Background: an optimization exercise with open tools, aiming at small area. Do not read the settings as production practice.
RTL that was checked went through simulation tests only; none was proved equivalent to the original.
Some runs may be left out. An edit can pass the tests and still lose a function that they never use.
For runs 2 and 3, only the layout was checked, not whether the RTL still works.
Power is estimated from default activity; no workload was simulated.

run_1/flops_by_reg.png
(1 px per µm) Other cells in grey.
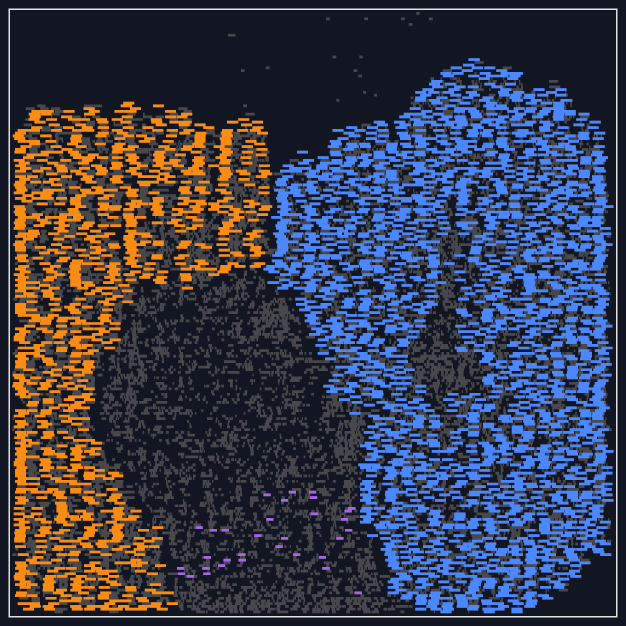
run_1/cell_density.png
(0.5 px per µm) The die is cut into 30 by 30 equal tiles; black is low, pale yellow is high, 0 to 100% covered.
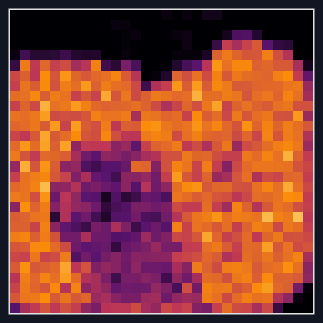
run_1/detail.png
Window x 139 to 164, y 442 to 467 µm. Cells in grey, sequential cells in the stronger grey; small squares are vias.
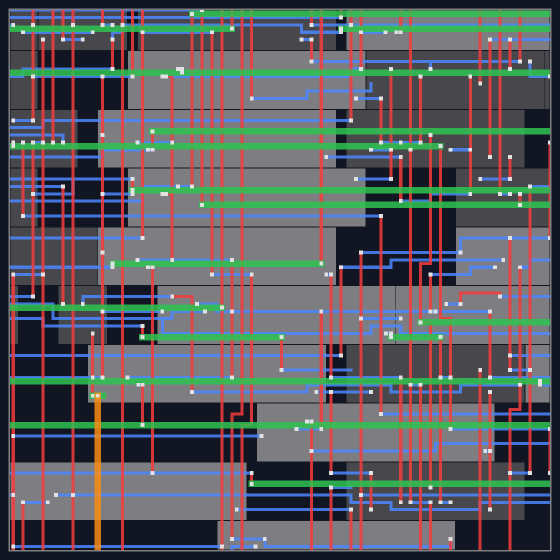
run_1/io_placement.png
(0.5 px per µm) Pins as bars across the die edge, other pins in grey.
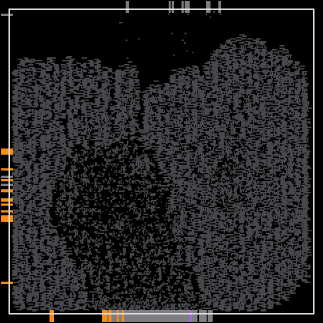
===== flow/run.sh =====
#!/bin/bash
# synth_recipe.tcl (not shown) runs the flow's synth.tcl, then flattens the netlist and writes it again
# the make line also repeats each setting of config.mk as NAME=value (left out here)
make -C /OpenROAD-flow-scripts/flow DESIGN_CONFIG=/design/flow/config.mk WORK_HOME=/design/flow/orfs CLKGATE_MAP_FILE= SYNTH_SCRIPT=/design/flow/synth_recipe.tcl finish

===== flow/config.mk =====
export PLATFORM = sky130hd
export DESIGN_NAME = riscv32i_cpu
export DESIGN_NICKNAME = riscv32i_cpu
export VERILOG_FILES = /design/flow/design.v
export SDC_FILE = /design/flow/constraint.sdc
export NUM_CORES = 4
export LEC_CHECK = 0
export CAP_MARGIN = 20
export CORE_MARGIN = 2
export CORE_UTILIZATION = 40
export SETUP_SLACK_MARGIN = 1.0
export SLEW_MARGIN = 20

===== flow/constraint.sdc =====
create_clock -name core_clock -period 15.0 [get_ports {clk}]
set_input_delay 3.0000 -clock core_clock [delete_from_list [all_inputs] [get_ports {clk}]]
set_output_delay 3.0000 -clock core_clock [all_outputs]
set_load 0.01 [all_outputs]

===== flow/design.v =====
`timescale 1ns / 1ps
module adder #(parameter WIDTH = 32) (
    input       [WIDTH-1:0] a, b,
    output      [WIDTH-1:0] sum
);
assign sum = a + b;
endmodule
`timescale 1ns / 1ps
module mux2 #(parameter WIDTH = 8) (
    input       [WIDTH-1:0] d0, d1,
    input       sel,
    output      [WIDTH-1:0] y
);
assign y = sel ? d1 : d0;
endmodule
`timescale 1ns / 1ps
module mux4 #(parameter WIDTH = 8) (
    input       [WIDTH-1:0] d0, d1, d2, d3,
    input       [1:0] sel,
    output      [WIDTH-1:0] y
);
assign y = sel[1] ? (sel[0] ? d3 : d2) : (sel[0] ? d1 : d0);
endmodule
`timescale 1ns / 1ps
module reset_ff #(parameter WIDTH = 8) (
    input       clk, rst,
    input       stall_en,
    input       [WIDTH-1:0] d,
    output reg  [WIDTH-1:0] q
);
always @(posedge clk) begin
    if (rst) q <= 0;
    else if (!stall_en) q <= d;
end
endmodule
`timescale 1ns / 1ps
module imm_extend (
    input  [31:7]     instr,
    input  [ 1:0]     immsrc,
    output reg [31:0] immext
);
always @(*) begin
    case(immsrc)
        2'b00:   immext = {{20{instr[31]}}, instr[31:20]};
        2'b01:   immext = {{20{instr[31]}}, instr[31:25], instr[11:7]};
        2'b10:   immext = {{20{instr[31]}}, instr[7], instr[30:25], instr[11:8], 1'b0};
        2'b11:   immext = {{12{instr[31]}}, instr[19:12], instr[20], instr[30:21], 1'b0};
        default: immext = 32'bx;  
    endcase
end
endmodule
`timescale 1ns / 1ps
module reg_file #(parameter DATA_WIDTH = 32) (
    input       clk,
    input       wr_en, stall_en,
    input       [4:0] rd_addr1, rd_addr2, wr_addr,
    input       [DATA_WIDTH-1:0] wr_data,
    output      [DATA_WIDTH-1:0] rd_data1, rd_data2
);
reg [DATA_WIDTH-1:0] reg_file_arr [0:31];
always @(posedge clk) begin
    if (wr_en && !stall_en) reg_file_arr[wr_addr] <= wr_data;
end
assign rd_data1 = ( rd_addr1 != 0 ) ? reg_file_arr[rd_addr1] : 0;
assign rd_data2 = ( rd_addr2 != 0 ) ? reg_file_arr[rd_addr2] : 0;
endmodule
`timescale 1ns / 1ps
module alu #(parameter WIDTH = 32) (
    input signed [WIDTH-1:0] a, b,        
    input        [3:0] alu_ctrl,          
    output reg   [WIDTH-1:0] alu_out,     
    output       zero, overflow           
);
wire unsigned [WIDTH-1:0] ua = a;          
wire unsigned [WIDTH-1:0] ub = b;          
always @(*) begin
    case (alu_ctrl)
        4'b0000:  alu_out = a + b;           
        4'b0001:  alu_out = a + ~b + 1;      
        4'b0010:  alu_out = a & b;           
        4'b0011:  alu_out = a | b;           
        4'b0100:  alu_out = a ^ b;           
        4'b0101:  begin                       
                     if (a[31] != b[31]) alu_out = a[31] ? 1 : 0;
                     else alu_out = overflow;
                 end
        4'b0110:  alu_out = overflow;        
        4'b0111:  alu_out = a << b[4:0];     
        4'b1000:  alu_out = a >> b[4:0];     
        4'b1001:  alu_out = a >>> b[4:0];    
        default:  alu_out = 0;
    endcase
end
assign overflow = (ua < ub) ? 1'b1 : 1'b0;
assign zero = (alu_out == 0) ? 1'b1 : 1'b0;
endmodule
`timescale 1ns / 1ps
module alu_decoder (
    input            opb5,
    input [2:0]      funct3,
    input            funct7b5,
    input [1:0]      ALUOp,
    output reg [3:0] ALUControl
);
always @(*) begin
    case (ALUOp)
        2'b00: ALUControl = 4'b0000;              
        2'b01: ALUControl = 4'b0001;              
        default:
            case (funct3)  
                3'b000: begin
                    if   (funct7b5 & opb5) ALUControl = 4'b0001;  
                    else ALUControl = 4'b0000;  
                end
                3'b001:  ALUControl = 4'b0111;  
                3'b010:  ALUControl = 4'b0101;  
                3'b011:  ALUControl = 4'b0110;  
                3'b100:  ALUControl = 4'b0100;  
                3'b101:  begin
                    if   (funct7b5) ALUControl = 4'b1001;  
                    else ALUControl = 4'b1000;  
                end
                3'b110:  ALUControl = 4'b0011;  
                3'b111:  ALUControl = 4'b0010;  
                default: ALUControl = 4'bxxxx;  
            endcase
    endcase
end
endmodule
`timescale 1ns / 1ps
module main_decoder (
    input  [6:0] op,
    input  [2:0] funct3,
    input        Zero, ALUR31, Overflow,
    output [1:0] ResultSrc,
    output       MemWrite, Branch, ALUSrc,
    output       RegWrite, Jump, Jalr,
    output [1:0] ImmSrc,
    output [1:0] ALUOp
);
reg [10:0] controls;
reg TakeBranch;
always @(*) begin
    TakeBranch = 0;
    casez (op)
        7'b0000011: controls = 11'b1_00_1_0_01_00_0_0;  
        7'b0100011: controls = 11'b0_01_1_1_00_00_0_0;  
        7'b0110011: controls = 11'b1_xx_0_0_00_10_0_0;  
        7'b1100011: begin  
            controls = 11'b0_10_0_0_00_01_0_0;
            case (funct3)
                3'b000: TakeBranch =      Zero;  
                3'b001: TakeBranch =     !Zero;  
                3'b100: TakeBranch =    ALUR31;  
                3'b101: TakeBranch =   !ALUR31;  
                3'b110: TakeBranch =  Overflow;  
                3'b111: TakeBranch = !Overflow;  
            endcase
        end
        7'b0010011: controls = 11'b1_00_1_0_00_10_0_0;  
        7'b1101111: controls = 11'b1_11_0_0_10_00_1_0;  
        7'b1100111: controls = 11'b1_00_1_0_10_00_0_1;  
        7'b0?10111: controls = 11'b1_xx_x_0_11_xx_0_0;  
        default:    controls = 11'bx_xx_x_x_xx_xx_x_x;  
    endcase
end
assign Branch = TakeBranch;
assign {RegWrite, ImmSrc, ALUSrc, MemWrite, ResultSrc, ALUOp, Jump, Jalr} = controls;
endmodule
`timescale 1ns / 1ps
module controller (
    input [6:0]  op,
    input [2:0]  funct3,
    input        funct7b5,
    input        Zero, ALUR31, Overflow,
    output       [1:0] ResultSrc,
    output       MemWrite,
    output       PCSrc, ALUSrc,
    output       RegWrite, Jump, Jalr,
    output [1:0] ImmSrc,
    output [3:0] ALUControl
);
wire [1:0] ALUOp;
wire       Branch;
main_decoder    md (op, funct3, Zero, ALUR31, Overflow, ResultSrc, MemWrite, Branch,
                    ALUSrc, RegWrite, Jump, Jalr, ImmSrc, ALUOp);
alu_decoder     ad (op[5], funct3, funct7b5, ALUOp, ALUControl);
assign PCSrc = Branch | Jump;
endmodule
`timescale 1ns / 1ps
module datapath (
    input         clk, reset,
    input         Stall,
    input [1:0]   ResultSrc,
    input         PCSrc, ALUSrc,
    input         RegWrite,
    input [1:0]   ImmSrc,
    input [3:0]   ALUControl,
    input         Jalr,
    output        Zero, ALUR31, Overflow,
    output [31:0] PC,
    input  [31:0] Instr,
    output [31:0] Mem_WrAddr, Mem_WrData,
    input  [31:0] ReadData,
    output [31:0] Result
);
wire [31:0] PCNext, PCPlus4, PCTarget, AuiPC, UIResult, JalrNext;
wire [31:0] ImmExt, SrcA, SrcB, WriteData, ALUResult;
reset_ff #(32) pcreg(clk, reset, Stall, PCNext, PC);
adder          pcadd4(PC, 32'd4, PCPlus4);
adder          pcaddbranch(PC, ImmExt, PCTarget);
mux2 #(32)     pcmux(PCPlus4, PCTarget, PCSrc, JalrNext);
mux2 #(32)     jalrmux(JalrNext, ALUResult, Jalr, PCNext);
reg_file       rf (clk, RegWrite && !reset, Stall, Instr[19:15], Instr[24:20], Instr[11:7], Result, SrcA, WriteData);
imm_extend     ext (Instr[31:7], ImmSrc, ImmExt);
mux2 #(32)     srcbmux(WriteData, ImmExt, ALUSrc, SrcB);
alu            alu (SrcA, SrcB, ALUControl, ALUResult, Zero, Overflow);
adder #(32)    auipc({Instr[31:12], 12'b0}, PC, AuiPC);
mux2 #(32)     uiresult(AuiPC, {Instr[31:12], 12'b0}, Instr[5], UIResult);
mux4 #(32)     resultmux(ALUResult, ReadData, PCPlus4, UIResult, ResultSrc, Result);
assign ALUR31 = (SrcA[31] != SrcB[31]) ? SrcA[31] : ALUResult[31];
assign Mem_WrData = WriteData;
assign Mem_WrAddr = ALUResult;
endmodule
`timescale 1ns / 1ps
module riscv_cpu (
    input         clk, reset,
    input         Stall,
    output [31:0] PC,
    input  [31:0] Instr,
    output        MemWrite,
    output [31:0] Mem_WrAddr, Mem_WrData,
    input  [31:0] ReadData,
    output [31:0] Result
);
wire        ALUSrc, RegWrite, Jump, Jalr, Zero, ALUR31, Overflow;
wire [1:0]  ResultSrc, ImmSrc;
wire [3:0]  ALUControl;
controller  c   (Instr[6:0], Instr[14:12], Instr[30], Zero, ALUR31, Overflow,
                ResultSrc, MemWrite, PCSrc, ALUSrc, RegWrite, Jump, Jalr,
                ImmSrc, ALUControl);
datapath    dp  (clk, reset, Stall, ResultSrc, PCSrc,
                ALUSrc, RegWrite, ImmSrc, ALUControl, Jalr,
                Zero, ALUR31, Overflow, PC, Instr, Mem_WrAddr, Mem_WrData, ReadData, Result);
endmodule
`timescale 1ns / 1ps
module data_mem #(parameter DATA_WIDTH = 32, ADDR_WIDTH = 32, MEM_SIZE = 64) (
    input       clk,
    input       wr_en,
    input       stall_en,
    input [2:0] funct3,
    input       [ADDR_WIDTH-1:0] wr_addr, wr_data,
    output reg  [DATA_WIDTH-1:0] rd_data_mem
);
reg [DATA_WIDTH-1:0] data_ram [0:MEM_SIZE-1];
wire [ADDR_WIDTH-1:0] word_addr = wr_addr[DATA_WIDTH-1:2] % 64;
always @(posedge clk) begin
    if (wr_en && !stall_en) begin
        case (funct3)
            3'b000: begin  
                case(wr_addr[1:0])
                    2'b00: data_ram[word_addr][ 7: 0] = wr_data[7:0];
                    2'b01: data_ram[word_addr][15: 8] = wr_data[7:0];
                    2'b10: data_ram[word_addr][23:16] = wr_data[7:0];
                    2'b11: data_ram[word_addr][31:24] = wr_data[7:0];
                endcase
            end
            3'b001: begin  
                case(wr_addr[1])
                    1'b0: data_ram[word_addr][15: 0] = wr_data[15:0];
                    1'b1: data_ram[word_addr][31:16] = wr_data[15:0];
                endcase
            end
            3'b010: data_ram[word_addr] <= wr_data;  
        endcase
    end
end
always @(*) begin
    rd_data_mem = 0;
    begin
        case (funct3)
            3'b000: begin  
                case (wr_addr[1:0])
                    2'b00: rd_data_mem = {{24{data_ram[word_addr][ 7]}}, data_ram[word_addr][ 7: 0]};
                    2'b01: rd_data_mem = {{24{data_ram[word_addr][15]}}, data_ram[word_addr][15: 8]};
                    2'b10: rd_data_mem = {{24{data_ram[word_addr][23]}}, data_ram[word_addr][23:16]};
                    2'b11: rd_data_mem = {{24{data_ram[word_addr][31]}}, data_ram[word_addr][31:24]};
                endcase
            end
            3'b001: begin  
                case (wr_addr[1])
                    1'b0: rd_data_mem = {{16{data_ram[word_addr][15]}}, data_ram[word_addr][15: 0]};
                    1'b1: rd_data_mem = {{16{data_ram[word_addr][31]}}, data_ram[word_addr][31:16]};
                endcase
            end
            3'b100: begin  
                case (wr_addr[1:0])
                    2'b00: rd_data_mem = {24'b0, data_ram[word_addr][ 7: 0]};
                    2'b01: rd_data_mem = {24'b0, data_ram[word_addr][15: 8]};
                    2'b10: rd_data_mem = {24'b0, data_ram[word_addr][23:16]};
                    2'b11: rd_data_mem = {24'b0, data_ram[word_addr][31:24]};
                endcase
            end
            3'b101: begin  
                case (wr_addr[1])
                    1'b0: rd_data_mem = {16'b0, data_ram[word_addr][15: 0]};
                    1'b1: rd_data_mem = {16'b0, data_ram[word_addr][31:16]};
                endcase
            end
            3'b010: rd_data_mem = data_ram[word_addr];  
        endcase
    end
end
endmodule
`timescale 1ns / 1ps
module riscv32i_cpu (
    input         clk, reset,
    input         Stall,
    input  [31:0] Instr,
    input         Ext_MemWrite,
    input  [31:0] Ext_WriteData, Ext_DataAdr,
    output        MemWrite,
    output [31:0] WriteData, DataAdr, ReadData,
    output [31:0] PC, Result
);
wire [31:0] DataAdr_rv32, WriteData_rv32;
wire        MemWrite_rv32;
riscv_cpu rvcpu    (clk, reset, Stall, PC, Instr,
                    MemWrite_rv32, DataAdr_rv32,
                    WriteData_rv32, ReadData, Result);
wire [2:0] MemFunct3 = reset ? 3'b010 : Instr[14:12];
data_mem  datamem  (clk, MemWrite, Stall, MemFunct3, DataAdr, WriteData, ReadData);
assign MemWrite  = reset ? Ext_MemWrite : MemWrite_rv32;
assign WriteData = (Ext_MemWrite && reset) ? Ext_WriteData : WriteData_rv32;
assign DataAdr   = reset ? Ext_DataAdr : DataAdr_rv32;
endmodule

==> impl_metrics.toml, run 1 <==
[run_status]
outcome = "no timing/DRC/antenna violations"

[sta]
smallest_hold_slack_ns = 0.610
timing.slew.headroom_pct = 7.36
max_freq_mhz = 69.6

[setup_path]
crit_path_max_fanout = 26
cp_common_cell = "sky130_fd_sc_hd__buf_4"
crit_type = "input port to primary output"
timing.reg2reg.setup_slack_ns = 4.54
critPathMaxStageDelay_ns = 0.69
launch_point_of_the_worst_path = "Instr[15]"
arrival_ns = 11.37

[clocking]
worst_skew_pair.late_latency_ns = 0.99
ctsRootBufferMaster = "sky130_fd_sc_hd__clkbuf_16"

[layout]
nonClockBufferCount = 1589
sequential_portion_of_the_cell_area_pct = 53.1
post_route_cells_drive_above_1_share_pct = 23.9
nNetsFinal = 11906
antenna-diode-count = 24
clkbuf_count = 392
nFillCells = 31212
register_area_um2 = 92900
multiInputGateArea_um2 = 49800

[synthesis]
ys_ff_latch = 3104
synthArstFlopShare_pct = 0
synth.avg_cell_area_um2 = 13.8
synth.cell_area_um2 = 145000
netlist.area_leader.share_pct = 63.7
yosys_warnings = 8

[global_routing]
grt_start_max_net_pins = 91
global_route_usage_sum_pct = 35.0

[detailed_routing]
drt_pass1_iterations = 6
detailroute.wirelength.met3_um = 69100

[place]
gp_routability_congestion = 1.07
place.detailed.hpwl_um = 450000

[floorplan]
pin_count = 261
fp.coreArea_um2 = 361000

[power_and_ir_drop]
vdd.ir_drop.worst_uv = 126
Notes on flops_by_reg.png above:
- purple: `rvcpu.dp.pcreg.q` (placed flops 32; where bottom middle)
- blue: `datamem.data_ram` (placed flops 2048)
- orange: `rvcpu.dp.rf.reg_file_arr` (placed flops 1024)

Notes on cell_density.png above:
- mean over tiles: 46%
- tiles over 75% full: 4.6%
- emptiest ninth of the die: top middle

Notes on detail.png above:
- green: metal 3
- red: metal 2
- orange: metal 4
- blue: metal 1
- netlist names of flops here include: `rvcpu.dp.rf.reg_file_arr` (11)
- cells with their middle in the window: 22
- sequential cells in the window: 11
- most frequent: edfxtp_1 (11), mux4_2 (5)

Notes on io_placement.png above:
- orange: `Result` (pins 32; direction output; edge 20 left, 12 bottom)
- purple: `MemWrite` (pins 1; direction output; edge bottom)

==> run 1: worst max-delay path by stage <==
stage                         endpoint  slack [ns]  cells after the start
final                       Result[19]        0.63                     32
after CTS                    Result[5]        0.92                     37
after floorplan             Result[17]        0.85                     33
after detailed placement    Result[18]       -1.18                     37
after global routing      ReadData[16]        0.74                     34
after global placement      Result[18]       -1.41                     37
==> run 1: cell families (layout without fill, tap and decap cells) <==
logic type | count (synthesis) | count (layout) | synth area share, %
adder cells (fa/ha/maj) | 153 | 153 | 1.34
multiplexers | 959 | 959 | 10.7
AO/OA/AOI/OAI | 2441 | 2441 | 11.7
XOR/XNOR | 81 | 81 | 0.490
AND/OR/NAND/NOR | 2823 | 2823 | 8.57
buffers and inverters | 930 | 2333 | 3.19
flip-flops | 3104 | 3104 | 64.1
other | 0 | 24 | 0
==> run 1: stage by stage <==
stage               cells  setup WS (ns)  total power [µW]
floorplan           10491          0.851             12600
global placement    15971          -1.41             15900
detailed placement  15974          -1.18             15900
CTS                 16628          0.921             24000
global route        16701          0.738             24700
finish              16712          0.632             24300
==> run 1: flip-flops by register name, summed over array words and instances, names as in the netlist <==
signal,flops
datamem.data_ram,2048
rvcpu.dp.pcreg.q,32
rvcpu.dp.rf.reg_file_arr,1024
==> run 1: power breakdown <==
group          switching (µW)  internal (µW)
registers                19.8           9890
clock network            3520           4480
logic                    4230           2150
total                    7770          16500
==> run 1: cell usage in the layout, fill, tap and decap left out, types with 32 or more instances in the layout <==
| cell type | count |
|---|---|
| sky130_fd_sc_hd__nor2_4 | 39 |
| sky130_fd_sc_hd__a22oi_1 | 99 |
| sky130_fd_sc_hd__clkbuf_16 | 339 |
| sky130_fd_sc_hd__o221ai_1 | 107 |
| sky130_fd_sc_hd__a21o_1 | 42 |
| sky130_fd_sc_hd__o21ai_1 | 36 |
| sky130_fd_sc_hd__nand4_1 | 53 |
| sky130_fd_sc_hd__o31ai_1 | 35 |
| sky130_fd_sc_hd__clkdlybuf4s50_1 | 185 |
| sky130_fd_sc_hd__nand3_1 | 294 |
| sky130_fd_sc_hd__inv_1 | 147 |
| sky130_fd_sc_hd__o211ai_1 | 168 |
| sky130_fd_sc_hd__clkinv_1 | 66 |
| sky130_fd_sc_hd__xnor2_1 | 59 |
| sky130_fd_sc_hd__a221oi_1 | 49 |
| sky130_fd_sc_hd__and3_1 | 54 |
| sky130_fd_sc_hd__nor3_1 | 130 |
| sky130_fd_sc_hd__clkinv_2 | 54 |
| sky130_fd_sc_hd__a211oi_1 | 106 |
| sky130_fd_sc_hd__buf_4 | 1107 |
| sky130_fd_sc_hd__dfxtp_1 | 32 |
| sky130_fd_sc_hd__nor2_1 | 838 |
| sky130_fd_sc_hd__mux2i_1 | 395 |
| sky130_fd_sc_hd__buf_6 | 67 |
| sky130_fd_sc_hd__nand2_1 | 1039 |
| sky130_fd_sc_hd__clkbuf_1 | 61 |
| sky130_fd_sc_hd__mux4_2 | 445 |
| sky130_fd_sc_hd__a31oi_1 | 118 |
| sky130_fd_sc_hd__nor2_2 | 47 |
| sky130_fd_sc_hd__o21ai_0 | 362 |
| sky130_fd_sc_hd__o22ai_1 | 412 |
| sky130_fd_sc_hd__o22a_1 | 45 |
| sky130_fd_sc_hd__edfxtp_1 | 3072 |
| sky130_fd_sc_hd__mux2_2 | 98 |
| sky130_fd_sc_hd__nand2b_1 | 45 |
| sky130_fd_sc_hd__buf_12 | 134 |
| sky130_fd_sc_hd__a21oi_1 | 334 |
| sky130_fd_sc_hd__ha_1 | 143 |
==> run 1: repair_timing <==
item / in CTS / in global routing
buffers inserted: 71 / 49
hold endpoints to repair: 0 / 0
resized for setup: 281 / 239
pin swaps: 56 / 68
endpoints found under the setup margin: 64 / 62
gates cloned: 12 / 8
==> run 1: worst max-delay path: cells and delay by family <==
kind | cells | cell delay (ns)
simple gates | 2 | 0.86
compound gates | 12 | 3.35
mux | 4 | 1.21
buf+inv | 14 | 2.70
==> run 1: per-layer routing <==
metal  global-route usage (%)  up-vias
met1                     44.0    56274
met5                        0        -
li1                         -    43847
met2                     53.9     8043
met4                     25.3       20
met3                     7.09     1885
==> run 2: a larger rewrite; changed files in full <==
==> flow/design.v <==
`timescale 1ns / 1ps
module riscv32i_cpu (
    input         clk, reset,
    input         Stall,
    input  [31:0] Instr,
    input         Ext_MemWrite,
    input  [31:0] Ext_WriteData, Ext_DataAdr,
    output        MemWrite,
    output [31:0] WriteData, DataAdr, ReadData,
    output [31:0] PC, Result
);
wire [2:0] f3 = Instr[14:12];
wire [4:0] rs1 = Instr[19:15];
wire [4:0] rs2 = Instr[24:20];
wire [4:0] rd  = Instr[11:7];
wire i_alu    =  Instr[4] & ~Instr[2];                           
wire i_upper  =  Instr[4] &  Instr[2];                           
wire i_load   = ~Instr[4] & ~Instr[6] & ~Instr[5];
wire i_store  = ~Instr[4] & ~Instr[6] &  Instr[5];
wire i_branch = ~Instr[4] &  Instr[6] & ~Instr[2];
wire i_jump   = ~Instr[4] &  Instr[6] &  Instr[2];               
wire i_jal    = i_jump & Instr[3];
wire i_jalr   = i_jump & ~Instr[3];
wire regwrite = ~(i_store | i_branch);
reg  [31:0] rf [1:31];
wire        rf_we = regwrite & ~reset & ~Stall;
genvar gi;
generate
    for (gi = 1; gi < 32; gi = gi + 1) begin : g_rf
        always @(posedge clk)
            if (rf_we && rd == gi) rf[gi] <= Result;
    end
endgenerate
wire [31:0] oh1 = reset ? 32'b0 : (32'b1 << rs1);
wire [31:0] oh2 = reset ? 32'b0 : (32'b1 << rs2);
reg  [31:0] rd1, rd2;
integer k;
always @(*) begin
    rd1 = {32{reset}} & Ext_DataAdr;
    rd2 = {32{reset}} & Ext_WriteData;
    for (k = 1; k < 32; k = k + 1) begin
        rd1 = rd1 | ({32{oh1[k]}} & rf[k]);
        rd2 = rd2 | ({32{oh2[k]}} & rf[k]);
    end
end
wire use_rs2 = ~reset & Instr[5] & ~Instr[2] & (Instr[4] | Instr[6]);    
wire [11:0] imm12 = {Instr[31:25], i_store ? Instr[11:7] : Instr[24:20]} & {12{~reset}};
wire [31:0] srcA = rd1;
wire [31:0] srcB = use_rs2 ? rd2 : {{20{imm12[11]}}, imm12};
wire sub = ~reset & (i_branch | (i_alu & (f3[1] | (Instr[5] & Instr[30]))));
wire [31:0] bx = srcB ^ {32{sub}};
wire [32:0] sum33 = {1'b0, srcA} + {1'b0, bx} + {32'b0, sub};
wire [31:0] sum = sum33[31:0];
wire ltu = ~sum33[32];
wire lt  = (srcA[31] ^ srcB[31]) ? srcA[31] : ltu;
wire [31:0] xr = srcA ^ srcB;
wire eq = ~|xr;
wire [4:0]  shamt = srcB[4:0];
wire        left  = ~f3[2];
wire        fill  = f3[2] & Instr[30] & srcA[31];
wire [31:0] arev;
wire [31:0] shr;
generate
    for (gi = 0; gi < 32; gi = gi + 1) begin : g_rev
        assign arev[gi] = srcA[31-gi];
    end
endgenerate
wire [31:0] sin = left ? arev : srcA;
wire [32:0] sext = $signed({fill, sin}) >>> shamt;
assign shr = sext[31:0];
wire [31:0] shl;
generate
    for (gi = 0; gi < 32; gi = gi + 1) begin : g_rev2
        assign shl[gi] = shr[31-gi];
    end
endgenerate
wire [7:0] f3oh = 8'b1 << f3;
wire [31:0] alures = ({32{f3oh[0]}} & sum)
                   | ({32{f3oh[1]}} & shl)
                   | {31'b0, f3oh[2] & lt}
                   | {31'b0, f3oh[3] & ltu}
                   | ({32{f3oh[4]}} & xr)
                   | ({32{f3oh[5]}} & shr)
                   | ({32{f3oh[6]}} & (srcA | srcB))
                   | ({32{f3oh[7]}} & (srcA & srcB));
wire take = i_jal | (i_branch & ((f3[2] ? (f3[1] ? ltu : lt) : eq) ^ f3[0]));
reg  [31:0] pc_q;
assign PC = pc_q;
wire [31:0] pc4 = {pc_q[31:2] + 30'd1, pc_q[1:0]};
wire [31:0] immpc;
assign immpc[0]     = 1'b0;
assign immpc[4:1]   = i_upper ? 4'b0 : (i_jal ? Instr[24:21] : Instr[11:8]);
assign immpc[10:5]  = i_upper ? 6'b0 : Instr[30:25];
assign immpc[11]    = i_upper ? 1'b0 : (i_jal ? Instr[20] : Instr[7]);
assign immpc[19:12] = i_branch ? {8{Instr[31]}} : Instr[19:12];
assign immpc[30:20] = i_upper ? Instr[30:20] : {11{Instr[31]}};
assign immpc[31]    = Instr[31];
wire [31:0] pcadd = pc_q + immpc;
wire [31:0] pcnext = i_jalr ? sum : (take ? pcadd : pc4);
always @(posedge clk)
    if (reset) pc_q <= 32'b0;
    else if (!Stall) pc_q <= pcnext;
assign MemWrite  = reset ? Ext_MemWrite : i_store;
assign DataAdr   = sum;
assign WriteData = rd2;
wire [5:0]  madr = sum[7:2];
wire [63:0] moh  = 64'b1 << madr;
wire        mem_we = MemWrite & ~Stall;
wire        m_w = reset | f3[1];
wire [3:0]  be;
assign be[0] = m_w | (~sum[1] & (f3[0] | ~sum[0]));
assign be[1] = m_w | (~sum[1] & (f3[0] |  sum[0]));
assign be[2] = m_w | ( sum[1] & (f3[0] | ~sum[0]));
assign be[3] = m_w | ( sum[1] & (f3[0] |  sum[0]));
wire [31:0] wlane;
assign wlane[7:0]   = rd2[7:0];
assign wlane[15:8]  = (~m_w & ~f3[0]) ? rd2[7:0] : rd2[15:8];
assign wlane[23:16] = m_w ? rd2[23:16] : rd2[7:0];
assign wlane[31:24] = m_w ? rd2[31:24] : (f3[0] ? rd2[15:8] : rd2[7:0]);
reg [31:0] dm [0:63];
generate
    for (gi = 0; gi < 64; gi = gi + 1) begin : g_dm
        always @(posedge clk) begin
            if (mem_we && moh[gi] && be[0]) dm[gi][7:0]   <= wlane[7:0];
            if (mem_we && moh[gi] && be[1]) dm[gi][15:8]  <= wlane[15:8];
            if (mem_we && moh[gi] && be[2]) dm[gi][23:16] <= wlane[23:16];
            if (mem_we && moh[gi] && be[3]) dm[gi][31:24] <= wlane[31:24];
        end
    end
endgenerate
reg [31:0] rw;
always @(*) begin
    rw = 32'b0;
    for (k = 0; k < 64; k = k + 1)
        rw = rw | ({32{moh[k]}} & dm[k]);
end
wire        l_w = f3[1];
wire        l_b = ~f3[1] & ~f3[0];
wire [1:0]  bsel = {sum[1] & ~l_w, sum[0] & l_b};
wire [7:0]  lo8 = bsel[1] ? (bsel[0] ? rw[31:24] : rw[23:16])
                          : (bsel[0] ? rw[15:8]  : rw[7:0]);
wire [7:0]  hi8h = (sum[1] & ~l_w) ? rw[31:24] : rw[15:8];
wire        sgn  = ~f3[2] & (l_b ? lo8[7] : hi8h[7]);
wire [31:0] ld;
assign ld[7:0]   = lo8;
assign ld[15:8]  = l_b ? {8{sgn}} : hi8h;
assign ld[31:16] = l_w ? rw[31:16] : {16{sgn}};
wire i_lui   = i_upper &  Instr[5];
wire i_auipc = i_upper & ~Instr[5];
assign Result = ({32{i_alu}}   & alures)
              | ({32{i_load}}  & ld)
              | ({32{i_jump}}  & pc4)
              | ({32{i_auipc}} & pcadd)
              | ({32{i_lui}}   & {Instr[31:12], 12'b0});
assign ReadData = Result;
endmodule
==> flow/config.mk <==
export PLATFORM = sky130hd
export DESIGN_NAME = riscv32i_cpu
export DESIGN_NICKNAME = riscv32i_cpu
export VERILOG_FILES = /design/flow/design.v
export SDC_FILE = /design/flow/constraint.sdc
export NUM_CORES = 4
export LEC_CHECK = 0
export CAP_MARGIN = 20
export CORE_MARGIN = 2
export CORE_UTILIZATION = 70
export PLACE_DENSITY = 0.8
export SETUP_SLACK_MARGIN = 0
export SLEW_MARGIN = 20
==> run 2 against run 1 <==
Synthesized cell count down 11%. Synthesized area decreased by 9.5%. The flow now stops in global routing (5_1_grt).
==> impl_metrics.toml, run 2 <==
[synthesis]
synth.cell_area_um2 = 131000
ys_ff_latch = 3072
post_synth_and_or_nand_nor_area_fraction_pct = 9.29
netlist.area_leader.share_pct = 69.6
yosys_warnings = 3
synthDominantAreaCellType = "sky130_fd_sc_hd__edfxtp_1"
yosys.area_share.adder_pct = 1.23
synth.avg_cell_area_um2 = 14.1
synth_xor_area_share_pct = 0.741
synthArstFlopShare_pct = 0
main_combinational_cell_family_by_area_after_synthesis = "compound AO/OA/AOI/OAI gates"
synth_compound_gate_area_share_pct = 14.6

[global_routing]
global_route_usage_sum_pct = 80.3
grt_start_max_net_pins = 69

[run_status]
error_line = "[ERROR GRT-0232] Routing congestion too high. Check the congestion heatmap in the GUI."
outcome = "aborted with a tool error"
stage_where_the_run_ended = "global routing (5_1_grt)"

[clocking]
ctsRootBufferMaster = "sky130_fd_sc_hd__clkbuf_16"
cts-hold-fix-buffers = 0

[place]
place.detailed.hpwl_um = 401000
place.port_buffers = 258
gp_routability_congestion = 1.17

[floorplan]
pin_count = 261
std_cell_rows = 158

[sta]
worstEndpointGrtRepair = "ReadData[13]"
worstEndpointType = "output port"
[run 2: power by group through the flow]
stage	Combinational, µW	Sequential [µW]	Clock [µW]
2_1_floorplan	1960	10100	0
3_3_place_gp	4760	10100	0
3_5_place_dp	4860	10100	0
4_1_cts	5020	9880	7760
[run 2: metal layers]
layer	GRT usage, %	GRT overflow
met1	81.1	18
met5	42.3	2
met3	71.4	8
met4	75.8	105
met2	91.9	87
[run 2: repair_timing]
| item | 4_1_cts |
|---|---|
| endpoints found under the setup margin | 61 |
| setup buffers | 6 |
| resized for setup | 21 |
| cloned | 1 |
| pin swaps | 5 |
[run 2: cells by family after synthesis]
group                      Yosys count
AOI/OAI and AO/OA                 2569
xor gates and xnor gates           111
adders and majority gates          128
buffers and inverters              776
DFF                               3072
muxes                              174
and+or+nand+nor                   2494
[run 2: stage by stage]
stage	util [%]	setup TNS (ns)	total power [µW]	worst slack [ns]	cells
after floorplan	-	0	12000	0.455	9324
after global placement	76.5	-1.72	14800	-0.467	12200
after detailed placement	76.6	-6.98	14900	-0.697	12208
after CTS	81.9	0	22700	0.00753	12754
[run 2: worst min-delay path by stage]
stage,start,to,slack [ns],depth (start not counted)
after detailed placement,pc_q[31],pc_q[31],0.55,2
after global placement,pc_q[31],pc_q[31],0.55,2
after CTS,pc_q[31],pc_q[31],0.56,2
after floorplan,pc_q[31],pc_q[31],0.53,2
==> run 3: changes to the inputs <==
--- a/flow/design.v
+++ b/flow/design.v
@@ -33,16 +33,18 @@
 endgenerate
 wire [31:0] oh1 = reset ? 32'b0 : (32'b1 << rs1);
 wire [31:0] oh2 = reset ? 32'b0 : (32'b1 << rs2);
-reg  [31:0] rd1, rd2;
-integer k;
-always @(*) begin
-    rd1 = {32{reset}} & Ext_DataAdr;
-    rd2 = {32{reset}} & Ext_WriteData;
-    for (k = 1; k < 32; k = k + 1) begin
-        rd1 = rd1 | ({32{oh1[k]}} & rf[k]);
-        rd2 = rd2 | ({32{oh2[k]}} & rf[k]);
+wire [31:0] rd1, rd2;
+wire [1023:0] rf_p1, rf_p2;
+generate
+    for (gi = 1; gi < 32; gi = gi + 1) begin : g_rfcat
+        assign rf_p1[gi*32 +: 32] = rf[gi];
+        assign rf_p2[gi*32 +: 32] = rf[gi];
     end
-end
+endgenerate
+assign rf_p1[31:0] = Ext_DataAdr;
+assign rf_p2[31:0] = Ext_WriteData;
+onehot_mux #(32) rp1 ({oh1[31:1], reset}, rf_p1, rd1);
+onehot_mux #(32) rp2 ({oh2[31:1], reset}, rf_p2, rd2);
 wire use_rs2 = ~reset & Instr[5] & ~Instr[2] & (Instr[4] | Instr[6]);    
 wire [11:0] imm12 = {Instr[31:25], i_store ? Instr[11:7] : Instr[24:20]} & {12{~reset}};
 wire [31:0] srcA = rd1;
@@ -128,12 +130,14 @@
         end
     end
 endgenerate
-reg [31:0] rw;
-always @(*) begin
-    rw = 32'b0;
-    for (k = 0; k < 64; k = k + 1)
-        rw = rw | ({32{moh[k]}} & dm[k]);
-end
+wire [31:0]   rw;
+wire [2047:0] dm_cat;
+generate
+    for (gi = 0; gi < 64; gi = gi + 1) begin : g_dmcat
+        assign dm_cat[gi*32 +: 32] = dm[gi];
+    end
+endgenerate
+onehot_mux #(64) mp (moh, dm_cat, rw);
 wire        l_w = f3[1];
 wire        l_b = ~f3[1] & ~f3[0];
 wire [1:0]  bsel = {sum[1] & ~l_w, sum[0] & l_b};
@@ -154,3 +158,24 @@
               | ({32{i_lui}}   & {Instr[31:12], 12'b0});
 assign ReadData = Result;
 endmodule
+module onehot_mux #(parameter N = 32) (
+    input  [N-1:0]      sel,
+    input  [N*32-1:0]   d,
+    output [31:0]       q
+);
+localparam G = (N + 2) / 3;
+reg [G-1:0] t [0:31];       
+integer b, g, j;
+reg [31:0] qq;
+always @(*) begin
+    for (b = 0; b < 32; b = b + 1) begin
+        for (g = 0; g < G; g = g + 1) begin
+            t[b][g] = 1'b0;
+            for (j = 3*g; j < 3*g + 3; j = j + 1)
+                if (j < N) t[b][g] = t[b][g] | (sel[j] & d[j*32 + b]);
+        end
+        qq[b] = |t[b];
+    end
+end
+assign q = qq;
+endmodule
--- a/flow/config.mk
+++ b/flow/config.mk
@@ -8,6 +8,7 @@
 export CAP_MARGIN = 20
 export CORE_MARGIN = 2
 export CORE_UTILIZATION = 70
+export CTS_BUF_LIST = sky130_fd_sc_hd__clkbuf_4 sky130_fd_sc_hd__clkbuf_8
 export PLACE_DENSITY = 0.8
 export SETUP_SLACK_MARGIN = 0
 export SLEW_MARGIN = 20
==> run 3 against run 2 <==
The flow again stops in global routing (5_1_grt). Synthesized cell count fell by 0.71%. Synthesized area about the same.
==> impl_metrics.toml, run 3 <==
[floorplan]
std_cell_rows = 158
initial_utilization_pct = 70.6
pin_count = 261
fp.dieH_um = 437
die_width_um = 437

[global_routing]
global_route_usage_sum_pct = 78.2
grt_start_max_net_pins = 69
first_global_vias = 118945
grt_overflow = 2
grt_first_pass_wirelength_um = 1000000

[synthesis]
synthDominantAreaCellType = "sky130_fd_sc_hd__edfxtp_1"
synth_compound_gate_area_share_pct = 14.2
post_synth_and_or_nand_nor_area_fraction_pct = 9.46
synth.distinct_cells = 102
yosysSeqAreaShare_pct = 70.1
ys_top_cells_by_area = "sky130_fd_sc_hd__edfxtp_1 (70%), sky130_fd_sc_hd__a22oi_1 (7.3%), sky130_fd_sc_hd__nand2_1 (1.7%)"
synthMostInstantiatedCell = "sky130_fd_sc_hd__edfxtp_1"
netlist.area_leader.share_pct = 69.6
yosys_warnings = 7
number_of_flops_mapped_to_enable_cells_by_yosys = 3040
ys_ff_latch = 3072
synth.cells.most_frequent = "sky130_fd_sc_hd__edfxtp_1 (3040), sky130_fd_sc_hd__a22oi_1 (1270), sky130_fd_sc_hd__nand2_1 (585)"
synth_xor_area_share_pct = 0.741
netlist_instances = 9258
main_combinational_cell_family_by_area_after_synthesis = "compound AO/OA/AOI/OAI gates"
muxShareOfSynthArea_pct = 1.72
synthArstFlopShare_pct = 0
synth.cell_area_um2 = 131000
yosys.area_share.adder_pct = 1.23
synth_ff_type = "sky130_fd_sc_hd__edfxtp_1"
synth.avg_cell_area_um2 = 14.2

[clocking]
cts_max_path_buffers = 4
cts_setup_buffers = 0
cts.sink_count = 3072
cts_inserted_buffers = 463
ctsHtreeMaxLevel = 5
ctsRootBufferMaster = "sky130_fd_sc_hd__clkbuf_8"

[place]
numPlacedInstances = 12385
place.detailed.hpwl_um = 407000
gp_routability_congestion = 1.21
pre_cts_ws_ns = -0.417
place.port_buffers = 258

[run_status]
outcome = "aborted with a tool error"
stage_where_the_run_ended = "global routing (5_1_grt)"
error_line = "[ERROR GRT-0116] Global routing finished with congestion. Check the congestion regions in the DRC Viewer."
run 3: cell types whose count changed after synthesis, moves of 38 or more:
cell                       delta
sky130_fd_sc_hd__a221oi_1    +58
sky130_fd_sc_hd__a222oi_1    +54
sky130_fd_sc_hd__a22oi_1    -244
sky130_fd_sc_hd__a32oi_1     +38
sky130_fd_sc_hd__and3_1      +51
sky130_fd_sc_hd__nand2_1    -125
sky130_fd_sc_hd__nand3_1     +47
sky130_fd_sc_hd__nand4_1     +43
sky130_fd_sc_hd__nor3_1      -45
run 3: kinds of logic after synthesis:
logic type | after synthesis
DFF | 3072
and+or+nand+nor | 2471
AOI/OAI and AO/OA | 2454
buffers and inverters | 811
muxes | 211
adders and majority gates | 128
xor gates and xnor gates | 111
run 3: stage by stage:
step | setup TNS [ns] | cell area, µm²
after CTS | 0 | 154000
after floorplan | 0 | 131000
after global placement | -1.31 | 145000
after detailed placement | -1.67 | 145000
run 3: power by group through the flow:
| stage | registers [µW] | clock network [µW] | logic [µW] |
|---|---|---|---|
| floorplan | 10100 | 0 | 1840 |
| global placement | 10000 | 0 | 4660 |
| detailed placement | 10000 | 0 | 4770 |
| CTS | 9870 | 6980 | 4910 |
run 3: worst min path at each step:
stage,start,slack (ns),end,cells past startpoint
after CTS,pc_q[22],0.54,pc_q[22],2
after floorplan,pc_q[22],0.51,pc_q[22],2
after global placement,pc_q[22],0.51,pc_q[22],2
after detailed placement,pc_q[22],0.53,pc_q[22],2
run 3: layer usage:
layer	GRT usage (%)	GRT overflow
met3	67.8	0
met5	44.7	0
met1	79.9	0
met4	73.0	2
met2	90.1	0
run 3: what timing repair did:
| action | in CTS |
|---|---|
| hold buffers | 0 |
| setup endpoints to repair | 51 |
| gates resized for setup | 18 |
| cloned | 0 |
## Run 4: files that changed since run 3, shown whole
removed: flow/run.sh
==> flow/design.v <==
`timescale 1ns / 1ps
module riscv32i_cpu (
    input         clk, reset,
    input         Stall,
    input  [31:0] Instr,
    input         Ext_MemWrite,
    input  [31:0] Ext_WriteData, Ext_DataAdr,
    output        MemWrite,
    output [31:0] WriteData, DataAdr, ReadData,
    output [31:0] PC, Result
);
wire [2:0] f3 = Instr[14:12];
wire [4:0] rs1 = Instr[19:15];
wire [4:0] rs2 = Instr[24:20];
wire [4:0] rd  = Instr[11:7];
wire i_alu    =  Instr[4] & ~Instr[2];                           
wire i_upper  =  Instr[4] &  Instr[2];                           
wire i_load   = ~Instr[4] & ~Instr[6] & ~Instr[5];
wire i_store  = ~Instr[4] & ~Instr[6] &  Instr[5];
wire i_branch = ~Instr[4] &  Instr[6] & ~Instr[2];
wire i_jump   = ~Instr[4] &  Instr[6] &  Instr[2];               
wire i_jal    = i_jump & Instr[3];
wire i_jalr   = i_jump & ~Instr[3];
wire i_auipc  = i_upper & ~Instr[5];
wire regwrite = ~(i_store | i_branch);
wire [31:0] rf [1:31];
wire        rf_we = regwrite & ~reset & ~Stall;
wire [31:0] rd_oh = 32'b1 << rd;
genvar gi, gb;
generate
    for (gi = 1; gi < 32; gi = gi + 1) begin : g_rf
        wire        we = rf_we & rd_oh[gi];
        wire        wn = ~we;
        wire [31:0] d;
        reg  [31:0] q;
        for (gb = 0; gb < 32; gb = gb + 1) begin : g_b
            hold_m u (we, wn, Result[gb], q[gb], d[gb]);
        end
        always @(posedge clk) q <= d;
        assign rf[gi] = q;
    end
endgenerate
wire [31:0] oh1 = (reset | i_upper) ? 32'b0 : (32'b1 << rs1);
wire [31:0] oh2 = reset ? 32'b0 : (32'b1 << rs2);
wire [31:0] rd1, rd2;
wire [1023:0] rf_p1, rf_p2;
generate
    for (gi = 1; gi < 32; gi = gi + 1) begin : g_rfcat
        assign rf_p1[gi*32 +: 32] = rf[gi];
        assign rf_p2[gi*32 +: 32] = rf[gi];
    end
endgenerate
assign rf_p1[31:0] = Ext_DataAdr;
wire [31:0] pc_q;
assign rf_p2[31:0] = Ext_WriteData;
onehot_mux #(33) rp1 ({i_auipc & ~reset, oh1[31:1], reset}, {pc_q, rf_p1}, rd1);
onehot_mux #(32) rp2 ({oh2[31:1], reset}, rf_p2, rd2);
wire use_rs2 = ~reset & Instr[5] & ~Instr[2] & (Instr[4] | Instr[6]);    
wire [31:0] imm;         
wire        imm_lo = ~reset & ~i_upper;
assign imm[4:0]   = {5{imm_lo}} & (i_store ? Instr[11:7] : Instr[24:20]);
assign imm[11:5]  = {7{imm_lo}} & Instr[31:25];
assign imm[30:12] = {19{~reset}} & (i_upper ? Instr[30:12] : {19{Instr[31]}});
assign imm[31]    = ~reset & Instr[31];
wire [31:0] srcA = rd1;
wire [31:0] srcB = use_rs2 ? rd2 : imm;
wire sub = ~reset & (i_branch | (i_alu & ~f3[2] & (f3[1] | (Instr[5] & Instr[30]))));
wire [31:0] bx = srcB ^ {32{sub}};
wire [31:0] sum, xr, an;            
wire        cout;                    
bk_add32 alu_add (srcA, bx, sub, sum, cout, xr, an);
wire ltu = ~cout;
wire lt  = (srcA[31] ^ srcB[31]) ? srcA[31] : ltu;
wire eq = &xr;
wire [4:0]  shamt = srcB[4:0];
wire        left  = ~f3[2];
wire        fill  = f3[2] & Instr[30] & srcA[31];
wire [31:0] shx [0:5];       
generate
    for (gi = 0; gi < 32; gi = gi + 1) begin : g_sh
        mux2i_m u0 (srcA[gi], srcA[31-gi], left, shx[0][gi]);
    end
endgenerate
genvar gk;
generate
    for (gk = 0; gk < 5; gk = gk + 1) begin : g_shl
        wire f = (gk % 2 == 0) ? ~fill : fill;
        for (gi = 0; gi < 32; gi = gi + 1) begin : g_b
            if (gi + (1 << gk) < 32)
                mux2i_m u (shx[gk][gi], shx[gk][gi + (1 << gk)], shamt[gk], shx[gk+1][gi]);
            else
                mux2i_m u (shx[gk][gi], f, shamt[gk], shx[gk+1][gi]);
        end
    end
endgenerate
wire [31:0] shr = shx[5];
wire [31:0] shl;
generate
    for (gi = 0; gi < 32; gi = gi + 1) begin : g_rev2
        assign shl[gi] = shr[31-gi];
    end
endgenerate
wire [7:0] f3oh = i_upper ? 8'b1 : (8'b1 << f3);
wire       r_alu = i_alu | i_upper;
wire       s_sum = r_alu & f3oh[0];
wire       s_shl = r_alu & f3oh[1];
wire       s_lt  = r_alu & f3oh[2];
wire       s_ltu = r_alu & f3oh[3];
wire       s_xr  = r_alu & (f3oh[4] | f3oh[6]);
wire       s_shr = r_alu & f3oh[5];
wire       s_an  = r_alu & (f3oh[6] | f3oh[7]);
wire take = i_jal | (i_branch & ((f3[2] ? (f3[1] ? ltu : lt) : eq) ^ f3[0]));
reg  [31:0] pc_r;
assign pc_q = pc_r;
assign PC = pc_r;
wire [31:0] pc4;                  
wire [32:3] ic;
assign pc4[1:0] = pc_r[1:0];
assign pc4[2]   = ~pc_r[2];
assign ic[3]    = pc_r[2];
generate
    for (gi = 3; gi < 32; gi = gi + 1) begin : g_inc
        ha_m u (pc_r[gi], ic[gi], pc4[gi], ic[gi+1]);
    end
endgenerate
wire [31:0] immpc;       
assign immpc[0]     = 1'b0;
assign immpc[4:1]   = i_jal ? Instr[24:21] : Instr[11:8];
assign immpc[10:5]  = Instr[30:25];
assign immpc[11]    = i_jal ? Instr[20] : Instr[7];
assign immpc[19:12] = i_jal ? Instr[19:12] : {8{Instr[31]}};
assign immpc[31:20] = {12{Instr[31]}};
wire [31:0] pcadd, pca_p, pca_g;
wire        pca_c;
bk_add32 pc_add (pc_r, immpc, 1'b0, pcadd, pca_c, pca_p, pca_g);
wire        s_pcadd = take & ~i_jalr;
wire        s_pc4   = ~(take | i_jalr);
wire [31:0] pcn_t;
generate
    for (gi = 0; gi < 32; gi = gi + 1) begin : g_pcn
        aoi222 u (i_jalr, sum[gi], s_pcadd, pcadd[gi], s_pc4, pc4[gi], pcn_t[gi]);
    end
endgenerate
wire [31:0] pcnext = ~(pcn_t | {32{reset}});
always @(posedge clk)
    if (reset || !Stall) pc_r <= pcnext;
assign MemWrite  = reset ? Ext_MemWrite : i_store;
assign DataAdr   = sum;
assign WriteData = rd2;
wire [5:0]  madr = sum[7:2];
wire [63:0] moh  = 64'b1 << madr;
wire        mem_we = MemWrite & ~Stall;
wire        m_w = reset | f3[1];
wire [3:0]  be;
assign be[0] = m_w | (~sum[1] & (f3[0] | ~sum[0]));
assign be[1] = m_w | (~sum[1] & (f3[0] |  sum[0]));
assign be[2] = m_w | ( sum[1] & (f3[0] | ~sum[0]));
assign be[3] = m_w | ( sum[1] & (f3[0] |  sum[0]));
wire [31:0] wlane;
assign wlane[7:0]   = rd2[7:0];
assign wlane[15:8]  = (~m_w & ~f3[0]) ? rd2[7:0] : rd2[15:8];
assign wlane[23:16] = m_w ? rd2[23:16] : rd2[7:0];
assign wlane[31:24] = m_w ? rd2[31:24] : (f3[0] ? rd2[15:8] : rd2[7:0]);
wire [31:0] rw;
wire [31:0] wword;
assign wword[7:0]   = be[0] ? wlane[7:0]   : rw[7:0];
assign wword[15:8]  = be[1] ? wlane[15:8]  : rw[15:8];
assign wword[23:16] = be[2] ? wlane[23:16] : rw[23:16];
assign wword[31:24] = be[3] ? wlane[31:24] : rw[31:24];
wire [31:0] dm [0:63];
generate
    for (gi = 0; gi < 64; gi = gi + 1) begin : g_dm
        wire        we = mem_we & moh[gi];
        wire        wn = ~we;
        wire [31:0] d;
        reg  [31:0] q;
        for (gb = 0; gb < 32; gb = gb + 1) begin : g_b
            hold_m u (we, wn, wword[gb], q[gb], d[gb]);
        end
        always @(posedge clk) q <= d;
        assign dm[gi] = q;
    end
endgenerate
wire [2047:0] dm_cat;
generate
    for (gi = 0; gi < 64; gi = gi + 1) begin : g_dmcat
        assign dm_cat[gi*32 +: 32] = dm[gi];
    end
endgenerate
onehot_mux #(64) mp (moh, dm_cat, rw);
wire        l_w = f3[1];
wire        l_b = ~f3[1] & ~f3[0];
wire [1:0]  bsel = {sum[1] & ~l_w, sum[0] & l_b};
wire [7:0]  lo8 = bsel[1] ? (bsel[0] ? rw[31:24] : rw[23:16])
                          : (bsel[0] ? rw[15:8]  : rw[7:0]);
wire [7:0]  hi8h = (sum[1] & ~l_w) ? rw[31:24] : rw[15:8];
wire        sgn  = ~f3[2] & (l_b ? lo8[7] : hi8h[7]);
wire [31:0] ld;
assign ld[7:0]   = lo8;
assign ld[15:8]  = l_b ? {8{sgn}} : hi8h;
assign ld[31:16] = l_w ? rw[31:16] : {16{sgn}};
wire [31:0] rt1, rt2, rt3;        
generate
    for (gi = 0; gi < 32; gi = gi + 1) begin : g_res
        aoi222 u1 (s_sum, sum[gi], s_shl, shl[gi], s_xr, xr[gi], rt1[gi]);
        aoi222 u2 (s_shr, shr[gi], s_an, an[gi], i_load, ld[gi], rt2[gi]);
        if (gi == 0)
            aoi222 u3 (i_jump, pc4[gi], s_lt, lt, s_ltu, ltu, rt3[gi]);
        else
            assign rt3[gi] = ~(i_jump & pc4[gi]);
    end
endgenerate
assign Result = ~(rt1 & rt2 & rt3);
assign ReadData = Result;
endmodule
module onehot_mux #(parameter N = 32) (
    input  [N-1:0]      sel,
    input  [N*32-1:0]   d,
    output [31:0]       q
);
localparam G = (N + 2) / 3;
localparam NP = 3 * G;
wire [NP-1:0] s = {{(NP-N){1'b0}}, sel};
genvar b, g;
generate
    for (b = 0; b < 32; b = b + 1) begin : g_bit
        wire [G-1:0] t;              
        for (g = 0; g < G; g = g + 1) begin : g_grp
            if (3*g + 2 < N)
                aoi222 u (s[3*g], d[(3*g)*32 + b], s[3*g+1], d[(3*g+1)*32 + b],
                          s[3*g+2], d[(3*g+2)*32 + b], t[g]);
            else if (3*g + 1 < N)
                aoi22 u (s[3*g], d[(3*g)*32 + b], s[3*g+1], d[(3*g+1)*32 + b], t[g]);
            else
                assign t[g] = ~(s[3*g] & d[(3*g)*32 + b]);
        end
        assign q[b] = ~&t;
    end
endgenerate
endmodule
module aoi222 (input a0, b0, a1, b1, a2, b2, output y);
assign y = ~((a0 & b0) | (a1 & b1) | (a2 & b2));
endmodule
module aoi22 (input a0, b0, a1, b1, output y);
assign y = ~((a0 & b0) | (a1 & b1));
endmodule
module mux2i_m (input a, b, s, output y);
assign y = ~(s ? b : a);
endmodule
module bk_add32 (
    input  [31:0] a, b,
    input         cin,
    output [31:0] s,
    output        cout,
    output [31:0] p, g       
);
genvar i;
generate
    for (i = 0; i < 32; i = i + 1) begin : g_ha
        ha_m u (a[i], b[i], p[i], g[i]);
    end
endgenerate
wire g0c;
gcell_m u_g0 (g[0], p[0], cin, g0c);
wire G1;
gcell_m u_1 (g[1], p[1], g0c, G1);
wire G2, P2;
gp_m u_2 (g[3], p[3], g[2], p[2], G2, P2);
wire G3, P3;
gp_m u_3 (g[5], p[5], g[4], p[4], G3, P3);
wire G4, P4;
gp_m u_4 (g[7], p[7], g[6], p[6], G4, P4);
wire G5, P5;
gp_m u_5 (g[9], p[9], g[8], p[8], G5, P5);
wire G6, P6;
gp_m u_6 (g[11], p[11], g[10], p[10], G6, P6);
wire G7, P7;
gp_m u_7 (g[13], p[13], g[12], p[12], G7, P7);
wire G8, P8;
gp_m u_8 (g[15], p[15], g[14], p[14], G8, P8);
wire G9, P9;
gp_m u_9 (g[17], p[17], g[16], p[16], G9, P9);
wire G10, P10;
gp_m u_10 (g[19], p[19], g[18], p[18], G10, P10);
wire G11, P11;
gp_m u_11 (g[21], p[21], g[20], p[20], G11, P11);
wire G12, P12;
gp_m u_12 (g[23], p[23], g[22], p[22], G12, P12);
wire G13, P13;
gp_m u_13 (g[25], p[25], g[24], p[24], G13, P13);
wire G14, P14;
gp_m u_14 (g[27], p[27], g[26], p[26], G14, P14);
wire G15, P15;
gp_m u_15 (g[29], p[29], g[28], p[28], G15, P15);
wire G16, P16;
gp_m u_16 (g[31], p[31], g[30], p[30], G16, P16);
wire G17;
gcell_m u_17 (G2, P2, G1, G17);
wire G18, P18;
gp_m u_18 (G4, P4, G3, P3, G18, P18);
wire G19, P19;
gp_m u_19 (G6, P6, G5, P5, G19, P19);
wire G20, P20;
gp_m u_20 (G8, P8, G7, P7, G20, P20);
wire G21, P21;
gp_m u_21 (G10, P10, G9, P9, G21, P21);
wire G22, P22;
gp_m u_22 (G12, P12, G11, P11, G22, P22);
wire G23, P23;
gp_m u_23 (G14, P14, G13, P13, G23, P23);
wire G24, P24;
gp_m u_24 (G16, P16, G15, P15, G24, P24);
wire G25;
gcell_m u_25 (G18, P18, G17, G25);
wire G26, P26;
gp_m u_26 (G20, P20, G19, P19, G26, P26);
wire G27, P27;
gp_m u_27 (G22, P22, G21, P21, G27, P27);
wire G28, P28;
gp_m u_28 (G24, P24, G23, P23, G28, P28);
wire G29;
gcell_m u_29 (G26, P26, G25, G29);
wire G30, P30;
gp_m u_30 (G28, P28, G27, P27, G30, P30);
wire G31;
gcell_m u_31 (G30, P30, G29, G31);
wire G32;
gcell_m u_32 (G27, P27, G29, G32);
wire G33;
gcell_m u_33 (G19, P19, G25, G33);
wire G34;
gcell_m u_34 (G21, P21, G29, G34);
wire G35;
gcell_m u_35 (G23, P23, G32, G35);
wire G36;
gcell_m u_36 (G3, P3, G17, G36);
wire G37;
gcell_m u_37 (G5, P5, G25, G37);
wire G38;
gcell_m u_38 (G7, P7, G33, G38);
wire G39;
gcell_m u_39 (G9, P9, G29, G39);
wire G40;
gcell_m u_40 (G11, P11, G34, G40);
wire G41;
gcell_m u_41 (G13, P13, G32, G41);
wire G42;
gcell_m u_42 (G15, P15, G35, G42);
wire G43;
gcell_m u_43 (g[2], p[2], G1, G43);
wire G44;
gcell_m u_44 (g[4], p[4], G17, G44);
wire G45;
gcell_m u_45 (g[6], p[6], G36, G45);
wire G46;
gcell_m u_46 (g[8], p[8], G25, G46);
wire G47;
gcell_m u_47 (g[10], p[10], G37, G47);
wire G48;
gcell_m u_48 (g[12], p[12], G33, G48);
wire G49;
gcell_m u_49 (g[14], p[14], G38, G49);
wire G50;
gcell_m u_50 (g[16], p[16], G29, G50);
wire G51;
gcell_m u_51 (g[18], p[18], G39, G51);
wire G52;
gcell_m u_52 (g[20], p[20], G34, G52);
wire G53;
gcell_m u_53 (g[22], p[22], G40, G53);
wire G54;
gcell_m u_54 (g[24], p[24], G32, G54);
wire G55;
gcell_m u_55 (g[26], p[26], G41, G55);
wire G56;
gcell_m u_56 (g[28], p[28], G35, G56);
wire G57;
gcell_m u_57 (g[30], p[30], G42, G57);
wire [32:0] c;
assign c[0] = cin;
assign c[1] = g0c;
assign c[2] = G1;
assign c[3] = G43;
assign c[4] = G17;
assign c[5] = G44;
assign c[6] = G36;
assign c[7] = G45;
assign c[8] = G25;
assign c[9] = G46;
assign c[10] = G37;
assign c[11] = G47;
assign c[12] = G33;
assign c[13] = G48;
assign c[14] = G38;
assign c[15] = G49;
assign c[16] = G29;
assign c[17] = G50;
assign c[18] = G39;
assign c[19] = G51;
assign c[20] = G34;
assign c[21] = G52;
assign c[22] = G40;
assign c[23] = G53;
assign c[24] = G32;
assign c[25] = G54;
assign c[26] = G41;
assign c[27] = G55;
assign c[28] = G35;
assign c[29] = G56;
assign c[30] = G42;
assign c[31] = G57;
assign c[32] = G31;
generate
    for (i = 0; i < 32; i = i + 1) begin : g_s
        xor2_m u (p[i], c[i], s[i]);
    end
endgenerate
assign cout = c[32];
endmodule
module ha_m (input a, b, output s, c);
assign s = a ^ b;
assign c = a & b;
endmodule
module gp_m (input gh, ph, gl, pl, output g, p);
assign g = gh | (ph & gl);
assign p = ph & pl;
endmodule
module gcell_m (input gh, ph, gl, output g);
assign g = gh | (ph & gl);
endmodule
module xor2_m (input a, b, output y);
assign y = a ^ b;
endmodule
module hold_m (input e, en, d, q, output y);
assign y = (e & d) | (en & q);
endmodule
==> flow/flow/run.sh <==
#!/bin/bash
# Own layout flow: the standard ORFS flow (standard.sh), with
#  - clock tree synthesis without dummy loads, clkbuf_8 leaf clusters of up to 12 sinks
#    within 45 um,
#  - port buffers of buf_2 instead of the default delay buffer (which repair can then
#    only resize to other delay cells),
#  - power recovery after global routing (downsizes gates off the critical paths).
# ORFS writes each step's full log under orfs/logs/; make's own output goes to flow.log.
set -euo pipefail
export CTS_ARGS="-sink_clustering_enable -repair_clock_nets -dont_use_dummy_load -buf_list sky130_fd_sc_hd__clkbuf_8 -sink_clustering_size 12 -sink_clustering_max_diameter 45"
export BUFFER_PORTS_ARGS="-buffer_cell sky130_fd_sc_hd__buf_2"
export RECOVER_POWER=100
bash standard.sh > flow.log 2>&1
==> flow/standard.sh <==
#!/bin/bash
# synth_recipe.tcl (not shown) runs the flow's synth.tcl, then flattens the netlist and writes it again
# the make line also repeats each setting of config.mk as NAME=value (left out here)
make -C /OpenROAD-flow-scripts/flow DESIGN_CONFIG=/design/flow/config.mk WORK_HOME=/design/flow/orfs CLKGATE_MAP_FILE= SYNTH_SCRIPT=/design/flow/synth_recipe.tcl "${@:-finish}"
==> flow/config.mk <==
export PLATFORM = sky130hd
export DESIGN_NAME = riscv32i_cpu
export DESIGN_NICKNAME = riscv32i_cpu
export VERILOG_FILES = /design/flow/design.v
export SDC_FILE = /design/flow/constraint.sdc
export NUM_CORES = 4
export LEC_CHECK = 0
export CAP_MARGIN = 20
export CORE_MARGIN = 2
export CORE_UTILIZATION = 58
export PLACE_DENSITY = 0.68
export SETUP_SLACK_MARGIN = 0.5
export SLEW_MARGIN = 20
export SYNTH_HIERARCHICAL = 1
run_4/io_placement.png
Pins as bars across the die edge, other pins in grey.
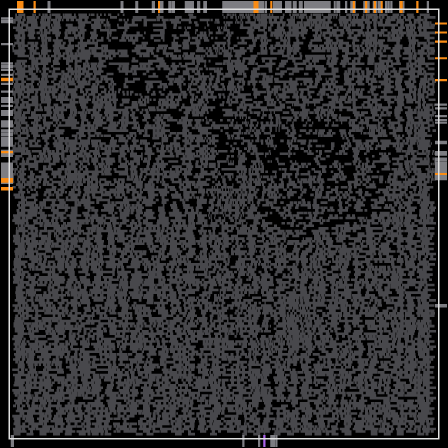
- orange: `Result` (pins 32; direction output; edge 18 top, 8 left, 6 right)
- purple: `MemWrite` (pins 1; direction output; edge bottom)
- all pins by edge: 158 top, 61 left, 33 right, 9 bottom

run_4/detail.png
Window x 101 to 126, y 327 to 352 µm. Cells in grey, sequential cells in the stronger grey; small squares are vias.
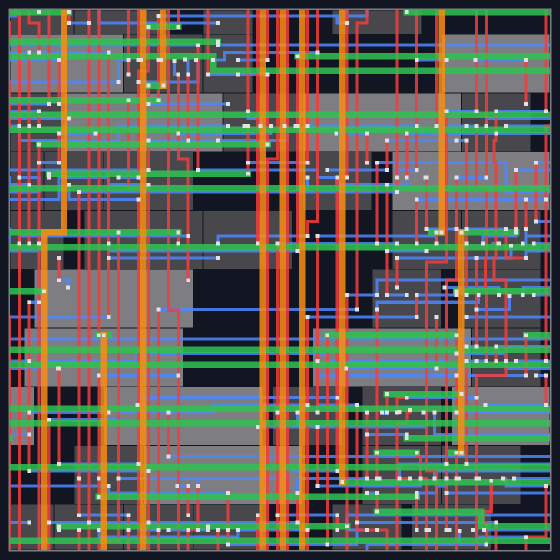
- green: metal 3
- blue: metal 1
- red: metal 2
- orange: metal 4
- most frequent: a22o_1 (13), dfxtp_1 (11), a222oi_1 (8)
- cells with their middle in the window: 37
- sequential cells in the window: 11
- netlist names of flops here include: `g_rf.q` (11)

==> run 4 against run 3 <==
The layout now fails its checks (max-capacitance violations, max-slew violations, negative setup slack). Synthesized area is 11% lower. Synthesized cell count is 4.2% higher.
==> impl_metrics.toml, run 4 <==
[global_routing]
grt_first_pass_wirelength_um = 757000
first_global_vias = 103128
grtUsageMet1_pct = 65.3
gr-usage-met2_pct = 66.1
grt_overflow = 0
grt_start_max_net_pins = 65
top_usage_layer = "met2"
global_route_usage_sum_pct = 49.8
groute.layer.met3.usage_pct = 25.7

[setup_path]
launch_point_of_the_worst_path = "Instr[23]"
worstReg2RegEnd = "g_dm[59].q[17]"
reg2reg_from = "g_rf[21].q[0]"
arrival_ns = 12.15

[layout]
max_ffs_per_register = 2048

[run_status]
checkFailReasons = "max-capacitance violations, max-slew violations, negative setup slack"
outcome = "finished with violations"

[hold_path]
hold_path.startpoint = "g_dm[25].q[30]"

[place]
place.detailed.hpwl_um = 345000
numPlacedInstances = 12947
place.port_buffers = 258

[sta]
maxSlewViolCount = 2159
postLayoutSetupSlackWorst_ns = -0.150
timing.final.setup_violations = 18

[clocking]
cts.sink_count = 3072
cts-hold-fix-buffers = 0
cts_inserted_buffers = 357
cts_max_path_buffers = 4
ctsHtreeMaxLevel = 5

[run]
timing.max_cap.violations = 36

[floorplan]
initial_utilization_pct = 58.4
fp.dieH_um = 453
pin_count = 261
std_cell_rows = 164

[synthesis]
synth.cell_area_um2 = 117000
yosys_warnings = 7
synth.avg_cell_area_um2 = 12.1

[power_and_ir_drop]
p_seq_share_pct = 54.7
run_4/cell_density.png
The die is cut into 23 by 23 equal tiles; black is low, pale yellow is high, 0 to 100% covered.
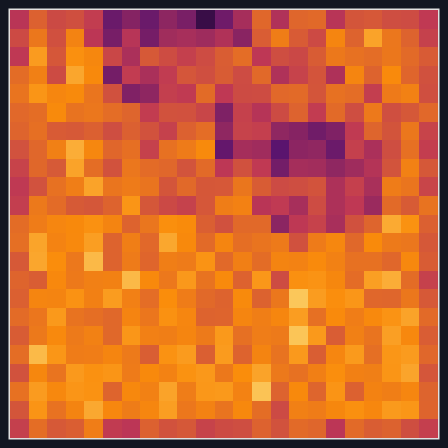
- mean over tiles: 64%
- tiles over 75% full: 15%
- emptiest ninth of the die: top middle

run_4/flops_by_reg.png
(1 px per µm) Other cells in grey.
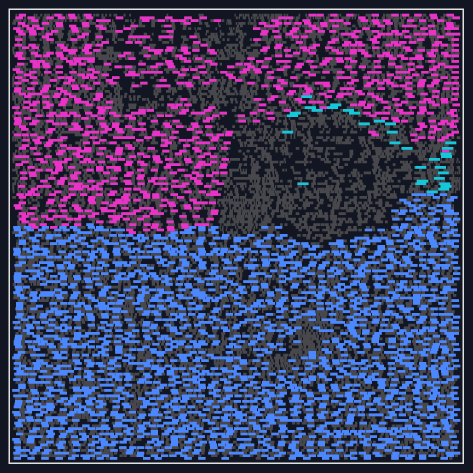
- magenta: `g_rf.q` (placed flops 992)
- cyan: `pc_r` (placed flops 32)
- blue: `g_dm.q` (placed flops 2048)

-- run 4: layout make-up --
type | instances | area [µm²] | share of cell area (%)
well taps | 2656 | 3320 | 2.48
clock buffers | 357 | 4910 | 3.67
diodes | 52 | 130 | 0.0972
inverters | 77 | 289 | 0.216
multi-input cells | 6412 | 56300 | 42.1
flip-flops and latches | 3072 | 61800 | 46.2
repair buffers | 889 | 6980 | 5.22
-- run 4: worst max-delay path: cells and delay by family --
family                     cells  cell delay, ns
buffers and inverters          6            1.11
and+or+nand+nor               11            3.81
adders and majority gates      1            0.26
muxes                          1            0.55
xor gates and xnor gates       2            0.61
AOI/OAI and AO/OA              7            2.75
-- run 4: per-layer routing --
metal | routed length [µm] | part of all wire (%)
met5 | 901 | 0.17
met4 | 39100 | 7.2
met1 | 198000 | 36
met2 | 206000 | 38
met3 | 100000 | 18
-- run 4: how the worst max path moves through the flow --
| stage | to | slack (ns) | cells past startpoint |
|---|---|---|---|
| after floorplan | Result[21] | 0.51 | 33 |
| after global placement | ReadData[16] | -0.63 | 30 |
| after detailed placement | ReadData[16] | -0.63 | 30 |
| after CTS | Result[26] | 0.50 | 32 |
| after global routing | ReadData[2] | 0.17 | 28 |
| final | ReadData[2] | -0.15 | 28 |
-- run 4: what timing repair did --
| item | 4_1_cts | 5_1_grt |
|---|---|---|
| cloned | 12 | 16 |
| setup buffers | 31 | 81 |
| gates resized for setup | 99 | 193 |
| setup endpoints to repair | 64 | 64 |
| pin swaps | 76 | 150 |
-- run 4: through the flow --
step	area [µm²]	worst slack, ns	power (µW)
finish	134000	-0.150	17900
global route	134000	0.174	18200
global placement	126000	-0.626	12500
CTS	132000	0.502	17500
detailed placement	126000	-0.633	12700
floorplan	117000	0.513	11400
-- run 4: power groups by stage --
| stage | combinational [µW] | clock [µW] | sequential [µW] |
|---|---|---|---|
| finish | 3120 | 4960 | 9760 |
| CTS | 2850 | 4920 | 9730 |
| global placement | 2690 | 0 | 9830 |
| detailed placement | 2760 | 0 | 9890 |
| floorplan | 1650 | 0 | 9720 |
| global route | 3160 | 5240 | 9850 |
==> run 5: changes to the inputs <==
==> flow/run.sh (new file) <==
#!/bin/bash
# synth_recipe.tcl (not shown) runs the flow's synth.tcl, then flattens the netlist and writes it again
# the make line also repeats each setting of config.mk as NAME=value (left out here)
make -C /OpenROAD-flow-scripts/flow DESIGN_CONFIG=/design/flow/config.mk WORK_HOME=/design/flow/orfs CLKGATE_MAP_FILE= SYNTH_SCRIPT=/design/flow/synth_recipe.tcl finish
--- a/flow/config.mk
+++ b/flow/config.mk
@@ -8,6 +8,9 @@
 export CAP_MARGIN = 20
 export CORE_MARGIN = 2
 export CORE_UTILIZATION = 58
+export CTS_BUF_LIST = sky130_fd_sc_hd__clkbuf_16
+export CTS_CLUSTER_DIAMETER = 70
+export CTS_CLUSTER_SIZE = 22
 export PLACE_DENSITY = 0.68
 export SETUP_SLACK_MARGIN = 0.5
 export SLEW_MARGIN = 20
removed: flow/flow/run.sh
removed: flow/standard.sh
run_5/cell_density.png
The die is cut into 23 by 23 equal tiles; black is low, pale yellow is high, 0 to 100% covered.
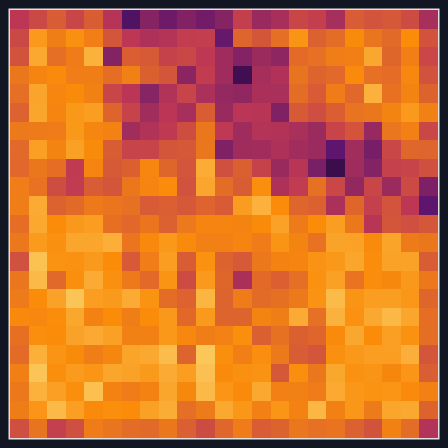
- emptiest ninth of the die: top middle
- mean over tiles: 66%
- fullest tile: 88%
- tiles over 75% full: 28%

run_5/detail.png
Window x 101 to 126, y 327 to 352 µm. Cells in grey, sequential cells in the stronger grey; small squares are vias.
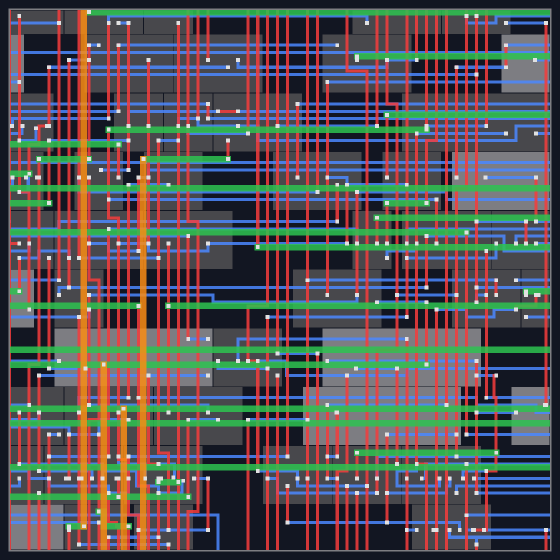
- green: metal 3
- blue: metal 1
- orange: metal 4
- red: metal 2
- most frequent: nor2_4 (10), a22o_1 (7), a222oi_1 (5)
- sequential cells in the window: 4
- cells with their middle in the window: 37
- netlist names of flops here include: `g_rf.q` (4)

==> run 5 against run 4 <==
Now clean on timing, DRC and antenna. Global-route usage increased by 0.39 points. Largest cell class unchanged. Wire length grew 0.36%. Via count is 0.52% higher. Critical path type unchanged. Final cell count up 2.1%. Critical endpoint is now ReadData[17]. Non-clock buffer count is 410 higher. Clock-buffer cell count is 181 lower. First-iteration DRC count rose by 1.0%.
==> impl_metrics.toml, run 5 <==
[power_and_ir_drop]
p_switching_uw = 5490
vdd.ir_drop.worst_uv = 190
power_frac_clock_pct = 28.4
comb_power_share_pct = 17.9
p_seq_share_pct = 53.7

[clocking]
ctsRootBufferMaster = "sky130_fd_sc_hd__clkbuf_16"
worst_setup_hold_path_clk_slew_ns = 0.08
cts_inserted_buffers = 173
cts.sink_count = 3072
cts-hold-fix-buffers = 0
ctsHtreeMaxLevel = 4
cts_max_path_buffers = 3

[synthesis]
synth.cell_area_um2 = 117000
synth.avg_cell_area_um2 = 12.1
yosys_warnings = 7

[detailed_routing]
drt_pass1_iterations = 15
first_iter_violations = 28280
viasPerCell = 8.30
routed-via-count = 114543

[floorplan]
fp.dieH_um = 453
design.die.area_um2 = 205000
std_cell_rows = 164
pin_count = 261
initial_utilization_pct = 58.4

[setup_path]
critical_path_required_ns = 12.00
crit_path_buf_inv_count = 8
crit_type = "input port to primary output"
cp_top_family = "simple AND/OR/NAND/NOR gates"
worstSetupStartpointType = "input port"
arrival_ns = 11.83
crit_path_max_fanout = 32

[layout]
register_area_um2 = 61800
mostFrequentLayoutCells = "sky130_fd_sc_hd__a22o_1 (3040), sky130_fd_sc_hd__dfxtp_1 (3040), sky130_fd_sc_hd__a222oi_1 (1441), sky130_fd_sc_hd__buf_4 (943), sky130_fd_sc_hd__nand4_1 (265)"
max_flop_register = "g_dm.q"
synthToLayoutAreaGrowth_pct = 18.5
post_route_cells_drive_above_1_share_pct = 15.8
max_ffs_per_register = 2048
final_core_utilization_pct = 69.2
multiInputGateArea_um2 = 55900
nNetsFinal = 11208
nFillCells = 14544

[global_routing]
first_global_vias = 104222
grt_first_pass_wirelength_um = 762000
grt_start_max_net_pins = 65
gr-usage-met2_pct = 66.8
grt_overflow = 0
top_usage_layer = "met2"
groute.layer.met3.usage_pct = 26.4
grtUsageMet1_pct = 64.9
global_route_usage_sum_pct = 50.2

[sta]
maxSlewViolCount = 0
timing.final.setup_violations = 0
final_hold_violations = 0

[run_status]
outcome = "no timing/DRC/antenna violations"

[hold_path]
holdCritPathClass = "register to register"

[place]
place.port_buffers = 258
place.detailed.hpwl_um = 354000

[run]
timing.max_cap.violations = 0
run_5/flops_by_reg.png
(1 px per µm) Other cells in grey.
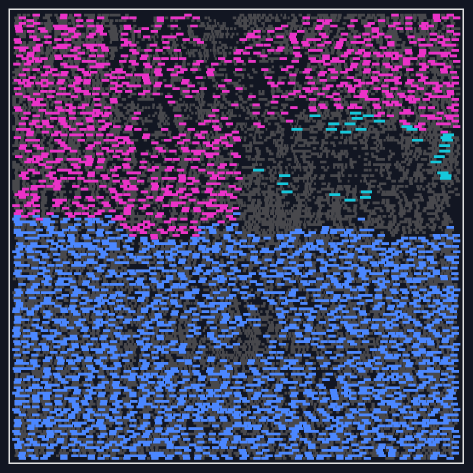
- blue: `g_dm.q` (placed flops 2048)
- magenta: `g_rf.q` (placed flops 992)
- cyan: `pc_r` (placed flops 32)

run_5/io_placement.png
Pins as bars across the die edge, other pins in grey.
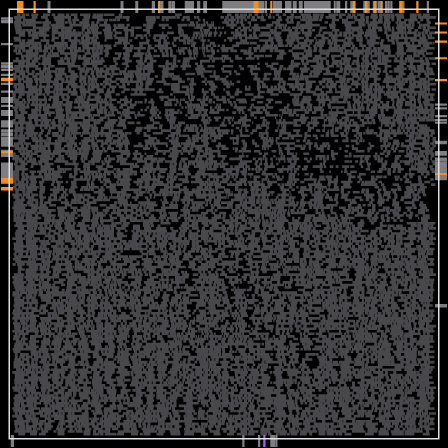
- purple: `MemWrite` (pins 1; direction output; edge bottom)
- orange: `Result` (pins 32; direction output; edge 18 top, 8 left, 6 right)
- all pins by edge: 158 top, 61 left, 33 right, 9 bottom

[run 5: worst paths after layout]
check | from | end | slack [ns] | depth (start not counted)
worst min register to register | g_dm[27].q[30] | g_dm[27].q[30] | 0.48 | 1
worst max-delay path | Instr[15] | ReadData[17] | 0.17 | 31
worst min-delay path | g_dm[27].q[30] | g_dm[27].q[30] | 0.48 | 1
worst max register to register | g_rf[6].q[0] | g_rf[17].q[28] | 6.39 | 34
[run 5: per-stage QoR]
| step | setup WS [ns] | power (µW) | instance area [µm²] | std cells |
|---|---|---|---|---|
| floorplan | 0.513 | 11400 | 117000 | 9653 |
| global placement | -0.473 | 12800 | 131000 | 13435 |
| detailed placement | -0.475 | 12900 | 132000 | 13445 |
| CTS | 0.523 | 17900 | 137000 | 13691 |
| global route | 0.440 | 18600 | 138000 | 13755 |
| finish | 0.175 | 18200 | 138000 | 13800 |
[run 5: what timing repair did]
item / CTS / global route
buffers inserted: 8 / 19
pin swaps: 26 / 82
cloned: 0 / 3
endpoints found under the setup margin: 64 / 64
resized for setup: 74 / 118
[run 5: cell type report]
class / instances / share of cell area, %
antenna: 66 / 0.119
clock buffer: 176 / 3.19
clock inverter: 62 / 0.576
inverter: 77 / 0.209
multi-input combinational: 6392 / 40.4
sequential: 3072 / 44.7
tap: 2656 / 2.40
timing repair buffer: 1299 / 8.36
[run 5: power groups by stage]
stage | sequential [µW] | clock [µW] | combinational, µW
floorplan | 9720 | 0 | 1650
finish | 9770 | 5160 | 3260
global placement | 9830 | 0 | 2950
global route | 9850 | 5420 | 3310
CTS | 9730 | 5130 | 3060
detailed placement | 9900 | 0 | 3020
[run 5: layer usage]
metal  vias up  share of wire (%)
met2     10760                 39
met4        70                7.1
li1      45467                  -
met3      2113                 19
met1     56133                 36
met5         -              0.089
==> run 6: changes to the inputs <==
--- a/flow/design.v
+++ b/flow/design.v
@@ -142,8 +142,15 @@
     end
 endgenerate
 wire [31:0] pcnext = ~(pcn_t | {32{reset}});
-always @(posedge clk)
-    if (reset || !Stall) pc_r <= pcnext;
+wire        pc_we = reset | ~Stall;
+wire        pc_wn = ~pc_we;
+wire [31:0] pc_d;
+generate
+    for (gi = 0; gi < 32; gi = gi + 1) begin : g_pcd
+        hold_m u (pc_we, pc_wn, pcnext[gi], pc_r[gi], pc_d[gi]);
+    end
+endgenerate
+always @(posedge clk) pc_r <= pc_d;
 assign MemWrite  = reset ? Ext_MemWrite : i_store;
 assign DataAdr   = sum;
 assign WriteData = rd2;
==> flow/flow/run.sh (new file) <==
#!/bin/bash
# Own layout flow: the standard ORFS flow (standard.sh), with
#  - clock tree synthesis without dummy loads, clkbuf_16 leaf clusters of up to 22 sinks
#    within 70 um,
#  - port buffers of buf_2 instead of the default delay buffer (which repair can then
#    only resize to other delay cells),
# ORFS writes each step's full log under orfs/logs/; make's own output goes to flow.log.
set -euo pipefail
export CTS_ARGS="-sink_clustering_enable -repair_clock_nets -dont_use_dummy_load -buf_list sky130_fd_sc_hd__clkbuf_16 -sink_clustering_size 22 -sink_clustering_max_diameter 70"
export BUFFER_PORTS_ARGS="-buffer_cell sky130_fd_sc_hd__buf_2"
bash standard.sh > flow.log 2>&1
==> flow/standard.sh (new file) <==
#!/bin/bash
# synth_recipe.tcl (not shown) runs the flow's synth.tcl, then flattens the netlist and writes it again
# the make line also repeats each setting of config.mk as NAME=value (left out here)
make -C /OpenROAD-flow-scripts/flow DESIGN_CONFIG=/design/flow/config.mk WORK_HOME=/design/flow/orfs CLKGATE_MAP_FILE= SYNTH_SCRIPT=/design/flow/synth_recipe.tcl "${@:-finish}"
--- a/flow/config.mk
+++ b/flow/config.mk
@@ -8,10 +8,7 @@
 export CAP_MARGIN = 20
 export CORE_MARGIN = 2
 export CORE_UTILIZATION = 58
-export CTS_BUF_LIST = sky130_fd_sc_hd__clkbuf_16
-export CTS_CLUSTER_DIAMETER = 70
-export CTS_CLUSTER_SIZE = 22
 export PLACE_DENSITY = 0.68
-export SETUP_SLACK_MARGIN = 0.5
+export SETUP_SLACK_MARGIN = 1.0
 export SLEW_MARGIN = 20
 export SYNTH_HIERARCHICAL = 1
removed: flow/run.sh
run_6/io_placement.png
Pins as bars across the die edge, other pins in grey.
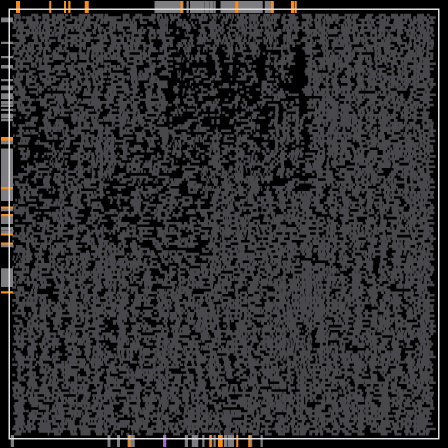
- orange: `Result` (pins 32; direction output; edge 16 top, 8 left, 8 bottom)
- purple: `MemWrite` (pins 1; direction output; edge bottom)
- all pins by edge: 119 top, 101 left, 41 bottom

run_6/flops_by_reg.png
(1 px per µm) Other cells in grey.
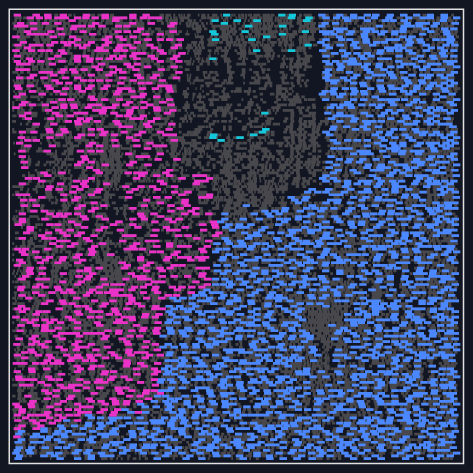
- magenta: `g_rf.q` (placed flops 992)
- blue: `g_dm.q` (placed flops 2048)
- cyan: `pc_r` (placed flops 32)

==> run 6 against run 5 <==
Power fell by 4.2%. Clock-buffer cell count fell by 5. Register-to-register slack got worse by 0.34 ns. Combinational power fell by 6.1%. Final area fell by 2.2%. Core utilization fell by 1.5 points. Still clean on timing, DRC and antenna. Non-clock buffer count fell by 252. Flip-flop and latch count did not move.
==> impl_metrics.toml, run 6 <==
[setup_path]
crit_type = "input port to primary output"
cp_top_family = "compound AO/OA/AOI/OAI gates"
crit_path_max_fanout = 14
crit_path_buf_inv_count = 9
arrival_ns = 11.43

[layout]
nNetsFinal = 11021
mostFrequentLayoutCells = "sky130_fd_sc_hd__a22o_1 (3073), sky130_fd_sc_hd__dfxtp_1 (3072), sky130_fd_sc_hd__a222oi_1 (1441), sky130_fd_sc_hd__buf_4 (663), sky130_fd_sc_hd__nand4_1 (265)"
max_flop_register = "g_dm.q"
post_route_cells_drive_above_1_share_pct = 16.5
max_ffs_per_register = 2048

[global_routing]
grt_first_pass_wirelength_um = 776000
grt_start_max_net_pins = 65
first_global_vias = 104838
global_route_usage_sum_pct = 51.3

[power_and_ir_drop]
comb_power_share_pct = 17.6
power_frac_clock_pct = 26.9
p_seq_share_pct = 55.5
design_power_total_uw = 17400
p_switching_uw = 5160

[clocking]
cts_inserted_buffers = 171
cts_max_path_buffers = 3
ctsRootBufferMaster = "sky130_fd_sc_hd__clkbuf_16"
worst_setup_hold_path_clk_slew_ns = 0.05
ctsHtreeMaxLevel = 4

[sta]
maxSlewViolCount = 0

[synthesis]
yosys_warnings = 7
synth.cell_area_um2 = 117000
synth.avg_cell_area_um2 = 12.0

[floorplan]
design.die.area_um2 = 205000
pin_count = 261

[place]
placed_area_um2 = 127000
place.detailed.hpwl_um = 362000
place.port_buffers = 258

[run]
timing.max_cap.violations = 0

[run_status]
outcome = "no timing/DRC/antenna violations"

[detailed_routing]
first_iter_violations = 26108
routed-via-count = 113447
run_6/cell_density.png
The die is cut into 23 by 23 equal tiles; black is low, pale yellow is high, 0 to 100% covered.
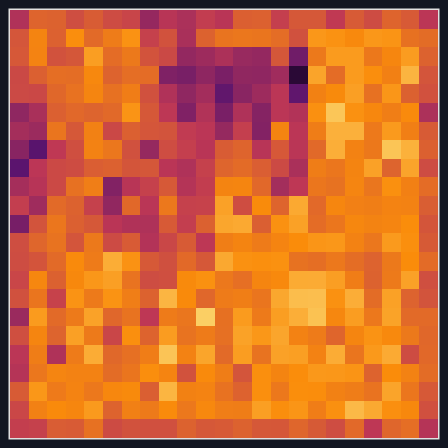
- mean over tiles: 64%
- tiles over 75% full: 20%
- emptiest ninth of the die: top middle
- fullest tile: 90%

run_6/detail.png
Window x 101 to 126, y 327 to 352 µm. Cells in grey, sequential cells in the stronger grey; small squares are vias.
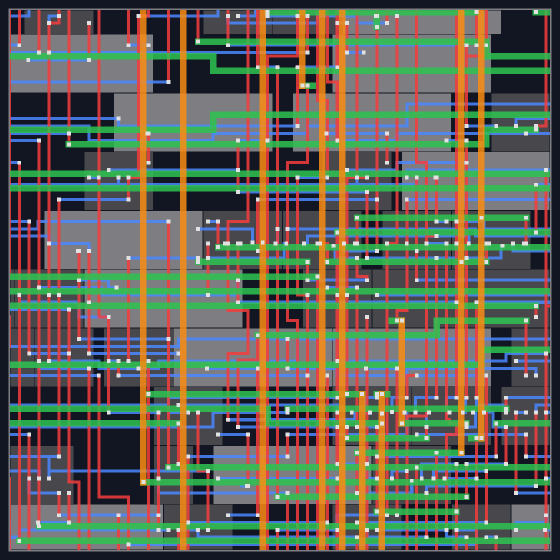
- red: metal 2
- blue: metal 1
- green: metal 3
- orange: metal 4
- netlist names of flops here include: `g_rf.q` (11)
- sequential cells in the window: 11
- cells with their middle in the window: 34
- most frequent: a22o_1 (12), dfxtp_1 (11), a222oi_1 (6)

run 6: cell types whose count changed in the layout (fill, tap and decap cells not counted), moves of 19 or more:
cell                              change
sky130_fd_sc_hd__a22o_1              +33
sky130_fd_sc_hd__buf_2              +216
sky130_fd_sc_hd__buf_4              -280
sky130_fd_sc_hd__buf_6               +59
sky130_fd_sc_hd__clkdlybuf4s50_1    -209
sky130_fd_sc_hd__dfxtp_1             +32
sky130_fd_sc_hd__dlymetal6s2s_1      -32
sky130_fd_sc_hd__edfxtp_1            -32
sky130_fd_sc_hd__nand2_1             -20
sky130_fd_sc_hd__nor2_2              -19
sky130_fd_sc_hd__nor2_4              +25
run 6: power by group through the flow:
stage          combinational [µW]  sequential (µW)  clock (µW)
3_3_place_gp                 2630             9740           0
2_1_floorplan                1590             9630           0
3_5_place_dp                 2710             9800           0
5_1_grt                      3100             9750        4940
6_report                     3060             9670        4700
4_1_cts                      2810             9630        4650
run 6: path summary, 6_finish.rpt:
kind / to / slack [ns] / start / cells after the start
setup reg to reg: g_rf[12].q[24] / 6.05 / g_rf[21].q[0] / 35
hold / removal: g_dm[49].q[0] / 0.47 / g_dm[49].q[0] / 1
setup / recovery: Result[17] / 0.57 / Instr[23] / 34
hold reg to reg: g_dm[49].q[0] / 0.47 / g_dm[49].q[0] / 1
run 6: routing by layer:
layer	wire [µm]	track usage, %	up-vias
li1	-	-	45116
met1	180000	58.7	55351
met2	227000	73.9	10377
met3	82800	19.3	2579
met4	65600	47.2	24
met5	331	0.700	-
run 6: metrics by stage:
step                      cells  setup slack (ns)  utilization (%)
after detailed placement  13128            -0.355             63.7
after CTS                 13381             0.997             66.5
final                     13539             0.573             67.7
after global routing      13513             0.693             67.6
after global placement    13124            -0.200             63.6
after floorplan            9715              1.00                -
run 6: timing repair:
action                     in CTS  in global routing
pin swaps                     110                190
cloned                          9                  5
setup endpoints to repair      64                 64
buffers inserted               73                 83
gates resized for setup       153                221
hold buffers                    0                  0
run 6: final cells by class:
type	count	area, µm²
fill	14989	64600
sequential	3072	61500
multi-input combinational	6459	57000
timing repair buffer	1047	8650
clock buffer	171	4280
tap	2656	3320
inverter	77	289
antenna	57	143
==> run 7: changes to the inputs <==
--- a/flow/config.mk
+++ b/flow/config.mk
@@ -9,6 +9,6 @@
 export CORE_MARGIN = 2
 export CORE_UTILIZATION = 58
 export PLACE_DENSITY = 0.68
-export SETUP_SLACK_MARGIN = 1.0
+export SETUP_SLACK_MARGIN = 0.8
 export SLEW_MARGIN = 20
 export SYNTH_HIERARCHICAL = 1
run_7/detail.png
Window x 101 to 126, y 327 to 352 µm. Cells in grey, sequential cells in the stronger grey; small squares are vias.
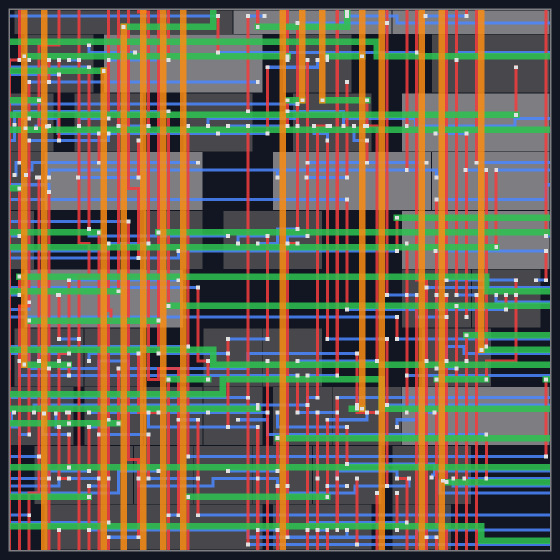
- green: metal 3
- orange: metal 4
- blue: metal 1
- red: metal 2
- netlist names of flops here include: `g_rf.q` (8)
- most frequent: buf_4 (12), a22o_1 (10), dfxtp_1 (8)
- sequential cells in the window: 8
- cells with their middle in the window: 39

run_7/cell_density.png
The die is cut into 23 by 23 equal tiles; black is low, pale yellow is high, 0 to 100% covered.
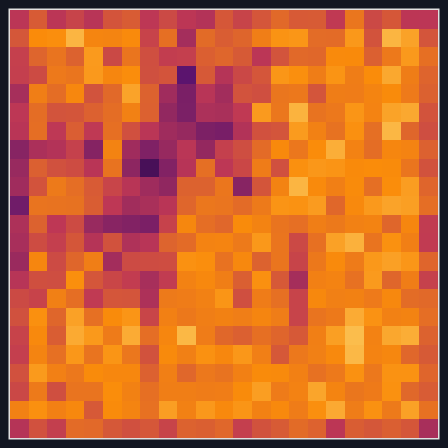
- fullest tile: 86%
- tiles over 75% full: 16%
- mean over tiles: 64%

run_7/io_placement.png
Pins as bars across the die edge, other pins in grey.
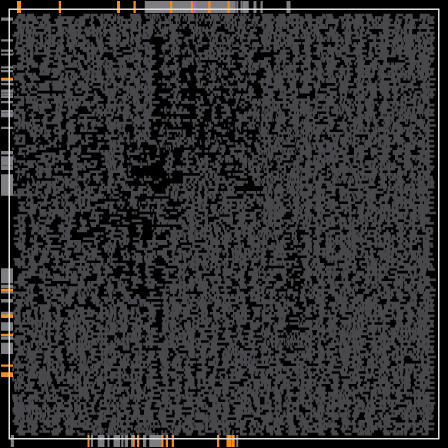
- orange: `Result` (pins 32; direction output; edge 12 bottom, 11 top, 9 left)
- purple: `MemWrite` (pins 1; direction output; edge top)
- all pins by edge: 123 top, 90 left, 48 bottom

run_7/flops_by_reg.png
(1 px per µm) Other cells in grey.
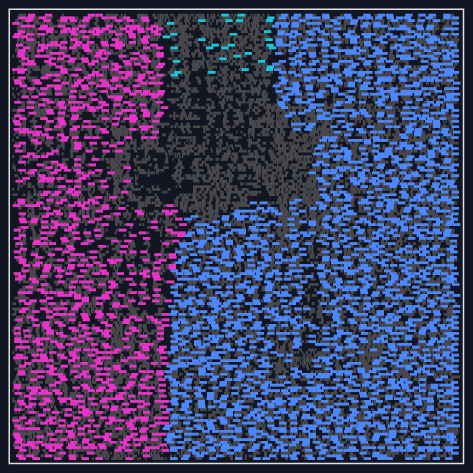
- cyan: `pc_r` (placed flops 32; where top middle)
- blue: `g_dm.q` (placed flops 2048)
- magenta: `g_rf.q` (placed flops 992)

==> run 7 against run 6 <==
Flip-flop and latch count is the same. Wire length shrank 1.7%. Non-clock buffer count grew 96. Core utilization shrank 0.15 points. Clock-buffer cell count shrank 4. Sequential share of layout area grew 0.10 points. Hold slack gained 0.0034 ns. Clock skew grew 0.018 ns. First-iteration DRC count grew 0.51%. Final cell count grew 0.60%. Global-route usage shrank 0.84 points. Critical path depth shrank 1.
==> impl_metrics.toml, run 7 <==
[global_routing]
global_route_usage_sum_pct = 50.5
grt_start_max_net_pins = 65
grtUsageMet1_pct = 60.5
gr-usage-met2_pct = 72.1
top_usage_layer = "met2"
groute.layer.met3.usage_pct = 16.7
first_global_vias = 104660
grt_first_pass_wirelength_um = 766000

[layout]
max_ffs_per_register = 2048
max_flop_register = "g_dm.q"
post_route_cells_drive_above_1_share_pct = 16.7
mostFrequentLayoutCells = "sky130_fd_sc_hd__a22o_1 (3073), sky130_fd_sc_hd__dfxtp_1 (3072), sky130_fd_sc_hd__a222oi_1 (1441), sky130_fd_sc_hd__buf_4 (798), sky130_fd_sc_hd__nand4_1 (265)"
nNetsFinal = 11116

[power_and_ir_drop]
comb_power_share_pct = 17.4
p_seq_share_pct = 55.8
power_frac_clock_pct = 26.8
p_switching_uw = 5090

[clocking]
cts-hold-fix-buffers = 0
worst_skew_pair.late_latency_ns = 0.89
ctsHtreeMaxLevel = 4
cts_max_path_buffers = 3
cts_inserted_buffers = 167
ctsRootBufferMaster = "sky130_fd_sc_hd__clkbuf_16"

[setup_path]
critical_path.slowest_cell = "sky130_fd_sc_hd__a222oi_1"
crit_type = "input port to primary output"
crit_path_max_fanout = 10
worstSetupStartpointType = "input port"
arrival_ns = 11.57

[floorplan]
std_cell_rows = 164
fp.dieH_um = 453
die_width_um = 453
design.die.area_um2 = 205000
pin_count = 261

[place]
place.detailed.hpwl_um = 349000
place.port_buffers = 258

[run]
timing.max_cap.violations = 0

[synthesis]
yosys_warnings = 7
synth.cell_area_um2 = 117000
synth.avg_cell_area_um2 = 12.0

[run_status]
outcome = "no timing/DRC/antenna violations"

[sta]
postLayoutSetupSlackWorst_ns = 0.427
maxSlewViolCount = 0

[detailed_routing]
postRouteAntennaNets = 0
routed-via-count = 113923
first_iter_violations = 26241
-- run 7: cell types whose count changed in the layout (fill, tap and decap cells not counted), sizes merged --
| cell | delta |
|---|---|
| clkbuf | -10 |
| buf | +103 |
| nor2 | +3 |
| diode | -14 |
| clkinv | -4 |
| bufbuf | -1 |
| inv | +4 |
-- run 7: timing repair --
item / in CTS / in global routing
resized for setup: 56 / 136
gates cloned: 1 / 13
endpoints found under the setup margin: 64 / 64
buffers inserted: 26 / 78
pin swaps: 24 / 113
endpoints found under the hold margin: 0 / 0
-- run 7: layout make-up --
cell class                 instances  area [µm²]
fill                           15167       64900
clock buffer                     167        4180
tap                             2656        3320
antenna                           43         108
inverter                          77         289
timing repair buffer            1143        9030
sequential                      3072       61500
multi-input combinational       6462       56500
-- run 7: metrics by stage --
stage	utilization, %	total power, µW	std cells	instance area, µm²
6_report	67.5	17300	13620	135000
5_1_grt	67.5	17700	13593	135000
4_1_cts	66.6	17000	13471	133000
3_5_place_dp	64.2	12500	13277	128000
3_3_place_gp	64.2	12400	13271	128000
2_1_floorplan	-	11200	9715	117000
-- run 7: per-layer routing --
layer / routed length (µm) / up-vias
met5: 460 / -
met4: 62400 / 42
met3: 78500 / 2685
met2: 223000 / 10552
met1: 182000 / 55402
li1: - / 45242
-- run 7: power by group through the flow --
stage | combinational, µW | sequential (µW) | clock [µW]
2_1_floorplan | 1570 | 9630 | 0
3_3_place_gp | 2640 | 9740 | 0
3_5_place_dp | 2720 | 9800 | 0
4_1_cts | 2750 | 9630 | 4610
5_1_grt | 3060 | 9740 | 4900
6_report | 3010 | 9660 | 4640
-- run 7: worst max-delay path, delay by kind of cell --
family,cells,cell delay [ns]
compound gates,9,2.92
buf+inv,11,1.83
fa+ha+maj,1,0.32
xor+xnor,1,0.21
simple gates,11,3.22
-- run 7: path summary, 6_finish.rpt --
| check | from | endpoint | slack, ns | cells after the start |
|---|---|---|---|---|
| worst min register to register | g_dm[55].q[28] | g_dm[55].q[28] | 0.48 | 1 |
| worst max-delay path | Instr[2] | Result[14] | 0.43 | 33 |
| worst max register to register | g_rf[2].q[5] | g_rf[27].q[6] | 6.23 | 29 |
| worst min-delay path | g_dm[55].q[28] | g_dm[55].q[28] | 0.48 | 1 |

## static timing again, ports no longer ideal
The results above use ideal ports. As a check the final layouts listed here were re-extracted and re-timed, cells and wires unchanged. Step 1: set_driving_cell puts a clkbuf_16 on clk and a buf_2 on each other input, an assumption about the parent block. Step 2 also shifts input and output timing later by t, the mid clock arrival at the registers, as if the neighbouring blocks saw the same clock. Three values: ideal ports, drivers, drivers and shift; two values: the first two.
| run | shift t [ns] | slack for setup (ns) | hold slack, ns | slew at the worst register clock pin (ns) | cell pins on the clock port's net |
|---|---|---|---|---|---|
| run 1 | 1.042 | 0.632 / 0.469 / 0.469 | 0.610 / 0.610 / 0.610 | 0.07 / 0.07 | 1 |
| run 4 | 1.179 | -0.150 / -0.225 / -0.225 | 0.469 / 0.469 / 0.469 | 0.09 / 0.09 | 1 |
| run 5 | 0.958 | 0.175 / 0.144 / 0.144 | 0.475 / 0.475 / 0.475 | 0.10 / 0.10 | 1 |
| run 6 | 0.955 | 0.573 / 0.490 / 0.490 | 0.472 / 0.472 / 0.472 | 0.10 / 0.10 | 1 |
| run 7 | 0.938 | 0.427 / 0.381 / 0.381 | 0.475 / 0.475 / 0.475 | 0.10 / 0.10 | 1 |
For run 1, which loses most, drivers alone change the setup slack by -0.163 ns; drivers and shift together by -0.163 ns.
